Source: an optimization exercise on an open RTL-to-GDS flow (aim: small area). Production flows keep margins and buffers that such runs may drop. At most, simulation tests tie the RTL to the original design; equivalence was not proved. Some runs may be left out. An edit can pass the tests and still lose a function that they never use. Only the layout flow was run in runs 1 to 6; the RTL was not checked for function there. The clock cells of run 7 come from the design's own scripts or RTL, not from TritonCTS. The clock input has no modelled driver; a real chip could not lean on it and would need a root buffer or a full tree.

**Run 1: supply network**

Drawn at 3 px/um. Pins as bars on the die edge.
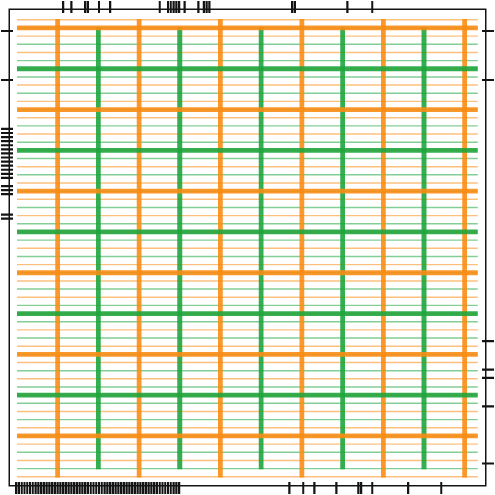
**Run 1: placed cells, one color a class**

Drawn at 4 px/um.
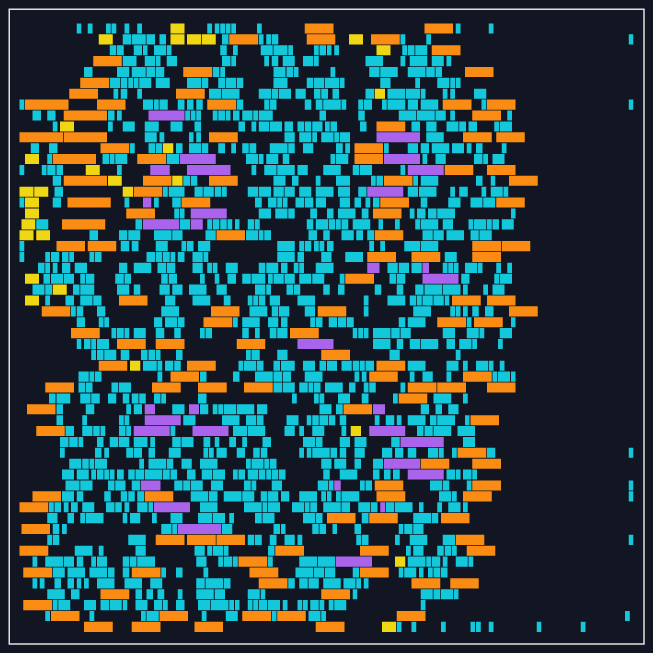
**Run 1: clock wires, drivers and flops**

Drawn at 4 px/um.
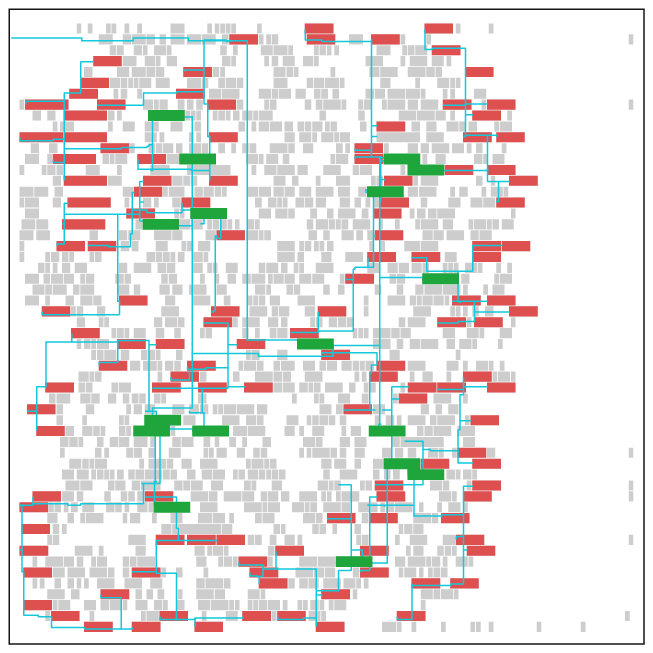
**Run 1: metal layers overlaid**

Drawn at 2 px/um. Two of the layers only.
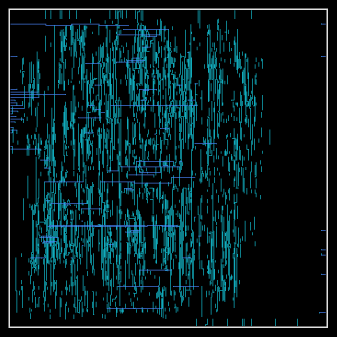
`flow/design.v`:
```
module motor_driver_wrapper (  
input PCLK,  
input PRESERN,  
input PSEL,  
input PENABLE,  
output wire PREADY,  
output wire PSLVERR,  
input PWRITE,  
input [31:0] PADDR,  
input wire [31:0] PWDATA,  
output wire [31:0] PRDATA,  
output wire [3:0] pulseX,
output wire [3:0] pulseY,
output reg [3:0] LED,
output wire [1:0] motionstateY
);
reg [1:0] DIRX;
reg [1:0] DIRY;
assign PREADY = 1;
assign PSLVERR = 0;
assign PRDATA = 32'b0;
wire WRITE_EN;
assign WRITE_EN = (PSEL && PENABLE && PWRITE);
always@(posedge PCLK) begin
if(~PRESERN) begin
	DIRX = 2'b11;
	DIRY = 2'b11;
	LED = 4'b1111;
end
if (WRITE_EN && PADDR[3:2] == 2'b00) begin
	DIRX = PWDATA[1:0];
	if (PWDATA[1:0] == 2'b01)
		LED[1:0] = 2'b10;
	else if (PWDATA[1:0] == 2'b10)
		LED[1:0] = 2'b01;
	else if (PWDATA[1:0] == 2'b11)
		LED[1:0] = 2'b11;
	else
		LED[1:0] = 2'b00;
end
if (WRITE_EN && PADDR[3:2] == 2'b01) begin
	DIRY = PWDATA[1:0];
	if (PWDATA[1:0] == 2'b01)
		LED[3:2] = 2'b10;
	else if (PWDATA[1:0] == 2'b10)
		LED[3:2] = 2'b01;
	else if (PWDATA[1:0] == 2'b11)
		LED[3:2] = 2'b11;
	else
		LED[3:2] = 2'b00;
end
end
motors_driver d1(.clock(PCLK), .reset(PRESERN), .dirX(DIRX), .dirY(DIRY), .pulseX(pulseX), .pulseY(pulseY), .motionstateY(motionstateY));
endmodule
module motors_driver(clock, reset, dirX, dirY, pulseX, pulseY,motionstateY);
input clock, reset;
input [1:0] dirX, dirY;
wire [1:0] dirXtest;
assign dirXtest = dirX;
parameter STOP = 2'b00;
parameter ACCEL = 2'b01;
parameter RUN = 2'b10;
parameter DECEL = 2'b11;
output reg[3:0] pulseX;
output reg [3:0] pulseY;
reg pulseEnX;
reg pulseEnY;
reg pulseClkX;
reg pulseClkY;
reg [1:0] motionstateX;
output reg [1:0] motionstateY;
reg [1:0] nextmotionstateX, nextmotionstateY;
reg [1:0] prevdirX, prevdirY;
reg [25:0] speedX;
reg [25:0] speedY;
parameter OFF = 3'b000;			 
parameter STEP1 = 3'b001;		 
parameter STEP2 = 3'b010;		 
parameter STEP3 = 3'b011;		 
parameter STEP4 = 3'b100;		 
reg [28:0] countX, countY;
wire riseX = (countX >= speedX) && ~pulseClkX;
wire riseY = (countY >= speedY) && ~pulseClkY;
always @(posedge clock)
begin
	if(~reset) begin
		pulseClkX <= 0;
		countX <= 0;
	end
	else if(countX >= speedX) begin
		pulseClkX <= ~pulseClkX;
		countX <= 0;
	end
	else begin
		countX <= countX + 2;
	end		
end
always @(posedge clock)
begin
	if(~reset) begin
		pulseClkY <= 0;
		countY <= 0;
	end
	else if(countY >= speedY) begin
		pulseClkY <= ~pulseClkY;
		countY <= 0;
	end
	else begin
		countY <= countY + 2;
	end
end
reg [2:0] stateX;
reg [2:0] stateY;
reg [2:0] nextstateX, nextstateY;
always@ *
begin
	nextstateX = stateX;
	nextstateY = stateY;
	case (stateX)
	OFF:	begin
			nextstateX = STEP1;
			end
	STEP1: 	begin
			if(dirX == 2'b10 || ((dirX == 2'b01 || dirX == 2'b00) && motionstateX == DECEL)) begin
			nextstateX = STEP2;
			end
			if(dirX == 2'b01 || ((dirX == 2'b10 || dirX == 2'b00) && motionstateX == DECEL)) begin
			nextstateX = STEP4;
			end
		end
	STEP2: 	begin
			if(dirX == 2'b10 || ((dirX == 2'b01 || dirX == 2'b00) && motionstateX == DECEL)) begin
			nextstateX = STEP3;
			end
			if(dirX == 2'b01 || ((dirX == 2'b10 || dirX == 2'b00) && motionstateX == DECEL)) begin
			nextstateX = STEP1;
			end
		end
	STEP3: 	begin
			if(dirX == 2'b10 || ((dirX == 2'b01 || dirX == 2'b00) && motionstateX == DECEL)) begin
			nextstateX = STEP4;
			end
			if(dirX == 2'b01 || ((dirX == 2'b10 || dirX == 2'b00) && motionstateX == DECEL))begin
			nextstateX = STEP2;
			end
		end
	STEP4: 	begin
			if(dirX == 2'b10 || ((dirX == 2'b01 || dirX == 2'b00) && motionstateX == DECEL)) begin
			nextstateX = STEP1;
			end
			if(dirX == 2'b01 || ((dirX == 2'b10 || dirX == 2'b00) && motionstateX == DECEL)) begin
			nextstateX = STEP3;
			end
		end
	default: nextstateX = OFF;
	endcase
	case (stateY)
	OFF:	begin
			nextstateY = STEP1;
			end
	STEP1: 	begin
			if(dirY == 2'b10 || ((dirY == 2'b01 || dirY == 2'b00) && motionstateY == DECEL)) begin
			nextstateY = STEP2;
			end
			if(dirY == 2'b01 || ((dirY == 2'b10 || dirY == 2'b00) && motionstateY == DECEL)) begin
			nextstateY = STEP4;
			end
		end
	STEP2: 	begin
			if(dirY == 2'b10 || ((dirY == 2'b01 || dirY == 2'b00) && motionstateY == DECEL)) begin
			nextstateY = STEP3;
			end
			if(dirY == 2'b01 || ((dirY == 2'b10 || dirY == 2'b00) && motionstateY == DECEL)) begin
			nextstateY = STEP1;
			end
		end
	STEP3: 	begin
			if(dirY == 2'b10 || ((dirY == 2'b01 || dirY == 2'b00) && motionstateY == DECEL)) begin
			nextstateY = STEP4;
			end
			if(dirY == 2'b01 || ((dirY == 2'b10 || dirY == 2'b00) && motionstateY == DECEL)) begin
			nextstateY = STEP2;
			end
		end
	STEP4: 	begin
			if(dirY == 2'b10 || ((dirY == 2'b01 || dirY == 2'b00) && motionstateY == DECEL)) begin
			nextstateY = STEP1;
			end
			if(dirY == 2'b01 || ((dirY == 2'b10 || dirY == 2'b00) && motionstateY == DECEL)) begin
			nextstateY = STEP3;
			end
		end
	default: nextstateY = OFF;
	endcase
end
always@ (posedge clock)
begin
	if(~reset) begin
		stateX <= OFF;
	end
	else if(~riseX) begin
	end
	else if(~pulseEnX) begin			 
		stateX <= OFF;
	end
	else begin
		stateX <= nextstateX;
	end
end
always@ (posedge clock)
begin
	if(~reset) begin
		stateY <= OFF;
	end
	else if(~riseY) begin
	end
	else if(~pulseEnY) begin			 
		stateY <= OFF;
	end
	else begin
		stateY <= nextstateY;
	end
end
always@ *
begin
	case(stateX)
	OFF: 	begin
			pulseX = 4'b0000;
			end
	STEP1:	begin
			pulseX = 4'b1001;
			end
	STEP2:	begin
			pulseX = 4'b0101;
			end
	STEP3:	begin
			pulseX = 4'b0110;
			end
	STEP4:	begin
			pulseX = 4'b1010;
			end
	default: pulseX = 4'b0000;
	endcase
	case(stateY)
	OFF: 	begin
			pulseY = 4'b0000;
			end
	STEP1:	begin
			pulseY = 4'b1001;
			end
	STEP2:	begin
			pulseY = 4'b0101;
			end
	STEP3:	begin
			pulseY = 4'b0110;
			end
	STEP4:	begin
			pulseY = 4'b1010;
			end
	default: pulseY = 4'b0000;
	endcase
end
always @*
begin
	case(motionstateX)
	STOP:	if(dirX == 2'b10 || dirX == 2'b01) begin
				nextmotionstateX = ACCEL;
			end
			else begin
				nextmotionstateX = STOP;
			end
	ACCEL:	if(speedX <= 15'b101110111000000 ) begin
				nextmotionstateX = RUN;
			end
			else if(prevdirX != dirX) begin
				nextmotionstateX = DECEL;
			end
			else begin
				nextmotionstateX = ACCEL;
			end
	RUN:	if(prevdirX != dirX) begin
				nextmotionstateX = DECEL;
			end
			else begin
				nextmotionstateX = RUN;
			end
	DECEL:	if((speedX >= 17'b11000011010100000) ) begin
				nextmotionstateX = STOP;
			end
			else begin
				nextmotionstateX = DECEL;
			end
	default: nextmotionstateX = STOP;
	endcase
	case(motionstateY)
	STOP:	if(dirY == 2'b10 || dirY == 2'b01) begin
				nextmotionstateY = ACCEL;
			end
			else begin
				nextmotionstateY = STOP;
			end
	ACCEL:	if(speedY <= 16'b1000010011010000) begin
				nextmotionstateY = RUN;
			end
			else if(prevdirY != dirY) begin
				nextmotionstateY = DECEL;
			end
			else begin
				nextmotionstateY = ACCEL;
			end
	RUN:	if(prevdirY != dirY) begin
				nextmotionstateY = DECEL;
			end
			else begin
				nextmotionstateY = RUN;
			end
	DECEL:	if((speedY >= 17'b11000011010100000) ) begin
				nextmotionstateY = STOP;
			end
			else begin
				nextmotionstateY = DECEL;
			end
	default: nextmotionstateY = STOP;
	endcase
end
always @(posedge clock)
begin
	if(~reset) begin
		motionstateX <= STOP;
		speedX <= 17'b11000011010100000;
		prevdirX <= 2'b11;
	end
	else if(riseX) begin
	motionstateX <= nextmotionstateX;
	case(motionstateX)
	STOP: 	speedX <= 17'b11000011010100000;
	ACCEL: 	speedX <= speedX - 9'b111110100;
	DECEL: 	speedX <= speedX + 9'b111110100;
	RUN:	speedX <= 15'b101110111000000;
	endcase
	prevdirX <= dirX;
	end
end
always @(posedge clock)
begin
	if(~reset) begin
		motionstateY <= STOP;
		speedY <= 17'b11000011010100000;
		prevdirY <= 2'b11;
	end
	else if(riseY) begin
	motionstateY <= nextmotionstateY;
	case(motionstateY)
	STOP: 	speedY <= 17'b11000011010100000;
	ACCEL: 	speedY <= speedY - 8'b11111010;
	DECEL: 	speedY <= speedY + 8'b11111010;
	RUN:	speedY <= 16'b1000010011010000;
	endcase
	prevdirY <= dirY;
	end
end
always @ (posedge clock)
begin
	if(~reset) begin
		pulseEnX <= 0;
		pulseEnY <= 0;
	end
	else begin
	case(motionstateX)
	STOP:	begin
			pulseEnX <= 0;
			end
	ACCEL:	begin
			pulseEnX <= 1;
			end
	RUN:	begin
			pulseEnX <= 1;
			end
	DECEL:	begin
			pulseEnX <= 1;
			end
	endcase
	case(motionstateY)
	STOP:	begin
			pulseEnY <= 0;
			end
	ACCEL:	begin
			pulseEnY <= 1;
			end
	RUN:	begin
			pulseEnY <= 1;
			end
	DECEL:	begin
			pulseEnY <= 1;
			end
	endcase
	end
end
endmodule
```
`flow/run.sh`:
```
#!/bin/bash
# synth_recipe.tcl (not shown) runs the flow's synth.tcl, then flattens the netlist and writes it again
# the make line also repeats each setting of config.mk as NAME=value (left out here)
make -C /OpenROAD-flow-scripts/flow DESIGN_CONFIG=/design/flow/config.mk WORK_HOME=/design/flow/orfs CLKGATE_MAP_FILE= SYNTH_SCRIPT=/design/flow/synth_recipe.tcl finish
```
`flow/config.mk`:
```
export PLATFORM = sky130hd
export DESIGN_NAME = motor_driver_wrapper
export DESIGN_NICKNAME = motor_driver_wrapper
export VERILOG_FILES = /design/flow/design.v
export SDC_FILE = /design/flow/constraint.sdc
export NUM_CORES = 4
export LEC_CHECK = 0
export CAP_MARGIN = 20
export CORE_MARGIN = 2
export CORE_UTILIZATION = 40
export SLEW_MARGIN = 20
```
`flow/constraint.sdc`:
```
create_clock -name core_clock -period 10.0 [get_ports {PCLK}]
set_input_delay 2.0000 -clock core_clock [delete_from_list [all_inputs] [get_ports {PCLK}]]
set_output_delay 2.0000 -clock core_clock [all_outputs]
set_load 0.01 [all_outputs]
```
==> notes.md, run 1 <==
status timing/DRC/antenna clean; Final Hold Viols 0; Starting Density 40.7%; FF-to-FF Start d1.motionstateX[1]; Worst EP arrival 4440 ps; synthesized cell area 9520 sq um; minimum clock period 4110 ps; share of cells above drive strength 1 4.21%; met3 Resource Use GR 3.27%; multi-input combinational area share 59.4%; Cells on Worst Hold Path 1; first-pass GRT wire length 39.3 mm; max_slew headroom 30.7%; die area 25100 sq um; Max FO, Critical Path 38; simple logic cell fraction of the synthesized area 22.5%; Reg area 2700 sq um; Critical Path Start PRESERN; diode count 0; Post-synth EDFFs 8; non-clk buf share 2.60%; tapcell count 319; Final GP Congestion 0.897; Setup WS pre-CTS 5480 ps; grt met1 use 26.9%; Critical Path Sink Type flip-flop; Mapped Cells 1227; Fmax 0.243 GHz; commonest non-fill, non-tap cell in the layout dfxtp_1; slowest library cell on the worst path clkinv_1; initial antenna violation count 1; xor/xnor share of the synthesized area 7.36%; max-cap violation count 0; area of the multi-input gates 6230 sq um; Setup crit start kind primary input; GRT busiest layer met2; CTS tree yes; data required time of the critical path 10330 ps; met3 routed WL 823 um; post-synth top area cell dfxtp_1; FFs & Latches 131; GRT overflow 0; DP Area 9860 sq um
About 'supply network':
net	color
VSS	orange
VDD	green
met1 rails	57
signal pins	117
met5 straps	11
Die Width: 158 um
Die H: 158 um
core box area: 23400 sq um

About 'placed cells, one color a class':
class	color	cells
sequential cells	orange	131
remaining buffers and delay cells	yellow	29
clock drivers and dummy loads	purple	32
combinational and other logic	cyan	1043
Rows: 56
sequential share of cell area: 25.7%
cell area after layout: 10500 sq um
Final Util: 44.9%

About 'clock wires, drivers and flops':
[clock wires] cyan | length: 1990 um
[clock drivers] green | count: 17
[flip-flops] red | count: 131
routed clock nets	18
clk latency of the worst-skew pair: 430 ps
Worst Skew: 11.3 ps

About 'metal layers overlaid':
layer	color	wire length
metal 2	cyan	10100 um
metal 3	blue	824 um
GRT Total Usage: 19.4%
drt total wl: 23.1 mm
drt wl/cell: 14.9 um
detailed-route via count: 8420

**Run 1: routing congestion**

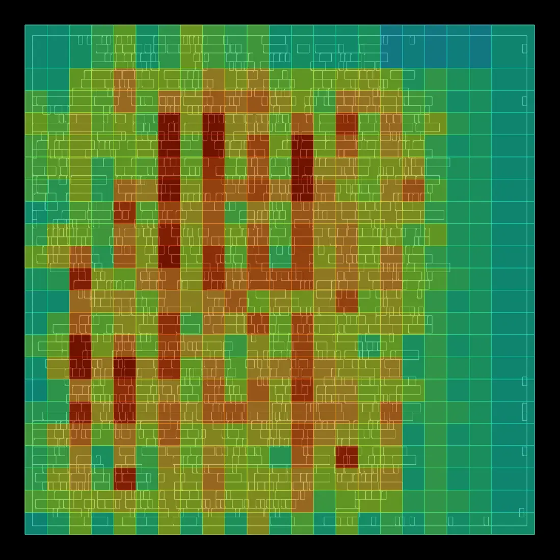

## Run 2: what changed since run 1
==> flow/design.v (replaced) <==
module motor_driver_wrapper (
input PCLK,
input PRESERN,
input PSEL,
input PENABLE,
output wire PREADY,
output wire PSLVERR,
input PWRITE,
input [31:0] PADDR,
input wire [31:0] PWDATA,
output wire [31:0] PRDATA,
output wire [3:0] pulseX,
output wire [3:0] pulseY,
output wire [3:0] LED,
output wire [1:0] motionstateY
);
reg [1:0] DIRX;
reg [1:0] DIRY;
assign PREADY = 1'b1;
assign PSLVERR = 1'b0;
assign PRDATA = 32'b0;
wire WRITE_EN = PSEL & PENABLE & PWRITE;
always @(posedge PCLK) begin
	if (WRITE_EN && PADDR[3:2] == 2'b00) DIRX <= PWDATA[1:0];
	else if (~PRESERN) DIRX <= 2'b11;
	if (WRITE_EN && PADDR[3:2] == 2'b01) DIRY <= PWDATA[1:0];
	else if (~PRESERN) DIRY <= 2'b11;
end
assign LED = {DIRY[0], DIRY[1], DIRX[0], DIRX[1]};
wire [1:0] msX;
motor_axis #(.PW(8), .PRE(250), .KW(8), .KSTART(200), .KMAX(48)) ax (
	.clock(PCLK), .reset(PRESERN), .dir(DIRX), .pulse(pulseX), .ms(msX));
motor_axis #(.PW(7), .PRE(125), .KW(9), .KSTART(400), .KMAX(136)) ay (
	.clock(PCLK), .reset(PRESERN), .dir(DIRY), .pulse(pulseY), .ms(motionstateY));
endmodule
module motor_axis #(parameter PW = 8, PRE = 250, KW = 8, KSTART = 200, KMAX = 48) (
	input clock,
	input reset,
	input [1:0] dir,
	output wire [3:0] pulse,
	output reg [1:0] ms
);
localparam STOP = 2'b00, ACCEL = 2'b01, RUN = 2'b10, DECEL = 2'b11;
reg [PW-1:0] b;
reg [KW-1:0] a;
reg [KW-1:0] k;
reg pclk;
reg [1:0] prevdir;
reg on, x, y;
wire bz = (b == 0);
wire bw = (b == PRE-1);
wire trig = bz && (a == k);
wire rise = trig && ~pclk;
wire clr = trig | ~reset;
always @(posedge clock) begin
	if (clr) begin
		b <= 0;
		a <= 0;
	end else if (bw) begin
		b <= 0;
		a <= a + 1'b1;
	end else begin
		b <= b + 1'b1;
	end
	if (~reset) pclk <= 1'b0;
	else if (trig) pclk <= ~pclk;
end
reg [1:0] nms;
always @* begin
	case (ms)
	STOP:  nms = (dir[0] ^ dir[1]) ? ACCEL : STOP;
	ACCEL: nms = (k == KMAX) ? RUN : (prevdir != dir) ? DECEL : ACCEL;
	RUN:   nms = (prevdir != dir) ? DECEL : RUN;
	default: nms = (k == KSTART) ? STOP : DECEL;
	endcase
end
wire decel = (ms == DECEL);
wire back = (dir == 2'b01) | (decel & (dir != 2'b11));
wire fwd = (dir == 2'b10) & ~decel;
always @(posedge clock) begin
	if (~reset) begin
		ms <= STOP;
		k <= KSTART;
		prevdir <= 2'b11;
		on <= 1'b0;
	end else if (rise) begin
		ms <= nms;
		case (ms)
		STOP:  k <= KSTART;
		ACCEL: k <= k - 1'b1;
		RUN:   k <= KMAX;
		default: k <= k + 1'b1;
		endcase
		prevdir <= dir;
		on <= (ms != STOP);
	end
end
always @(posedge clock) begin
	if (reset && rise) begin
		if (~on) begin
			x <= 1'b1;
			y <= 1'b1;
		end else if (back) begin
			x <= y;
			y <= ~x;
		end else if (fwd) begin
			x <= ~y;
			y <= x;
		end
	end
end
assign pulse = on ? {x, ~x, ~y, y} : 4'b0000;
endmodule
**Run 2: routing congestion**

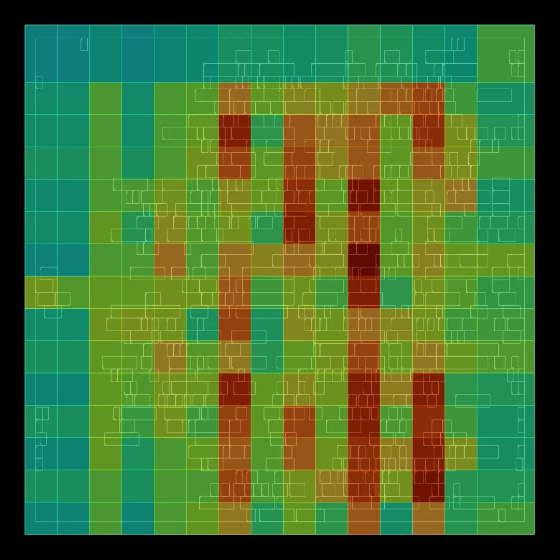
drt wl/cell: 12.8 um
GRT Total Usage: 16.0%
GRT busiest layer: met2
met3 Resource Use GR: 3.95%

**Run 2: supply network**

Drawn at 4 px/um. Pins as bars on the die edge.
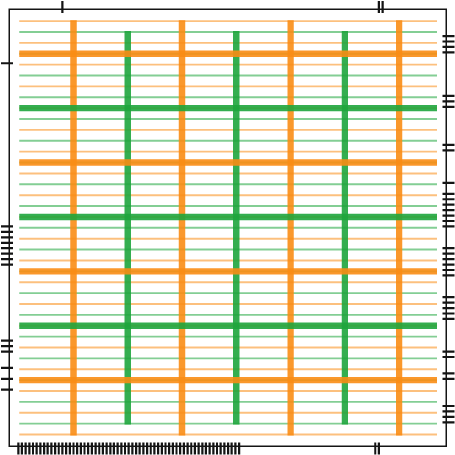
net	color
VSS	orange
VDD	green
met1 rails	39
met5 straps	7
core box area: 10800 sq um
Die Width: 109 um

**Run 2: placed cells, one color a class**

Drawn at 4 px/um.
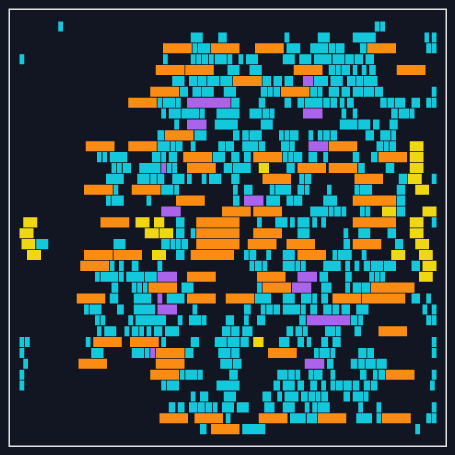
sequential share of cell area: 30.9%
Rows: 38
Final Util: 43.8%

**Run 2: metal layers overlaid**

Drawn at 3 px/um. Two of the layers only.
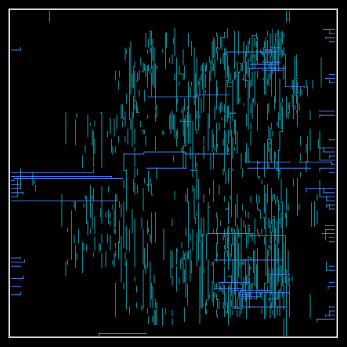
layer	color	wire length
metal 3	blue	630 um
metal 2	cyan	3880 um
detailed-route via count: 3599
drt total wl: 8.82 mm

==> run 2 against run 1 <==
Compared with the run above:
- still clean
- first-iteration DRC count is 63% lower
- die area is 53% lower
- setup slack better by 390 ps
- register-to-register slack better by 970 ps
- sequential share of layout area is 5.2 points higher
- core utilization is 1.0 points lower
- global-route usage is 3.4 points lower
- clock skew is 1.7 ps lower
- largest cell class unchanged
==> notes.md, run 2 <==
Syn-to-layout area delta 7.54%; grt met1 use 20.9%; post-synth top area cell dfxtp_1; clk tree area frac 4.58%; Final Max Slew Viols 0; clock sinks 69; Final GP Congestion 0.835; diode count 0; DR iter-0 viols 182; met3 routed WL 630 um; multi-input combinational area share 54.4%; data required time of the critical path 8000 ps; initial antenna violation count 0; Post-synth EDFFs 8; Worst Skew 9.59 ps; slowest library cell on the worst path dfxtp_1; Cells on Worst Hold Path 1; max_slew headroom 57.9%; area of the multi-input gates 2570 sq um; Setup WS pre-CTS 6040 ps; die area 11800 sq um; htree depth 3; router iterations before antenna repair 4; Final nets 626; most frequent cells in the layout nor2_1, dfxtp_1, nand2_1, xnor2_1, conb_1; clk latency of the worst-skew pair 350 ps; CTS tree yes; cell area after layout 4730 sq um; Starting Density 40.7%; tapcell count 140; non-clk buf share 5.13%; main combinational cell family by area after synthesis simple AND/OR/NAND/NOR gates; Setup crit start kind flip-flop; Reg area 1460 sq um; minimum clock period 3720 ps; Mapped Cells 542; Max FO, Critical Path 19; Fmax 0.269 GHz; Final Hold Viols 0; FFs & Latches 69; max-cap violation count 0; xor/xnor share of the synthesized area 11.2%; Worst EP arrival 1720 ps; first-pass GRT wire length 15.1 mm; Critical Path Sink Type output port; share of cells above drive strength 1 6.92%; FF-to-FF Start ay.ms[1]; status timing/DRC/antenna clean; synthesized cell area 4400 sq um; simple logic cell fraction of the synthesized area 25.3%
**Run 2: clock wires, drivers and flops**

Drawn at 6 px/um.
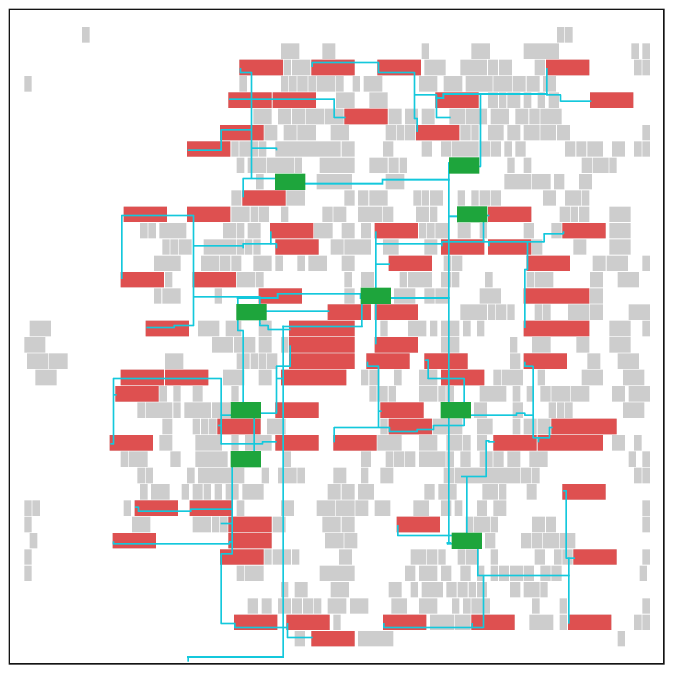

--- run 3 (changed files replaced; the others as in run 2) ---
==> flow/design.v <==
module motor_driver_wrapper (
input PCLK,
input PRESERN,
input PSEL,
input PENABLE,
output wire PREADY,
output wire PSLVERR,
input PWRITE,
input [31:0] PADDR,
input wire [31:0] PWDATA,
output wire [31:0] PRDATA,
output wire [3:0] pulseX,
output wire [3:0] pulseY,
output wire [3:0] LED,
output wire [1:0] motionstateY
);
reg [1:0] DIRX;
reg [1:0] DIRY;
assign PREADY = 1'b1;
assign PSLVERR = 1'b0;
assign PRDATA = 32'b0;
wire WRITE_EN = PSEL & PENABLE & PWRITE;
always @(posedge PCLK) begin
	if (WRITE_EN && PADDR[3:2] == 2'b00) DIRX <= PWDATA[1:0];
	else if (~PRESERN) DIRX <= 2'b11;
	if (WRITE_EN && PADDR[3:2] == 2'b01) DIRY <= PWDATA[1:0];
	else if (~PRESERN) DIRY <= 2'b11;
end
assign LED = {DIRY[0], DIRY[1], DIRX[0], DIRX[1]};
wire [1:0] msX;
motor_axis_X ax (.clock(PCLK), .reset(PRESERN), .dir(DIRX), .pulse(pulseX), .ms(msX));
motor_axis_Y ay (.clock(PCLK), .reset(PRESERN), .dir(DIRY), .pulse(pulseY), .ms(motionstateY));
endmodule
module motor_axis_X (
	input clock,
	input reset,
	input [1:0] dir,
	output wire [3:0] pulse,
	output reg [1:0] ms
);
localparam STOP = 2'b00, ACCEL = 2'b01, RUN = 2'b10, DECEL = 2'b11;
localparam [8-1:0] BTAPS = 8'b10001110, S0 = 8'b11001111;
localparam [8-1:0] KTAPS = 8'b10001110, A0 = 8'b11010010, KSTART = 8'b00001101, KRUN = 8'b10010000;
reg [8-1:0] b;
reg [8-1:0] a;
reg [8-1:0] k;
reg pclk;
reg [1:0] prevdir;
reg on, x, y;
wire bz = (b[1] & b[2] & b[3] & ~b[4] & ~b[5] & b[6] & b[7]);           
wire bw = (b[0] & b[1] & b[2] & ~b[3] & ~b[4] & b[5] & b[6]);           
wire az = (~a[0] & a[1] & ~a[2] & a[4] & ~a[5] & a[7]);      
wire trig = bz & az;
wire rise = trig & ~pclk;
wire clr = trig | ~reset;
wire [8-1:0] kup = {k[8-2:0], ^(k & KTAPS)};
wire [8-1:0] kdn = {k[0] ^ ^(k[8-1:1] & KTAPS[8-2:0]), k[8-1:1]};
reg [8-1:0] knext;
always @* begin
	case (ms)
	STOP:  knext = KSTART;
	ACCEL: knext = kdn;
	RUN:   knext = KRUN;
	default: knext = kup;
	endcase
end
always @(posedge clock) begin
	if (clr) b <= S0;
	else b <= {b[8-2:0], ^(b & BTAPS) ^ bw};
	if (~reset) a <= KSTART;
	else if (trig) a <= rise ? knext : k;
	else if (bw) a <= {a[0] ^ ^(a[7:1] & KTAPS[6:0]), a[7:1]};
	if (~reset) pclk <= 1'b0;
	else if (trig) pclk <= ~pclk;
end
reg [1:0] nms;
always @* begin
	case (ms)
	STOP:  nms = (dir[0] ^ dir[1]) ? ACCEL : STOP;
	ACCEL: nms = (~k[0] & ~k[1] & ~k[2] & ~k[3] & ~k[5]) ? RUN : (prevdir != dir) ? DECEL : ACCEL;
	RUN:   nms = (prevdir != dir) ? DECEL : RUN;
	default: nms = (k[0] & ~k[4] & ~k[5] & ~k[6] & ~k[7]) ? STOP : DECEL;
	endcase
end
wire decel = (ms == DECEL);
wire back = (dir == 2'b01) | (decel & (dir != 2'b11));
wire fwd = (dir == 2'b10) & ~decel;
always @(posedge clock) begin
	if (~reset) begin
		ms <= STOP;
		k <= KSTART;
		prevdir <= 2'b11;
		on <= 1'b0;
	end else if (rise) begin
		ms <= nms;
		k <= knext;
		prevdir <= dir;
		on <= (ms != STOP);
	end
end
always @(posedge clock) begin
	if (reset & rise) begin
		if (~on) begin
			x <= 1'b1;
			y <= 1'b1;
		end else if (back) begin
			x <= y;
			y <= ~x;
		end else if (fwd) begin
			x <= ~y;
			y <= x;
		end
	end
end
assign pulse = on ? {x, ~x, ~y, y} : 4'b0000;
endmodule
module motor_axis_Y (
	input clock,
	input reset,
	input [1:0] dir,
	output wire [3:0] pulse,
	output reg [1:0] ms
);
localparam STOP = 2'b00, ACCEL = 2'b01, RUN = 2'b10, DECEL = 2'b11;
localparam [7-1:0] BTAPS = 7'b1000001, S0 = 7'b1010100;
localparam [9-1:0] KTAPS = 9'b100001000, A0 = 9'b000000011, KSTART = 9'b101011010, KRUN = 9'b010001000;
reg [7-1:0] b;
reg [9-1:0] a;
reg [9-1:0] k;
reg pclk;
reg [1:0] prevdir;
reg on, x, y;
wire bz = (~b[1] & b[2] & ~b[3] & b[4] & ~b[5] & b[6]);           
wire bw = (~b[0] & b[1] & ~b[2] & b[3] & ~b[4] & b[5]);           
wire az = (a[0] & a[1] & ~a[2] & ~a[4] & ~a[5] & ~a[6] & ~a[8]);      
wire trig = bz & az;
wire rise = trig & ~pclk;
wire clr = trig | ~reset;
wire [9-1:0] kup = {k[9-2:0], ^(k & KTAPS)};
wire [9-1:0] kdn = {k[0] ^ ^(k[9-1:1] & KTAPS[9-2:0]), k[9-1:1]};
reg [9-1:0] knext;
always @* begin
	case (ms)
	STOP:  knext = KSTART;
	ACCEL: knext = kdn;
	RUN:   knext = KRUN;
	default: knext = kup;
	endcase
end
always @(posedge clock) begin
	if (clr) b <= S0;
	else b <= {b[7-2:0], ^(b & BTAPS) ^ bw};
	if (~reset) a <= KSTART;
	else if (trig) a <= rise ? knext : k;
	else if (bw) a <= {a[0] ^ ^(a[8:1] & KTAPS[7:0]), a[8:1]};
	if (~reset) pclk <= 1'b0;
	else if (trig) pclk <= ~pclk;
end
reg [1:0] nms;
always @* begin
	case (ms)
	STOP:  nms = (dir[0] ^ dir[1]) ? ACCEL : STOP;
	ACCEL: nms = (~k[0] & ~k[1] & ~k[2] & ~k[4] & ~k[5] & ~k[6]) ? RUN : (prevdir != dir) ? DECEL : ACCEL;
	RUN:   nms = (prevdir != dir) ? DECEL : RUN;
	default: nms = (~k[0] & k[1] & ~k[2] & k[3] & k[4] & ~k[5]) ? STOP : DECEL;
	endcase
end
wire decel = (ms == DECEL);
wire back = (dir == 2'b01) | (decel & (dir != 2'b11));
wire fwd = (dir == 2'b10) & ~decel;
always @(posedge clock) begin
	if (~reset) begin
		ms <= STOP;
		k <= KSTART;
		prevdir <= 2'b11;
		on <= 1'b0;
	end else if (rise) begin
		ms <= nms;
		k <= knext;
		prevdir <= dir;
		on <= (ms != STOP);
	end
end
always @(posedge clock) begin
	if (reset & rise) begin
		if (~on) begin
			x <= 1'b1;
			y <= 1'b1;
		end else if (back) begin
			x <= y;
			y <= ~x;
		end else if (fwd) begin
			x <= ~y;
			y <= x;
		end
	end
end
assign pulse = on ? {x, ~x, ~y, y} : 4'b0000;
endmodule
**Run 3: clock wires, drivers and flops**

Drawn at 6 px/um.
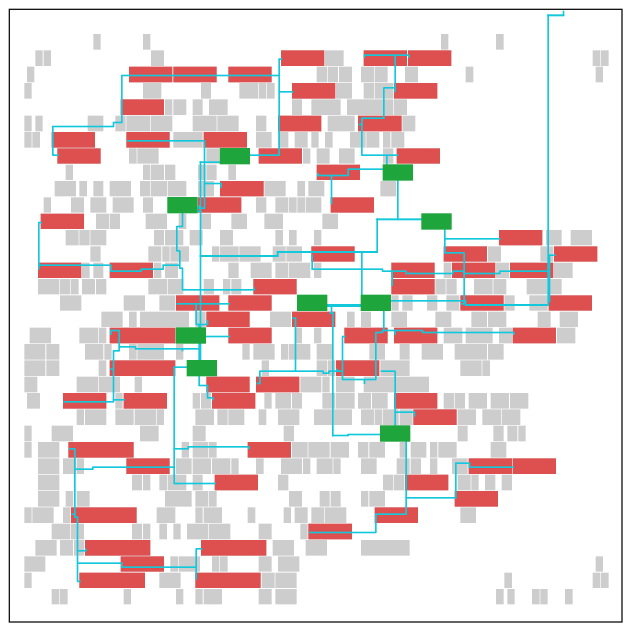
[clock drivers] green | count: 9
[flip-flops] red | count: 69
[clock wires] cyan | length: 899 um
flops lie	all over the die
clk latency of the worst-skew pair: 340 ps
Worst Skew: 10.6 ps

**Run 3: routing congestion**

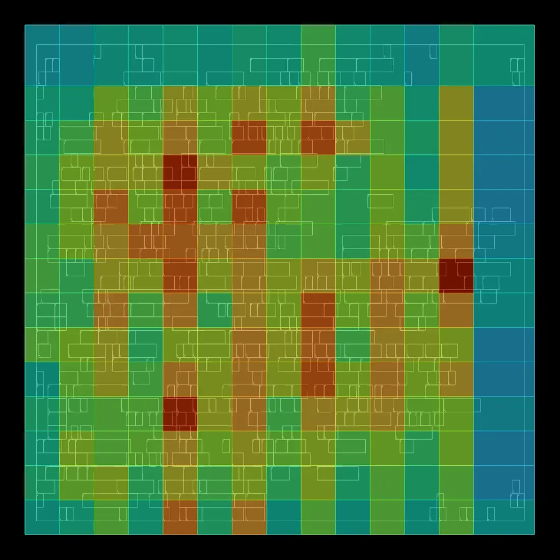
drt wl/cell: 13.6 um
met2 Track Usage GR: 25.5%
Final Util: 45.4%

**Run 3: metal layers overlaid**

Drawn at 4 px/um. Two of the layers only.
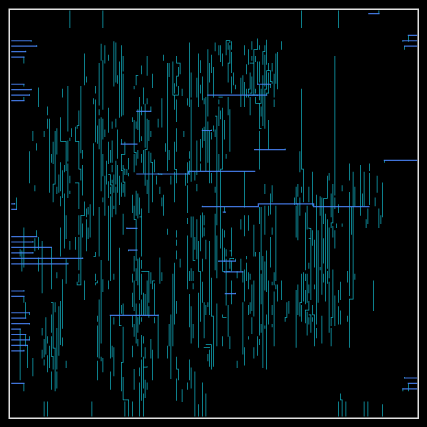
drt total wl: 7.89 mm
GRT Total Usage: 16.1%
detailed-route via count: 2991

**Run 3: supply network**

Drawn at 4 px/um. Pins as bars on the die edge.
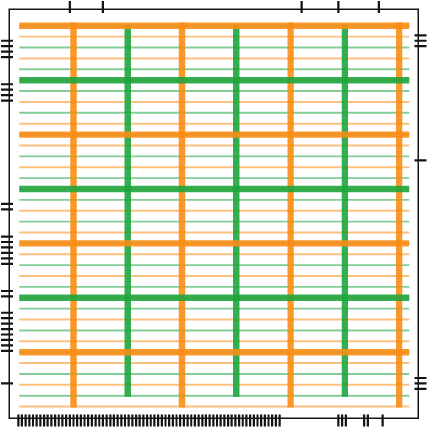
net	color
VDD	green
VSS	orange
met4 straps	7
met1 rails	36
core box area: 9280 sq um
Die Width: 102 um
Die H: 102 um

==> run 3 against run 2 <==
Compared with the run above:
- global-route usage grew 0.18 points
- synthesized area is 13% lower
- critical path depth stayed put
- cell area decreased by 11%
- die area fell by 12%
- critical path type unchanged
- sequential cell count did not move
- count of clock-buffer cells in the layout is 1 higher
- setup slack lost 62 ps
==> notes.md, run 3 <==
status timing/DRC/antenna clean; simple logic cell fraction of the synthesized area 23.4%; cell area after layout 4220 sq um; DR vias/cell 5.14; DP Area 4020 sq um; max-cap violation count 0; FF-to-FF Start ay.a[4]; CTS tree yes; grt met1 use 22.3%; Final Max Slew Viols 0; Syn-to-layout area delta 10.0%; commonest non-fill, non-tap cell in the layout dfxtp_1; slowest library cell on the worst path dfxtp_1; Critical Path Sink Type output port; most frequent cells in the layout dfxtp_1, nand2_1, conb_1, nor2_1, mux2i_1; GRT overflow 0; area of the multi-input gates 2100 sq um; Mapped Cells 438; max_slew headroom 34.8%; initial antenna violation count 0; Setup crit start kind flip-flop; main combinational cell family by area after synthesis simple AND/OR/NAND/NOR gates; met3 Resource Use GR 3.21%; DR iter-0 viols 151; minimum clock period 3780 ps; router iterations before antenna repair 4; die area 10400 sq um; clock sinks 69; tapcell count 129; xor/xnor share of the synthesized area 5.39%; Post-synth EDFFs 8; Final Hold Viols 0; Reg area 1460 sq um; Fmax 0.264 GHz; Critical Path Start ay.ms[1]; GRT busiest layer met2; post-synth top area cell dfxtp_1; htree depth 3; synthesized cell area 3830 sq um; Rows 35; clk tree area frac 4.60%; Setup WS pre-CTS 5910 ps; Starting Density 41.3%; diode count 0; first-pass GRT wire length 13.4 mm
**Run 3: placed cells, one color a class**

Drawn at 6 px/um.
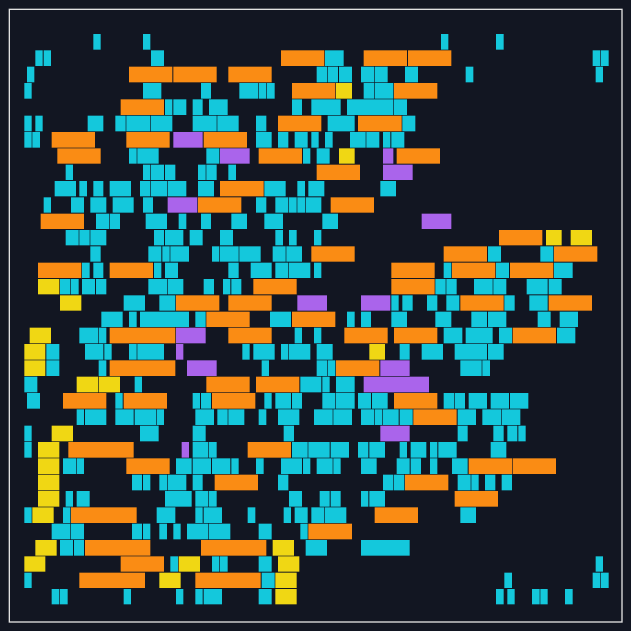

## Run 4: what changed since run 3
--- a/flow/design.v
+++ b/flow/design.v
@@ -42,3 +42,3 @@
 localparam [8-1:0] BTAPS = 8'b10001110, S0 = 8'b11001111;
-localparam [8-1:0] KTAPS = 8'b10001110, A0 = 8'b11010010, KSTART = 8'b00001101, KRUN = 8'b10010000;
+localparam [8-1:0] KTAPS = 8'b10001110, A0 = 8'b00010011, KSTART = 8'b00001000, KRUN = 8'b00000101;
 reg [8-1:0] b;
@@ -51,4 +51,3 @@
 wire bw = (b[0] & b[1] & b[2] & ~b[3] & ~b[4] & b[5] & b[6]);           
-wire az = (~a[0] & a[1] & ~a[2] & a[4] & ~a[5] & a[7]);      
-wire trig = bz & az;
+wire trig = bz & (a == k);
 wire rise = trig & ~pclk;
@@ -69,5 +68,4 @@
 	else b <= {b[8-2:0], ^(b & BTAPS) ^ bw};
-	if (~reset) a <= KSTART;
-	else if (trig) a <= rise ? knext : k;
-	else if (bw) a <= {a[0] ^ ^(a[7:1] & KTAPS[6:0]), a[7:1]};
+	if (clr) a <= A0;
+	else if (bw) a <= {a[6:0], ^(a & KTAPS)};
 	if (~reset) pclk <= 1'b0;
@@ -79,5 +77,5 @@
 	STOP:  nms = (dir[0] ^ dir[1]) ? ACCEL : STOP;
-	ACCEL: nms = (~k[0] & ~k[1] & ~k[2] & ~k[3] & ~k[5]) ? RUN : (prevdir != dir) ? DECEL : ACCEL;
+	ACCEL: nms = (k[0] & ~k[1] & ~k[4] & ~k[5] & ~k[7]) ? RUN : (prevdir != dir) ? DECEL : ACCEL;
 	RUN:   nms = (prevdir != dir) ? DECEL : RUN;
-	default: nms = (k[0] & ~k[4] & ~k[5] & ~k[6] & ~k[7]) ? STOP : DECEL;
+	default: nms = (~k[1] & ~k[2] & ~k[4] & ~k[5] & ~k[7]) ? STOP : DECEL;
 	endcase
@@ -134,4 +132,3 @@
 wire bw = (~b[0] & b[1] & ~b[2] & b[3] & ~b[4] & b[5]);           
-wire az = (a[0] & a[1] & ~a[2] & ~a[4] & ~a[5] & ~a[6] & ~a[8]);      
-wire trig = bz & az;
+wire trig = bz & (a == k);
 wire rise = trig & ~pclk;
@@ -152,5 +149,4 @@
 	else b <= {b[7-2:0], ^(b & BTAPS) ^ bw};
-	if (~reset) a <= KSTART;
-	else if (trig) a <= rise ? knext : k;
-	else if (bw) a <= {a[0] ^ ^(a[8:1] & KTAPS[7:0]), a[8:1]};
+	if (clr) a <= A0;
+	else if (bw) a <= {a[7:0], ^(a & KTAPS)};
 	if (~reset) pclk <= 1'b0;
**Run 4: placed cells, one color a class**

Drawn at 6 px/um.
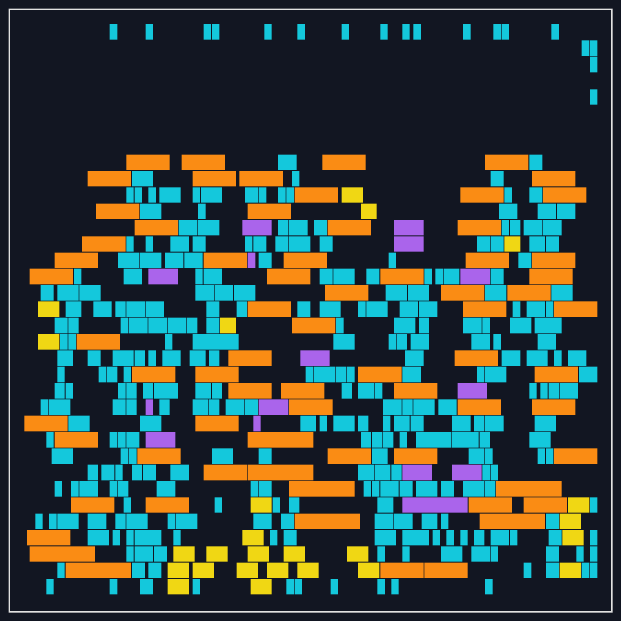
class	color	cells
remaining buffers and delay cells	yellow	25
sequential cells	orange	69
combinational and other logic	cyan	313
clock drivers and dummy loads	purple	15
Final Util: 44.1%
sequential share of cell area: 36.4%
cell area after layout: 4010 sq um
core box area: 9110 sq um
Rows: 35

**Run 4: routing congestion**

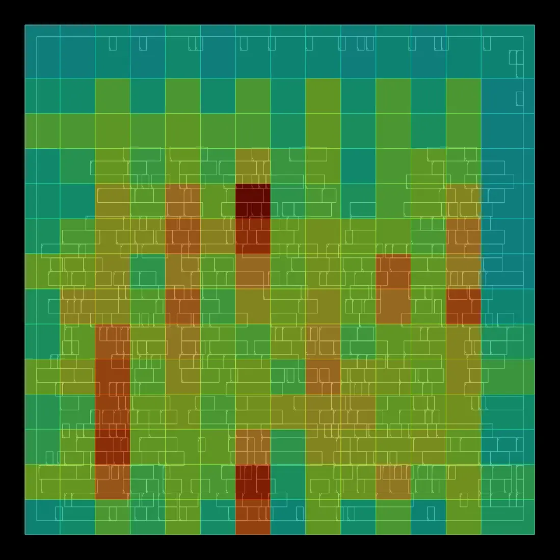
drt wl/cell: 12.1 um
grt met1 use: 18.6%
met3 Resource Use GR: 4.39%
GRT Total Usage: 14.0%

**Run 4: clock wires, drivers and flops**

Drawn at 6 px/um.
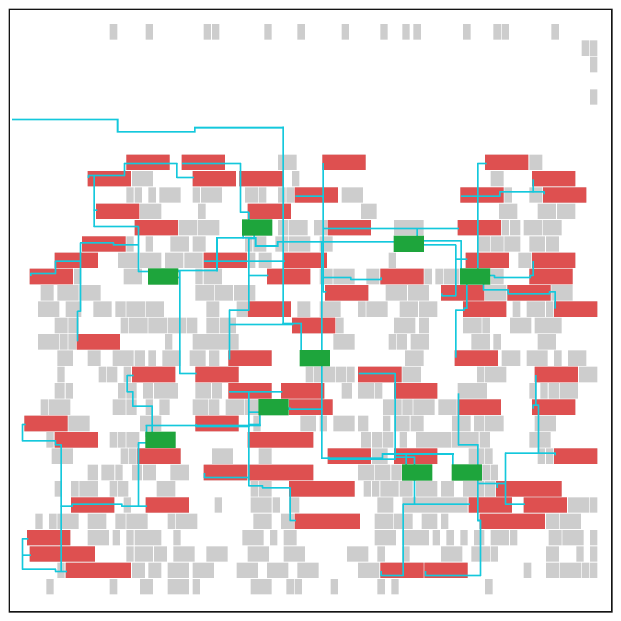
[clock wires] cyan | length: 926 um
[flip-flops] red | count: 69
[clock drivers] green | count: 9
routed clock nets	10
Worst Skew: 8.47 ps

**Run 4: supply network**

Drawn at 4 px/um. Pins as bars on the die edge.
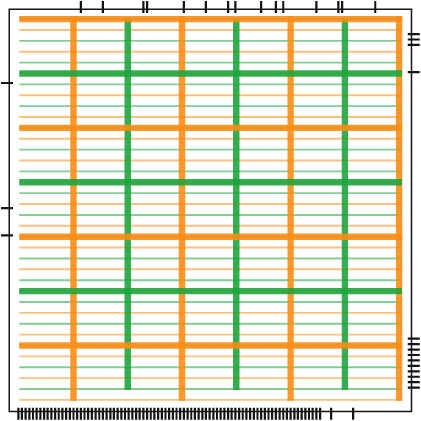
Die Width: 100 um
Die H: 100 um

==> run 4 against run 3 <==
Compared with the run above:
- synthesized area down 3.4%
- count of clock-buffer cells in the layout up 1
- clock skew down 2.1 ps
- cell count down 8.4%
- critical path type unchanged
- largest cell class unchanged
==> notes.md, run 4 <==
status timing/DRC/antenna clean; share of cells above drive strength 1 5.92%; multi-input combinational area share 48.6%; GRT overflow 0; Root Buffer clkbuf_8; largest net degree at the start of global routing 45; Setup crit start kind flip-flop; non-clk buf share 6.05%; clk tree area frac 4.80%; simple logic cell fraction of the synthesized area 19.8%; # hold bufs at CTS 0; die area 10000 sq um; Final nets 489; Starting Density 40.6%; Syn-to-layout area delta 8.45%; Final GP Congestion 0.763; clock sinks 69; Mapped Cells 409; main combinational cell family by area after synthesis simple AND/OR/NAND/NOR gates; area of the multi-input gates 1950 sq um; GRT busiest layer met2; drt total wl 6.46 mm; FFs & Latches 69; data required time of the critical path 8000 ps; DP Area 3820 sq um; CTS tree yes; commonest non-fill, non-tap cell in the layout dfxtp_1; max_slew headroom 39.1%; synthesized cell area 3700 sq um; xor/xnor share of the synthesized area 9.91%; minimum clock period 3800 ps; clk latency of the worst-skew pair 340 ps; met2 Track Usage GR 22.1%; top flop regs ay.a x9, ay.k x9; met3 routed WL 217 um; router iterations before antenna repair 4; Cells on Worst Hold Path 1; htree depth 3; detailed-route via count 2593; Post-synth EDFFs 8; Critical Path Start ay.ms[1]; max-cap violation count 0; DR iter-0 viols 70; Worst EP arrival 1800 ps; Reg area 1460 sq um; initial antenna violation count 0; diode count 0; Final Max Slew Viols 0; Setup WS pre-CTS 6340 ps
**Run 4: metal layers overlaid**

Drawn at 4 px/um. Two of the layers only.
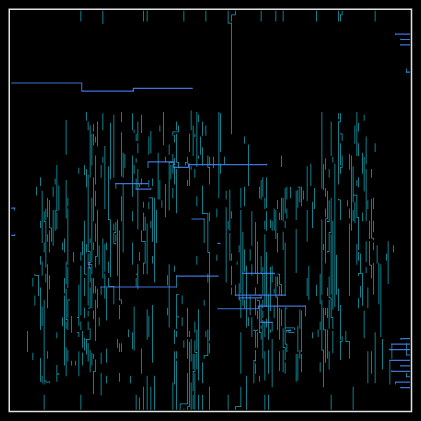

## Run 5: what changed since run 4
--- a/flow/config.mk
+++ b/flow/config.mk
@@ -10,2 +10,5 @@
 export CORE_UTILIZATION = 40
+export CTS_BUF_LIST = sky130_fd_sc_hd__clkbuf_16
+export CTS_CLUSTER_DIAMETER = 500
+export CTS_CLUSTER_SIZE = 100
 export SLEW_MARGIN = 20
**Run 5: metal layers overlaid**

Drawn at 4 px/um. Two of the layers only.
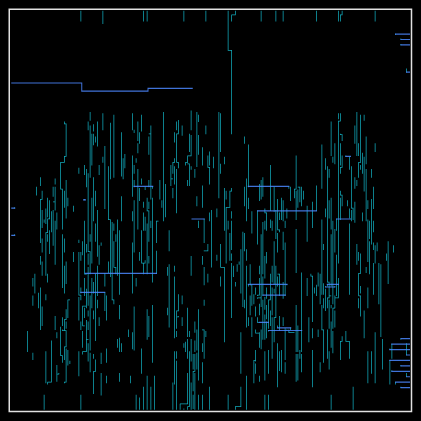
layer	color	wire length
metal 3	blue	182 um
metal 2	cyan	3050 um
detailed-route via count: 2597
drt total wl: 6.42 mm
drt wl/cell: 12.0 um

**Run 5: placed cells, one color a class**

Drawn at 6 px/um.
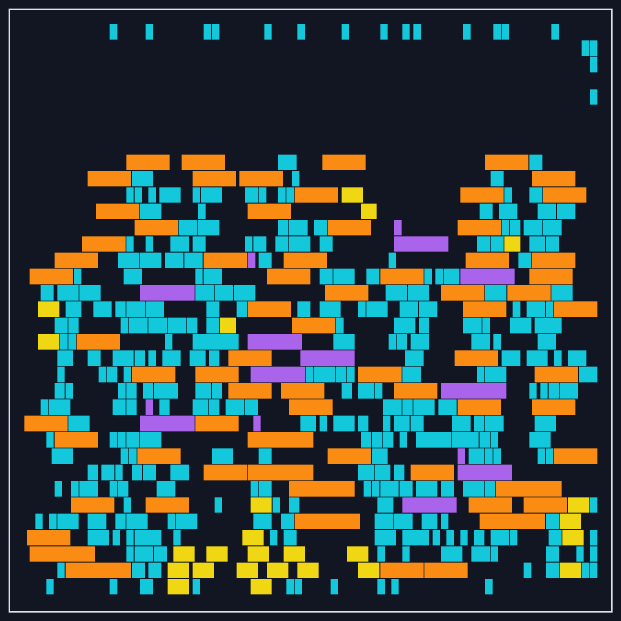
class	color	cells
combinational and other logic	cyan	313
remaining buffers and delay cells	yellow	25
clock drivers and dummy loads	purple	15
sequential cells	orange	69
Final Util: 45.0%
cell area after layout: 4100 sq um

==> run 5 against run 4 <==
Compared with the run above:
- register-to-register slack hardly changed
- wire length is 0.62% lower
- cell area is 2.0% higher
- worst hold slack hardly changed
- clock skew is 3.1 ps lower
- critical endpoint unchanged
- largest cell class unchanged
- synthesized cell count stayed put
- via count is 0.15% higher
- setup slack better by 15 ps
- still clean on timing, DRC and antenna
- count of clock-buffer cells in the layout is 5 lower
==> notes.md, run 5 <==
status timing/DRC/antenna clean; Critical Path Start ay.ms[1]; most frequent cells in the layout dfxtp_1, nand2_1, mux2i_1, conb_1, xnor2_1; commonest non-fill, non-tap cell in the layout dfxtp_1; CTS tree yes; main combinational cell family by area after synthesis simple AND/OR/NAND/NOR gates; # hold bufs at CTS 0; simple logic cell fraction of the synthesized area 19.8%; initial antenna violation count 0; Fmax 0.264 GHz; DR vias/cell 4.87; Final Max Slew Viols 0; Worst EP arrival 1780 ps; Final GP Congestion 0.763; Mapped Cells 409; post-synth top area cell dfxtp_1; largest net degree at the start of global routing 45; htree depth 3; core box area 9110 sq um; synthesized cell area 3700 sq um; top flop regs ay.a x9, ay.k x9; FFs & Latches 69; FF-to-FF Start ax.k[1]; Critical Path Sink Type output port; tapcell count 111; Rows 35; DR iter-0 viols 74; Max FO, Critical Path 22; GRT Total Usage 14.0%; clock sinks 69; Final nets 489; GRT overflow 0; xor/xnor share of the synthesized area 9.91%; multi-input combinational area share 47.7%; diode count 0; Starting Density 40.6%; GRT busiest layer met2; Root Buffer clkbuf_16; Post-synth EDFFs 8; max_slew headroom 39.4%
**Run 5: routing congestion**

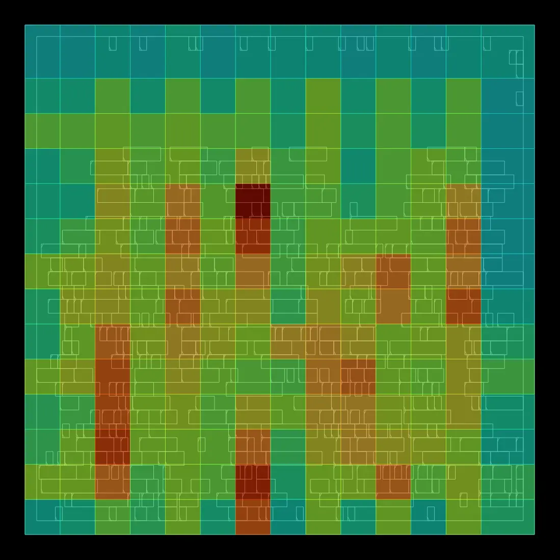
grt met1 use: 18.4%
met2 Track Usage GR: 22.3%
met3 Resource Use GR: 3.62%

**Run 5: clock wires, drivers and flops**

Drawn at 6 px/um.
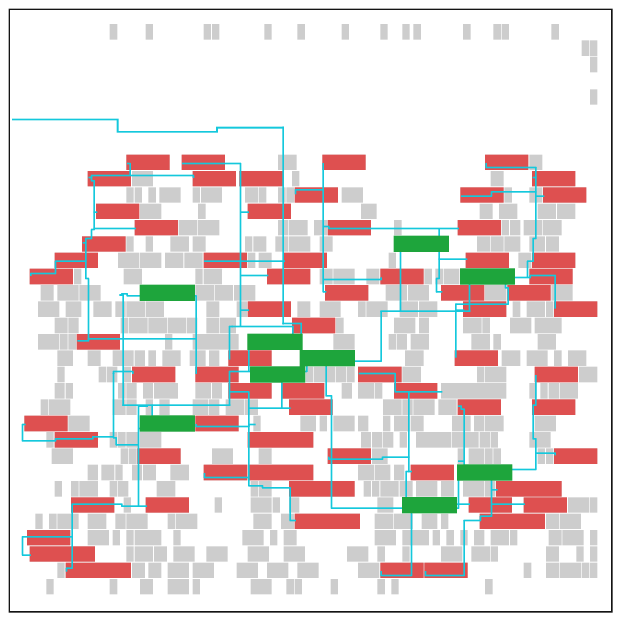
[clock wires] cyan | length: 924 um
[clock drivers] green | count: 9
[flip-flops] red | count: 69
routed clock nets	10
clk latency of the worst-skew pair: 320 ps
Worst Skew: 5.33 ps

## Run 6: what changed since run 5
--- a/flow/design.v
+++ b/flow/design.v
@@ -56,11 +56,5 @@
 wire [8-1:0] kdn = {k[0] ^ ^(k[8-1:1] & KTAPS[8-2:0]), k[8-1:1]};
-reg [8-1:0] knext;
-always @* begin
-	case (ms)
-	STOP:  knext = KSTART;
-	ACCEL: knext = kdn;
-	RUN:   knext = KRUN;
-	default: knext = kup;
-	endcase
-end
+wire k_is_krun = (k[0]);   
+wire kstep = ms[0] | (ms[1] ? ~k_is_krun : on);
+wire [7:0] knext = kstep ? (ms[1] ? kup : kdn) : k;
 always @(posedge clock) begin
@@ -137,11 +131,5 @@
 wire [9-1:0] kdn = {k[0] ^ ^(k[9-1:1] & KTAPS[9-2:0]), k[9-1:1]};
-reg [9-1:0] knext;
-always @* begin
-	case (ms)
-	STOP:  knext = KSTART;
-	ACCEL: knext = kdn;
-	RUN:   knext = KRUN;
-	default: knext = kup;
-	endcase
-end
+wire k_is_krun = (~k[2]);   
+wire kstep = ms[0] | (ms[1] ? ~k_is_krun : on);
+wire [8:0] knext = kstep ? (ms[1] ? kup : kdn) : k;
 always @(posedge clock) begin
--- a/flow/config.mk
+++ b/flow/config.mk
@@ -10,5 +10,2 @@
 export CORE_UTILIZATION = 40
-export CTS_BUF_LIST = sky130_fd_sc_hd__clkbuf_16
-export CTS_CLUSTER_DIAMETER = 500
-export CTS_CLUSTER_SIZE = 100
 export SLEW_MARGIN = 20
**Run 6: supply network**

Drawn at 4 px/um. Pins as bars on the die edge.
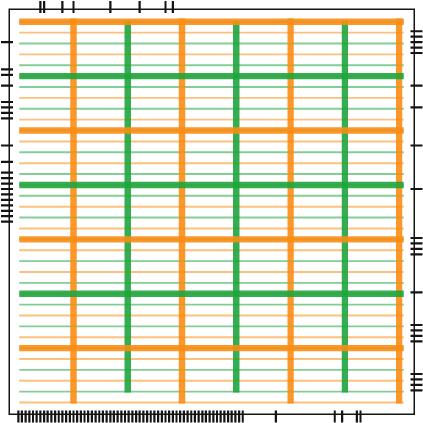
net	color
VDD	green
VSS	orange
met5 straps	7
met1 rails	36
rows	35
core box area: 9150 sq um
Die H: 101 um
Die Width: 101 um

**Run 6: placed cells, one color a class**

Drawn at 6 px/um.
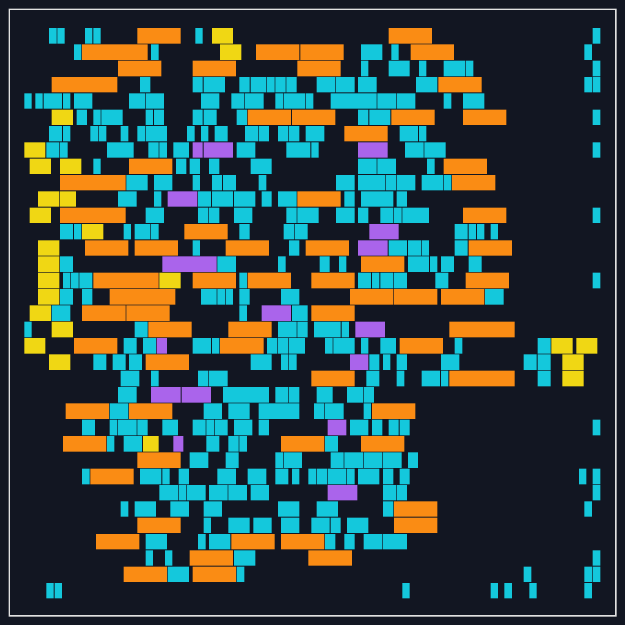
sequential share of cell area: 35.6%
cell area after layout: 4100 sq um
Final Util: 44.8%

**Run 6: metal layers overlaid**

Drawn at 4 px/um. Two of the layers only.
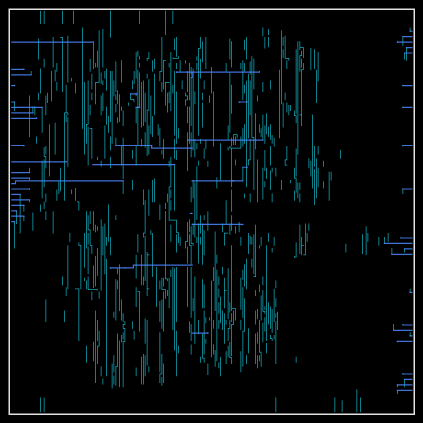
layer	color	wire length
metal 2	cyan	3030 um
metal 3	blue	316 um
drt wl/cell: 13.1 um
drt total wl: 7.17 mm
GRT Total Usage: 15.2%

**Run 6: routing congestion**

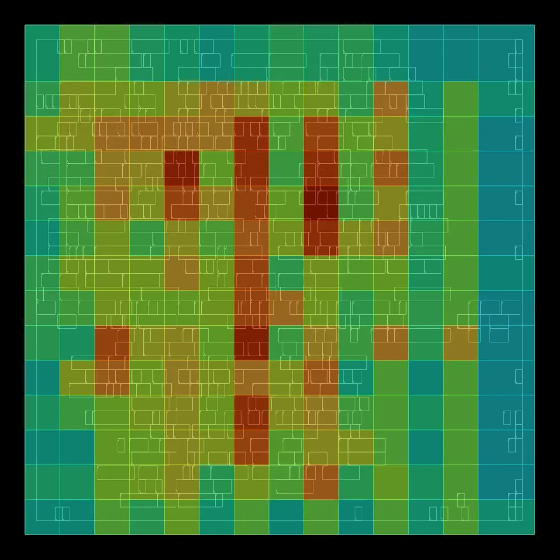
grt met1 use: 20.9%
met3 Resource Use GR: 4.02%

==> run 6 against run 5 <==
Compared with the run above:
- core utilization shrank 0.13 points
- wire length grew 12%
- synthesized cell count grew 1.7%
- sequential share of layout area shrank 0.065 points
- synthesized area grew 1.4%
- first-iteration DRC count grew 65%
- critical path type unchanged
- largest cell class unchanged
==> notes.md, run 6 <==
status timing/DRC/antenna clean; Rows 35; synthesized cell area 3750 sq um; FF-to-FF Start ay.k[4]; data required time of the critical path 8000 ps; initial antenna violation count 0; FFs & Latches 69; detailed-route via count 2778; Starting Density 41.0%; router iterations before antenna repair 4; diode count 0; clock sinks 69; GRT busiest layer met2; Final Max Slew Viols 0; die area 10200 sq um; Critical Path Start ay.ms[1]; CTS tree yes; htree depth 3; DR iter-0 viols 122; GRT overflow 0; area of the multi-input gates 2030 sq um; DP Area 3910 sq um; Setup WS pre-CTS 6170 ps; minimum clock period 3780 ps; top flop regs ay.a x9, ay.k x9; Worst Skew 8.13 ps; Root Buffer clkbuf_8; simple logic cell fraction of the synthesized area 21.2%; # hold bufs at CTS 0; Cells on Worst Hold Path 1; DR vias/cell 5.08; Fmax 0.264 GHz; met2 Track Usage GR 22.8%; xor/xnor share of the synthesized area 9.57%; Syn-to-layout area delta 9.34%; clk tree area frac 4.76%; Reg area 1460 sq um
**Run 6: clock wires, drivers and flops**

Drawn at 6 px/um.
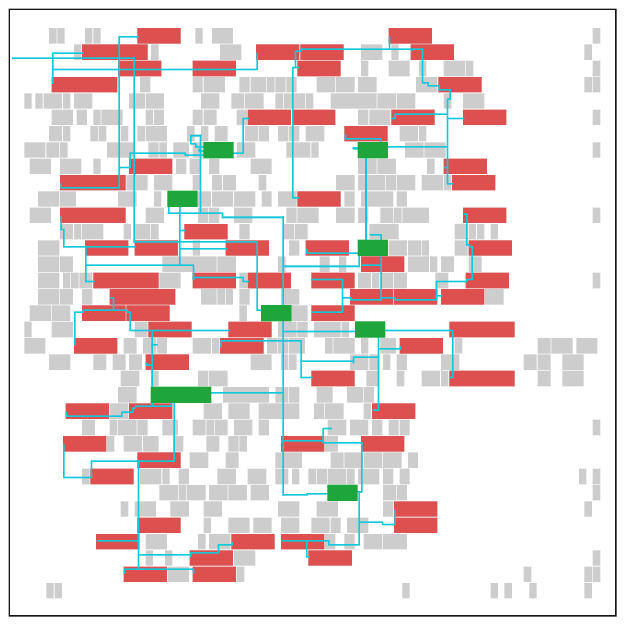

==> run 7: a larger rewrite; changed files in full <==
removed: flow/run.sh
==> flow/design.v <==
module motor_driver_wrapper (
input PCLK,
input PRESERN,
input PSEL,
input PENABLE,
output wire PREADY,
output wire PSLVERR,
input PWRITE,
input [31:0] PADDR,
input wire [31:0] PWDATA,
output wire [31:0] PRDATA,
output wire [3:0] pulseX,
output wire [3:0] pulseY,
output wire [3:0] LED,
output wire [1:0] motionstateY
);
reg [1:0] DIRX;
reg [1:0] DIRY;
assign PREADY = 1'b1;
assign PSLVERR = 1'b0;
assign PRDATA = 32'b0;
wire WRITE_EN = PSEL & PENABLE & PWRITE;
always @(posedge PCLK) begin
	if (WRITE_EN && PADDR[3:2] == 2'b00) DIRX <= PWDATA[1:0];
	else if (~PRESERN) DIRX <= 2'b11;
	if (WRITE_EN && PADDR[3:2] == 2'b01) DIRY <= PWDATA[1:0];
	else if (~PRESERN) DIRY <= 2'b11;
end
assign LED = {DIRY[0], DIRY[1], DIRX[0], DIRX[1]};
wire [1:0] msX;
motor_axis_X ax (.clock(PCLK), .reset(PRESERN), .dir(DIRX), .pulse(pulseX), .ms(msX));
motor_axis_Y ay (.clock(PCLK), .reset(PRESERN), .dir(DIRY), .pulse(pulseY), .ms(motionstateY));
endmodule
module motor_axis_X (
	input clock,
	input reset,
	input [1:0] dir,
	output wire [3:0] pulse,
	output reg [1:0] ms
);
localparam STOP = 2'b00, ACCEL = 2'b01, RUN = 2'b10, DECEL = 2'b11;
localparam [8-1:0] BTAPS = 8'b10001110, S0 = 8'b11001111;
localparam [8-1:0] KTAPS = 8'b10001110, A0 = 8'b00010011, KSTART = 8'b00001000, KRUN = 8'b00000101;
reg [8-1:0] b;
reg [8-1:0] a;
reg [8-1:0] k;
reg pclk;
reg [1:0] prevdir;
reg on, x, y;
wire bz = (b[1] & b[2] & b[3] & ~b[4] & ~b[5] & b[6] & b[7]);           
wire bw = (b[0] & b[1] & b[2] & ~b[3] & ~b[4] & b[5] & b[6]);           
wire trig = bz & (a == k);
wire rise = trig & ~pclk;
wire clr = trig | ~reset;
wire [8-1:0] bnext = {b[8-2:0], ^(b & BTAPS) ^ bw};
wire [8-1:0] anext = {a[8-2:0], ^(a & KTAPS)};
wire [8-1:0] kup = {k[8-2:0], ^(k & KTAPS)};
wire [8-1:0] kdn = {k[0] ^ ^(k[8-1:1] & KTAPS[8-2:0]), k[8-1:1]};
wire kld = ~reset | (rise & (ms == STOP));      
wire kr = reset & rise & (ms == RUN);           
wire ku = reset & rise & (ms == DECEL);         
wire kd = reset & rise & (ms == ACCEL);         
wire kh = reset & ~rise;                        
wire aadv = ~clr & bw;
wire ahold = ~clr & ~bw;
always @(posedge clock) begin
	b <= ({8{~clr}} & bnext) | ({8{clr}} & S0);
	a <= ({8{aadv}} & anext) | ({8{ahold}} & a) | ({8{clr}} & A0);
	k <= ({8{kld}} & KSTART) | ({8{kr}} & KRUN) | ({8{ku}} & kup) |
	     ({8{kd}} & kdn) | ({8{kh}} & k);
	pclk <= reset & (pclk ^ trig);
end
reg [1:0] nms;
always @* begin
	case (ms)
	STOP:  nms = (dir[0] ^ dir[1]) ? ACCEL : STOP;
	ACCEL: nms = (k[0] & ~k[1] & ~k[4] & ~k[5] & ~k[7]) ? RUN : (prevdir != dir) ? DECEL : ACCEL;
	RUN:   nms = (prevdir != dir) ? DECEL : RUN;
	default: nms = (~k[1] & ~k[2] & ~k[4] & ~k[5] & ~k[7]) ? STOP : DECEL;
	endcase
end
wire decel = (ms == DECEL);
wire back = (dir == 2'b01) | (decel & (dir != 2'b11));
wire fwd = (dir == 2'b10) & ~decel;
always @(posedge clock) begin
	if (~reset) begin
		ms <= STOP;
		prevdir <= 2'b11;
		on <= 1'b0;
	end else if (rise) begin
		ms <= nms;
		prevdir <= dir;
		on <= (ms != STOP);
	end
end
always @(posedge clock) begin
	if (reset & rise) begin
		if (~on) begin
			x <= 1'b1;
			y <= 1'b1;
		end else if (back) begin
			x <= y;
			y <= ~x;
		end else if (fwd) begin
			x <= ~y;
			y <= x;
		end
	end
end
assign pulse = on ? {x, ~x, ~y, y} : 4'b0000;
endmodule
module motor_axis_Y (
	input clock,
	input reset,
	input [1:0] dir,
	output wire [3:0] pulse,
	output reg [1:0] ms
);
localparam STOP = 2'b00, ACCEL = 2'b01, RUN = 2'b10, DECEL = 2'b11;
localparam [7-1:0] BTAPS = 7'b1000001, S0 = 7'b1010100;
localparam [9-1:0] KTAPS = 9'b100001000, A0 = 9'b000000011, KSTART = 9'b101011010, KRUN = 9'b010001000;
reg [7-1:0] b;
reg [9-1:0] a;
reg [9-1:0] k;
reg pclk;
reg [1:0] prevdir;
reg on, x, y;
wire bz = (~b[1] & b[2] & ~b[3] & b[4] & ~b[5] & b[6]);           
wire bw = (~b[0] & b[1] & ~b[2] & b[3] & ~b[4] & b[5]);           
wire trig = bz & (a == k);
wire rise = trig & ~pclk;
wire clr = trig | ~reset;
wire [7-1:0] bnext = {b[7-2:0], ^(b & BTAPS) ^ bw};
wire [9-1:0] anext = {a[9-2:0], ^(a & KTAPS)};
wire [9-1:0] kup = {k[9-2:0], ^(k & KTAPS)};
wire [9-1:0] kdn = {k[0] ^ ^(k[9-1:1] & KTAPS[9-2:0]), k[9-1:1]};
wire kld = ~reset | (rise & (ms == STOP));      
wire kr = reset & rise & (ms == RUN);           
wire ku = reset & rise & (ms == DECEL);         
wire kd = reset & rise & (ms == ACCEL);         
wire kh = reset & ~rise;                        
wire aadv = ~clr & bw;
wire ahold = ~clr & ~bw;
always @(posedge clock) begin
	b <= ({7{~clr}} & bnext) | ({7{clr}} & S0);
	a <= ({9{aadv}} & anext) | ({9{ahold}} & a) | ({9{clr}} & A0);
	k <= ({9{kld}} & KSTART) | ({9{kr}} & KRUN) | ({9{ku}} & kup) |
	     ({9{kd}} & kdn) | ({9{kh}} & k);
	pclk <= reset & (pclk ^ trig);
end
reg [1:0] nms;
always @* begin
	case (ms)
	STOP:  nms = (dir[0] ^ dir[1]) ? ACCEL : STOP;
	ACCEL: nms = (~k[0] & ~k[1] & ~k[2] & ~k[4] & ~k[5] & ~k[6]) ? RUN : (prevdir != dir) ? DECEL : ACCEL;
	RUN:   nms = (prevdir != dir) ? DECEL : RUN;
	default: nms = (~k[0] & k[1] & ~k[2] & k[3] & k[4] & ~k[5]) ? STOP : DECEL;
	endcase
end
wire decel = (ms == DECEL);
wire back = (dir == 2'b01) | (decel & (dir != 2'b11));
wire fwd = (dir == 2'b10) & ~decel;
always @(posedge clock) begin
	if (~reset) begin
		ms <= STOP;
		prevdir <= 2'b11;
		on <= 1'b0;
	end else if (rise) begin
		ms <= nms;
		prevdir <= dir;
		on <= (ms != STOP);
	end
end
always @(posedge clock) begin
	if (reset & rise) begin
		if (~on) begin
			x <= 1'b1;
			y <= 1'b1;
		end else if (back) begin
			x <= y;
			y <= ~x;
		end else if (fwd) begin
			x <= ~y;
			y <= x;
		end
	end
end
assign pulse = on ? {x, ~x, ~y, y} : 4'b0000;
endmodule
==> flow/flow/run.sh <==
#!/bin/bash
# Own layout flow: the standard ORFS flow (standard.sh) with two changes:
#  - port buffers are buf_1 (buffer_ports' default pick is a 10 um2 delay cell)
#  - the clock tree is a small two-level tree built by cts_tree.tcl instead of TritonCTS
# Every tool's output is in orfs/logs/ (one log per step) and standard.log.
set -euo pipefail
HERE=$(pwd)
export BUFFER_PORTS_ARGS="-buffer_cell sky130_fd_sc_hd__buf_1"
export PRE_CTS_TCL=$HERE/flow/cts_tree.tcl
export CTS_ROOT_BUF=${CTS_ROOT_BUF:-sky130_fd_sc_hd__clkbuf_4}
export CTS_LEAF_BUF=${CTS_LEAF_BUF:-sky130_fd_sc_hd__clkbuf_8}
export CTS_LEAF_SINKS=${CTS_LEAF_SINKS:-18}
bash standard.sh > standard.log 2>&1
==> flow/flow/cts_tree.tcl <==
# Replace TritonCTS's H-tree with a small two-level tree: the clock sinks are
# split into a few groups by location (k-means), each group is driven by one
# leaf buffer at its centroid, and one root buffer on the clock port drives
# the leaf buffers.
rename clock_tree_synthesis tritoncts_clock_tree_synthesis
proc clock_tree_synthesis { args } {
  set block [ord::get_db_block]
  set db [ord::get_db]
  set port_net [[$block findBTerm PCLK] getNet]
  set leaf_master [$db findMaster $::env(CTS_LEAF_BUF)]
  set root_master [$db findMaster $::env(CTS_ROOT_BUF)]
  set sinks {}
  foreach it [$port_net getITerms] {
    set bb [[$it getInst] getBBox]
    lappend sinks [list $it [expr {([$bb xMin] + [$bb xMax]) / 2.0}] [expr {([$bb yMin] + [$bb yMax]) / 2.0}]]
  }
  set n [llength $sinks]
  set k [expr {max(1, int(ceil(double($n) / $::env(CTS_LEAF_SINKS))))}]
  # k-means, seeded with sinks spread through the list sorted by x
  set sorted [lsort -real -index 1 $sinks]
  set cx {}
  set cy {}
  for {set c 0} {$c < $k} {incr c} {
    set s [lindex $sorted [expr {int(($c + 0.5) * $n / $k)}]]
    lappend cx [lindex $s 1]
    lappend cy [lindex $s 2]
  }
  for {set iter 0} {$iter < 50} {incr iter} {
    set sumx [lrepeat $k 0.0]
    set sumy [lrepeat $k 0.0]
    set cnt [lrepeat $k 0]
    set assign {}
    foreach s $sinks {
      set best 0
      set bd 1e30
      for {set c 0} {$c < $k} {incr c} {
        set d [expr {abs([lindex $s 1] - [lindex $cx $c]) + abs([lindex $s 2] - [lindex $cy $c])}]
        if {$d < $bd} { set bd $d; set best $c }
      }
      lappend assign $best
      lset sumx $best [expr {[lindex $sumx $best] + [lindex $s 1]}]
      lset sumy $best [expr {[lindex $sumy $best] + [lindex $s 2]}]
      lset cnt $best [expr {[lindex $cnt $best] + 1}]
    }
    for {set c 0} {$c < $k} {incr c} {
      if {[lindex $cnt $c] > 0} {
        lset cx $c [expr {[lindex $sumx $c] / [lindex $cnt $c]}]
        lset cy $c [expr {[lindex $sumy $c] / [lindex $cnt $c]}]
      }
    }
  }
  set root [odb::dbInst_create $block $root_master clkbuf_root]
  set trunk [odb::dbNet_create $block clknet_trunk]
  $trunk setSigType CLOCK
  set rx 0.0
  set ry 0.0
  set used 0
  for {set c 0} {$c < $k} {incr c} {
    if {[lindex $cnt $c] == 0} { continue }
    set buf [odb::dbInst_create $block $leaf_master clkbuf_leaf_$c]
    set net [odb::dbNet_create $block clknet_leaf_$c]
    $net setSigType CLOCK
    [$buf findITerm A] connect $trunk
    [$buf findITerm X] connect $net
    $buf setLocation [expr {int([lindex $cx $c])}] [expr {int([lindex $cy $c])}]
    $buf setPlacementStatus PLACED
    set rx [expr {$rx + [lindex $cx $c]}]
    set ry [expr {$ry + [lindex $cy $c]}]
    incr used
    set nets($c) $net
  }
  foreach s $sinks c $assign {
    set it [lindex $s 0]
    $it disconnect
    $it connect $nets($c)
  }
  [$root findITerm A] connect $port_net
  [$root findITerm X] connect $trunk
  $root setLocation [expr {int($rx / $used)}] [expr {int($ry / $used)}]
  $root setPlacementStatus PLACED
  puts "cts: $n sinks on $used $::env(CTS_LEAF_BUF) leaves (sizes $cnt) under one $::env(CTS_ROOT_BUF)"
  set_propagated_clock [all_clocks]
}
==> flow/standard.sh <==
#!/bin/bash
# synth_recipe.tcl (not shown) runs the flow's synth.tcl, then flattens the netlist and writes it again
# the make line also repeats each setting of config.mk as NAME=value (left out here)
make -C /OpenROAD-flow-scripts/flow DESIGN_CONFIG=/design/flow/config.mk WORK_HOME=/design/flow/orfs CLKGATE_MAP_FILE= SYNTH_SCRIPT=/design/flow/synth_recipe.tcl "${@:-finish}"
**Run 7: clock wires, drivers and flops**

Drawn at 6 px/um.
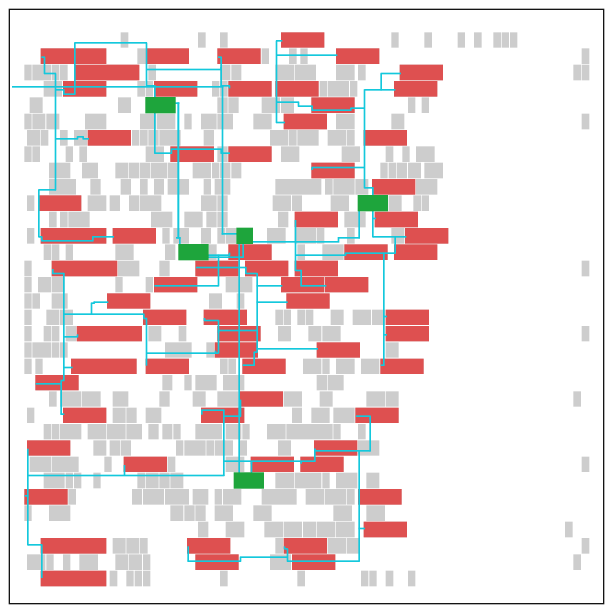
[clock wires] cyan | length: 791 um
[flip-flops] red | count: 69
[clock drivers] green | count: 5
routed clock nets	6
Worst Skew: 19.1 ps
clk latency of the worst-skew pair: 380 ps

**Run 7: metal layers overlaid**

Drawn at 4 px/um. Two of the layers only.
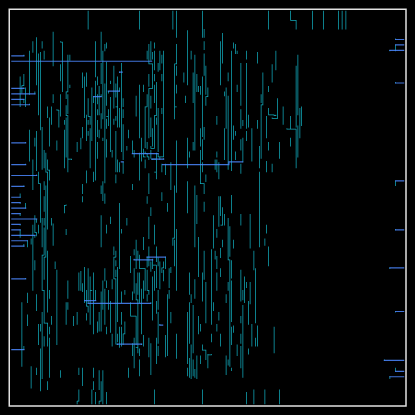
layer	color	wire length
metal 2	cyan	2700 um
metal 3	blue	209 um
drt total wl: 5.86 mm
detailed-route via count: 2497
drt wl/cell: 11.5 um

**Run 7: supply network**

Drawn at 4 px/um. Pins as bars on the die edge.
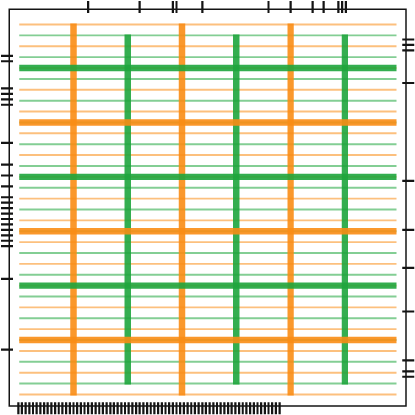
net	color
VSS	orange
VDD	green
met1 rails	35
met5 straps	6
met4 straps	6
signal pins	117
rows	34
Die H: 98.8 um
Die Width: 98.8 um
core box area: 8720 sq um

**Run 7: routing congestion**

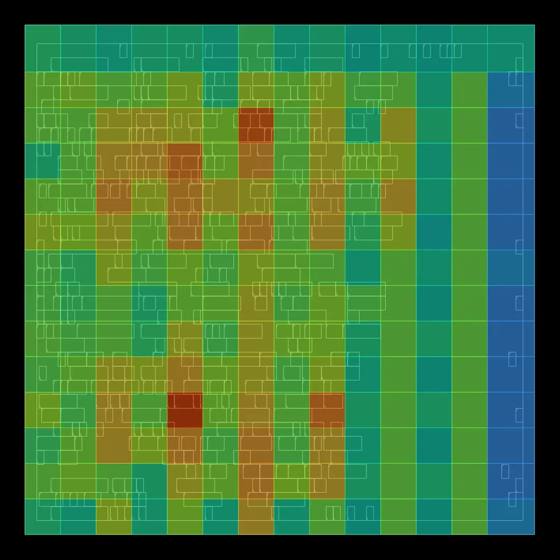
met2 Track Usage GR: 20.2%
grt met1 use: 16.9%
Final Util: 41.9%
met3 Resource Use GR: 0.709%

==> run 7 against run 6 <==
Compared with the run above:
- setup slack better by 610 ps
- synthesized area is 4.1% lower
- via count is 10% lower
- clock skew is 11 ps higher
- synthesized cell count is 6.3% lower
- maximum frequency is 19% higher
- register-to-register slack worse by 440 ps
- global-route usage is 3.4 points lower
- critical path depth stayed put
- cell count is 7.1% lower
- critical endpoint unchanged
- largest cell class unchanged
- highest routed layer unchanged
==> notes.md, run 7 <==
Cells on Worst Hold Path 2; Reg area 1460 sq um; post-synth top area cell dfxtp_1; slowest library cell on the worst path dfxtp_1; Mapped Cells 390; Final Max Slew Viols 0; multi-input combinational area share 50.0%; data required time of the critical path 8000 ps; xor/xnor share of the synthesized area 10.2%; tapcell count 108; status timing/DRC/antenna clean; Final Hold Viols 0; minimum clock period 3180 ps; max_slew headroom 56.2%; Post-synth EDFFs 8; # hold bufs at CTS 0; sequential share of cell area 40.0%; initial antenna violation count 0; Fmax 0.315 GHz; Final nets 475; diode count 0; DR iter-0 viols 123; router iterations before antenna repair 5; Starting Density 41.2%; Max FO, Critical Path 13; Setup crit start kind flip-flop; share of cells above drive strength 1 6.00%; Rows 34; synthesized cell area 3600 sq um; Setup WS pre-CTS 6560 ps; max-cap violation count 0; most frequent cells in the layout dfxtp_1, nand2_1, conb_1, xnor2_1, nor2_1; Critical Path Sink Type output port; top flop regs ay.a x9, ay.k x9

## static timing again, ports no longer ideal
The results above use ideal ports. As a check the final layouts listed here were re-extracted and re-timed, cells and wires unchanged. Step 1, drivers: a clkbuf_16 drives PCLK and a buf_2 each remaining input, both assumed. Step 2 also shifts input and output timing later by t, the mid clock arrival at the registers, as if the neighbouring blocks saw the same clock. Slacks: no drivers / after step 1 / after step 2; pairs: no drivers / after step 1.
| run | shift t [ns] | setup slack, ns | worst hold slack (ns) | clock arrival spread, ns |
|---|---|---|---|---|
| run 1 | 0.471 | 5.891 / 5.919 / 5.448 | 0.470 / 0.470 / 0.470 | 0.012 / 0.012 |
| run 2 | 0.373 | 6.280 / 6.248 / 6.024 | 0.467 / 0.467 / 0.467 | 0.010 / 0.010 |
| run 3 | 0.367 | 6.217 / 6.185 / 5.914 | 0.469 / 0.469 / 0.469 | 0.011 / 0.012 |
| run 4 | 0.365 | 6.203 / 6.173 / 6.326 | 0.445 / 0.445 / 0.445 | 0.009 / 0.009 |
| run 5 | 0.354 | 6.218 / 6.183 / 6.337 | 0.445 / 0.445 / 0.445 | 0.006 / 0.005 |
| run 6 | 0.377 | 6.219 / 6.188 / 6.158 | 0.453 / 0.453 / 0.453 | 0.010 / 0.010 |
| run 7 | 0.395 | 6.825 / 6.798 / 6.553 | 0.439 / 0.439 / 0.439 | 0.019 / 0.019 |
After both steps setup and hold are still met in every run listed. For run 1, which loses most, drivers alone change the setup slack by +0.028 ns; drivers and shift together by -0.443 ns.
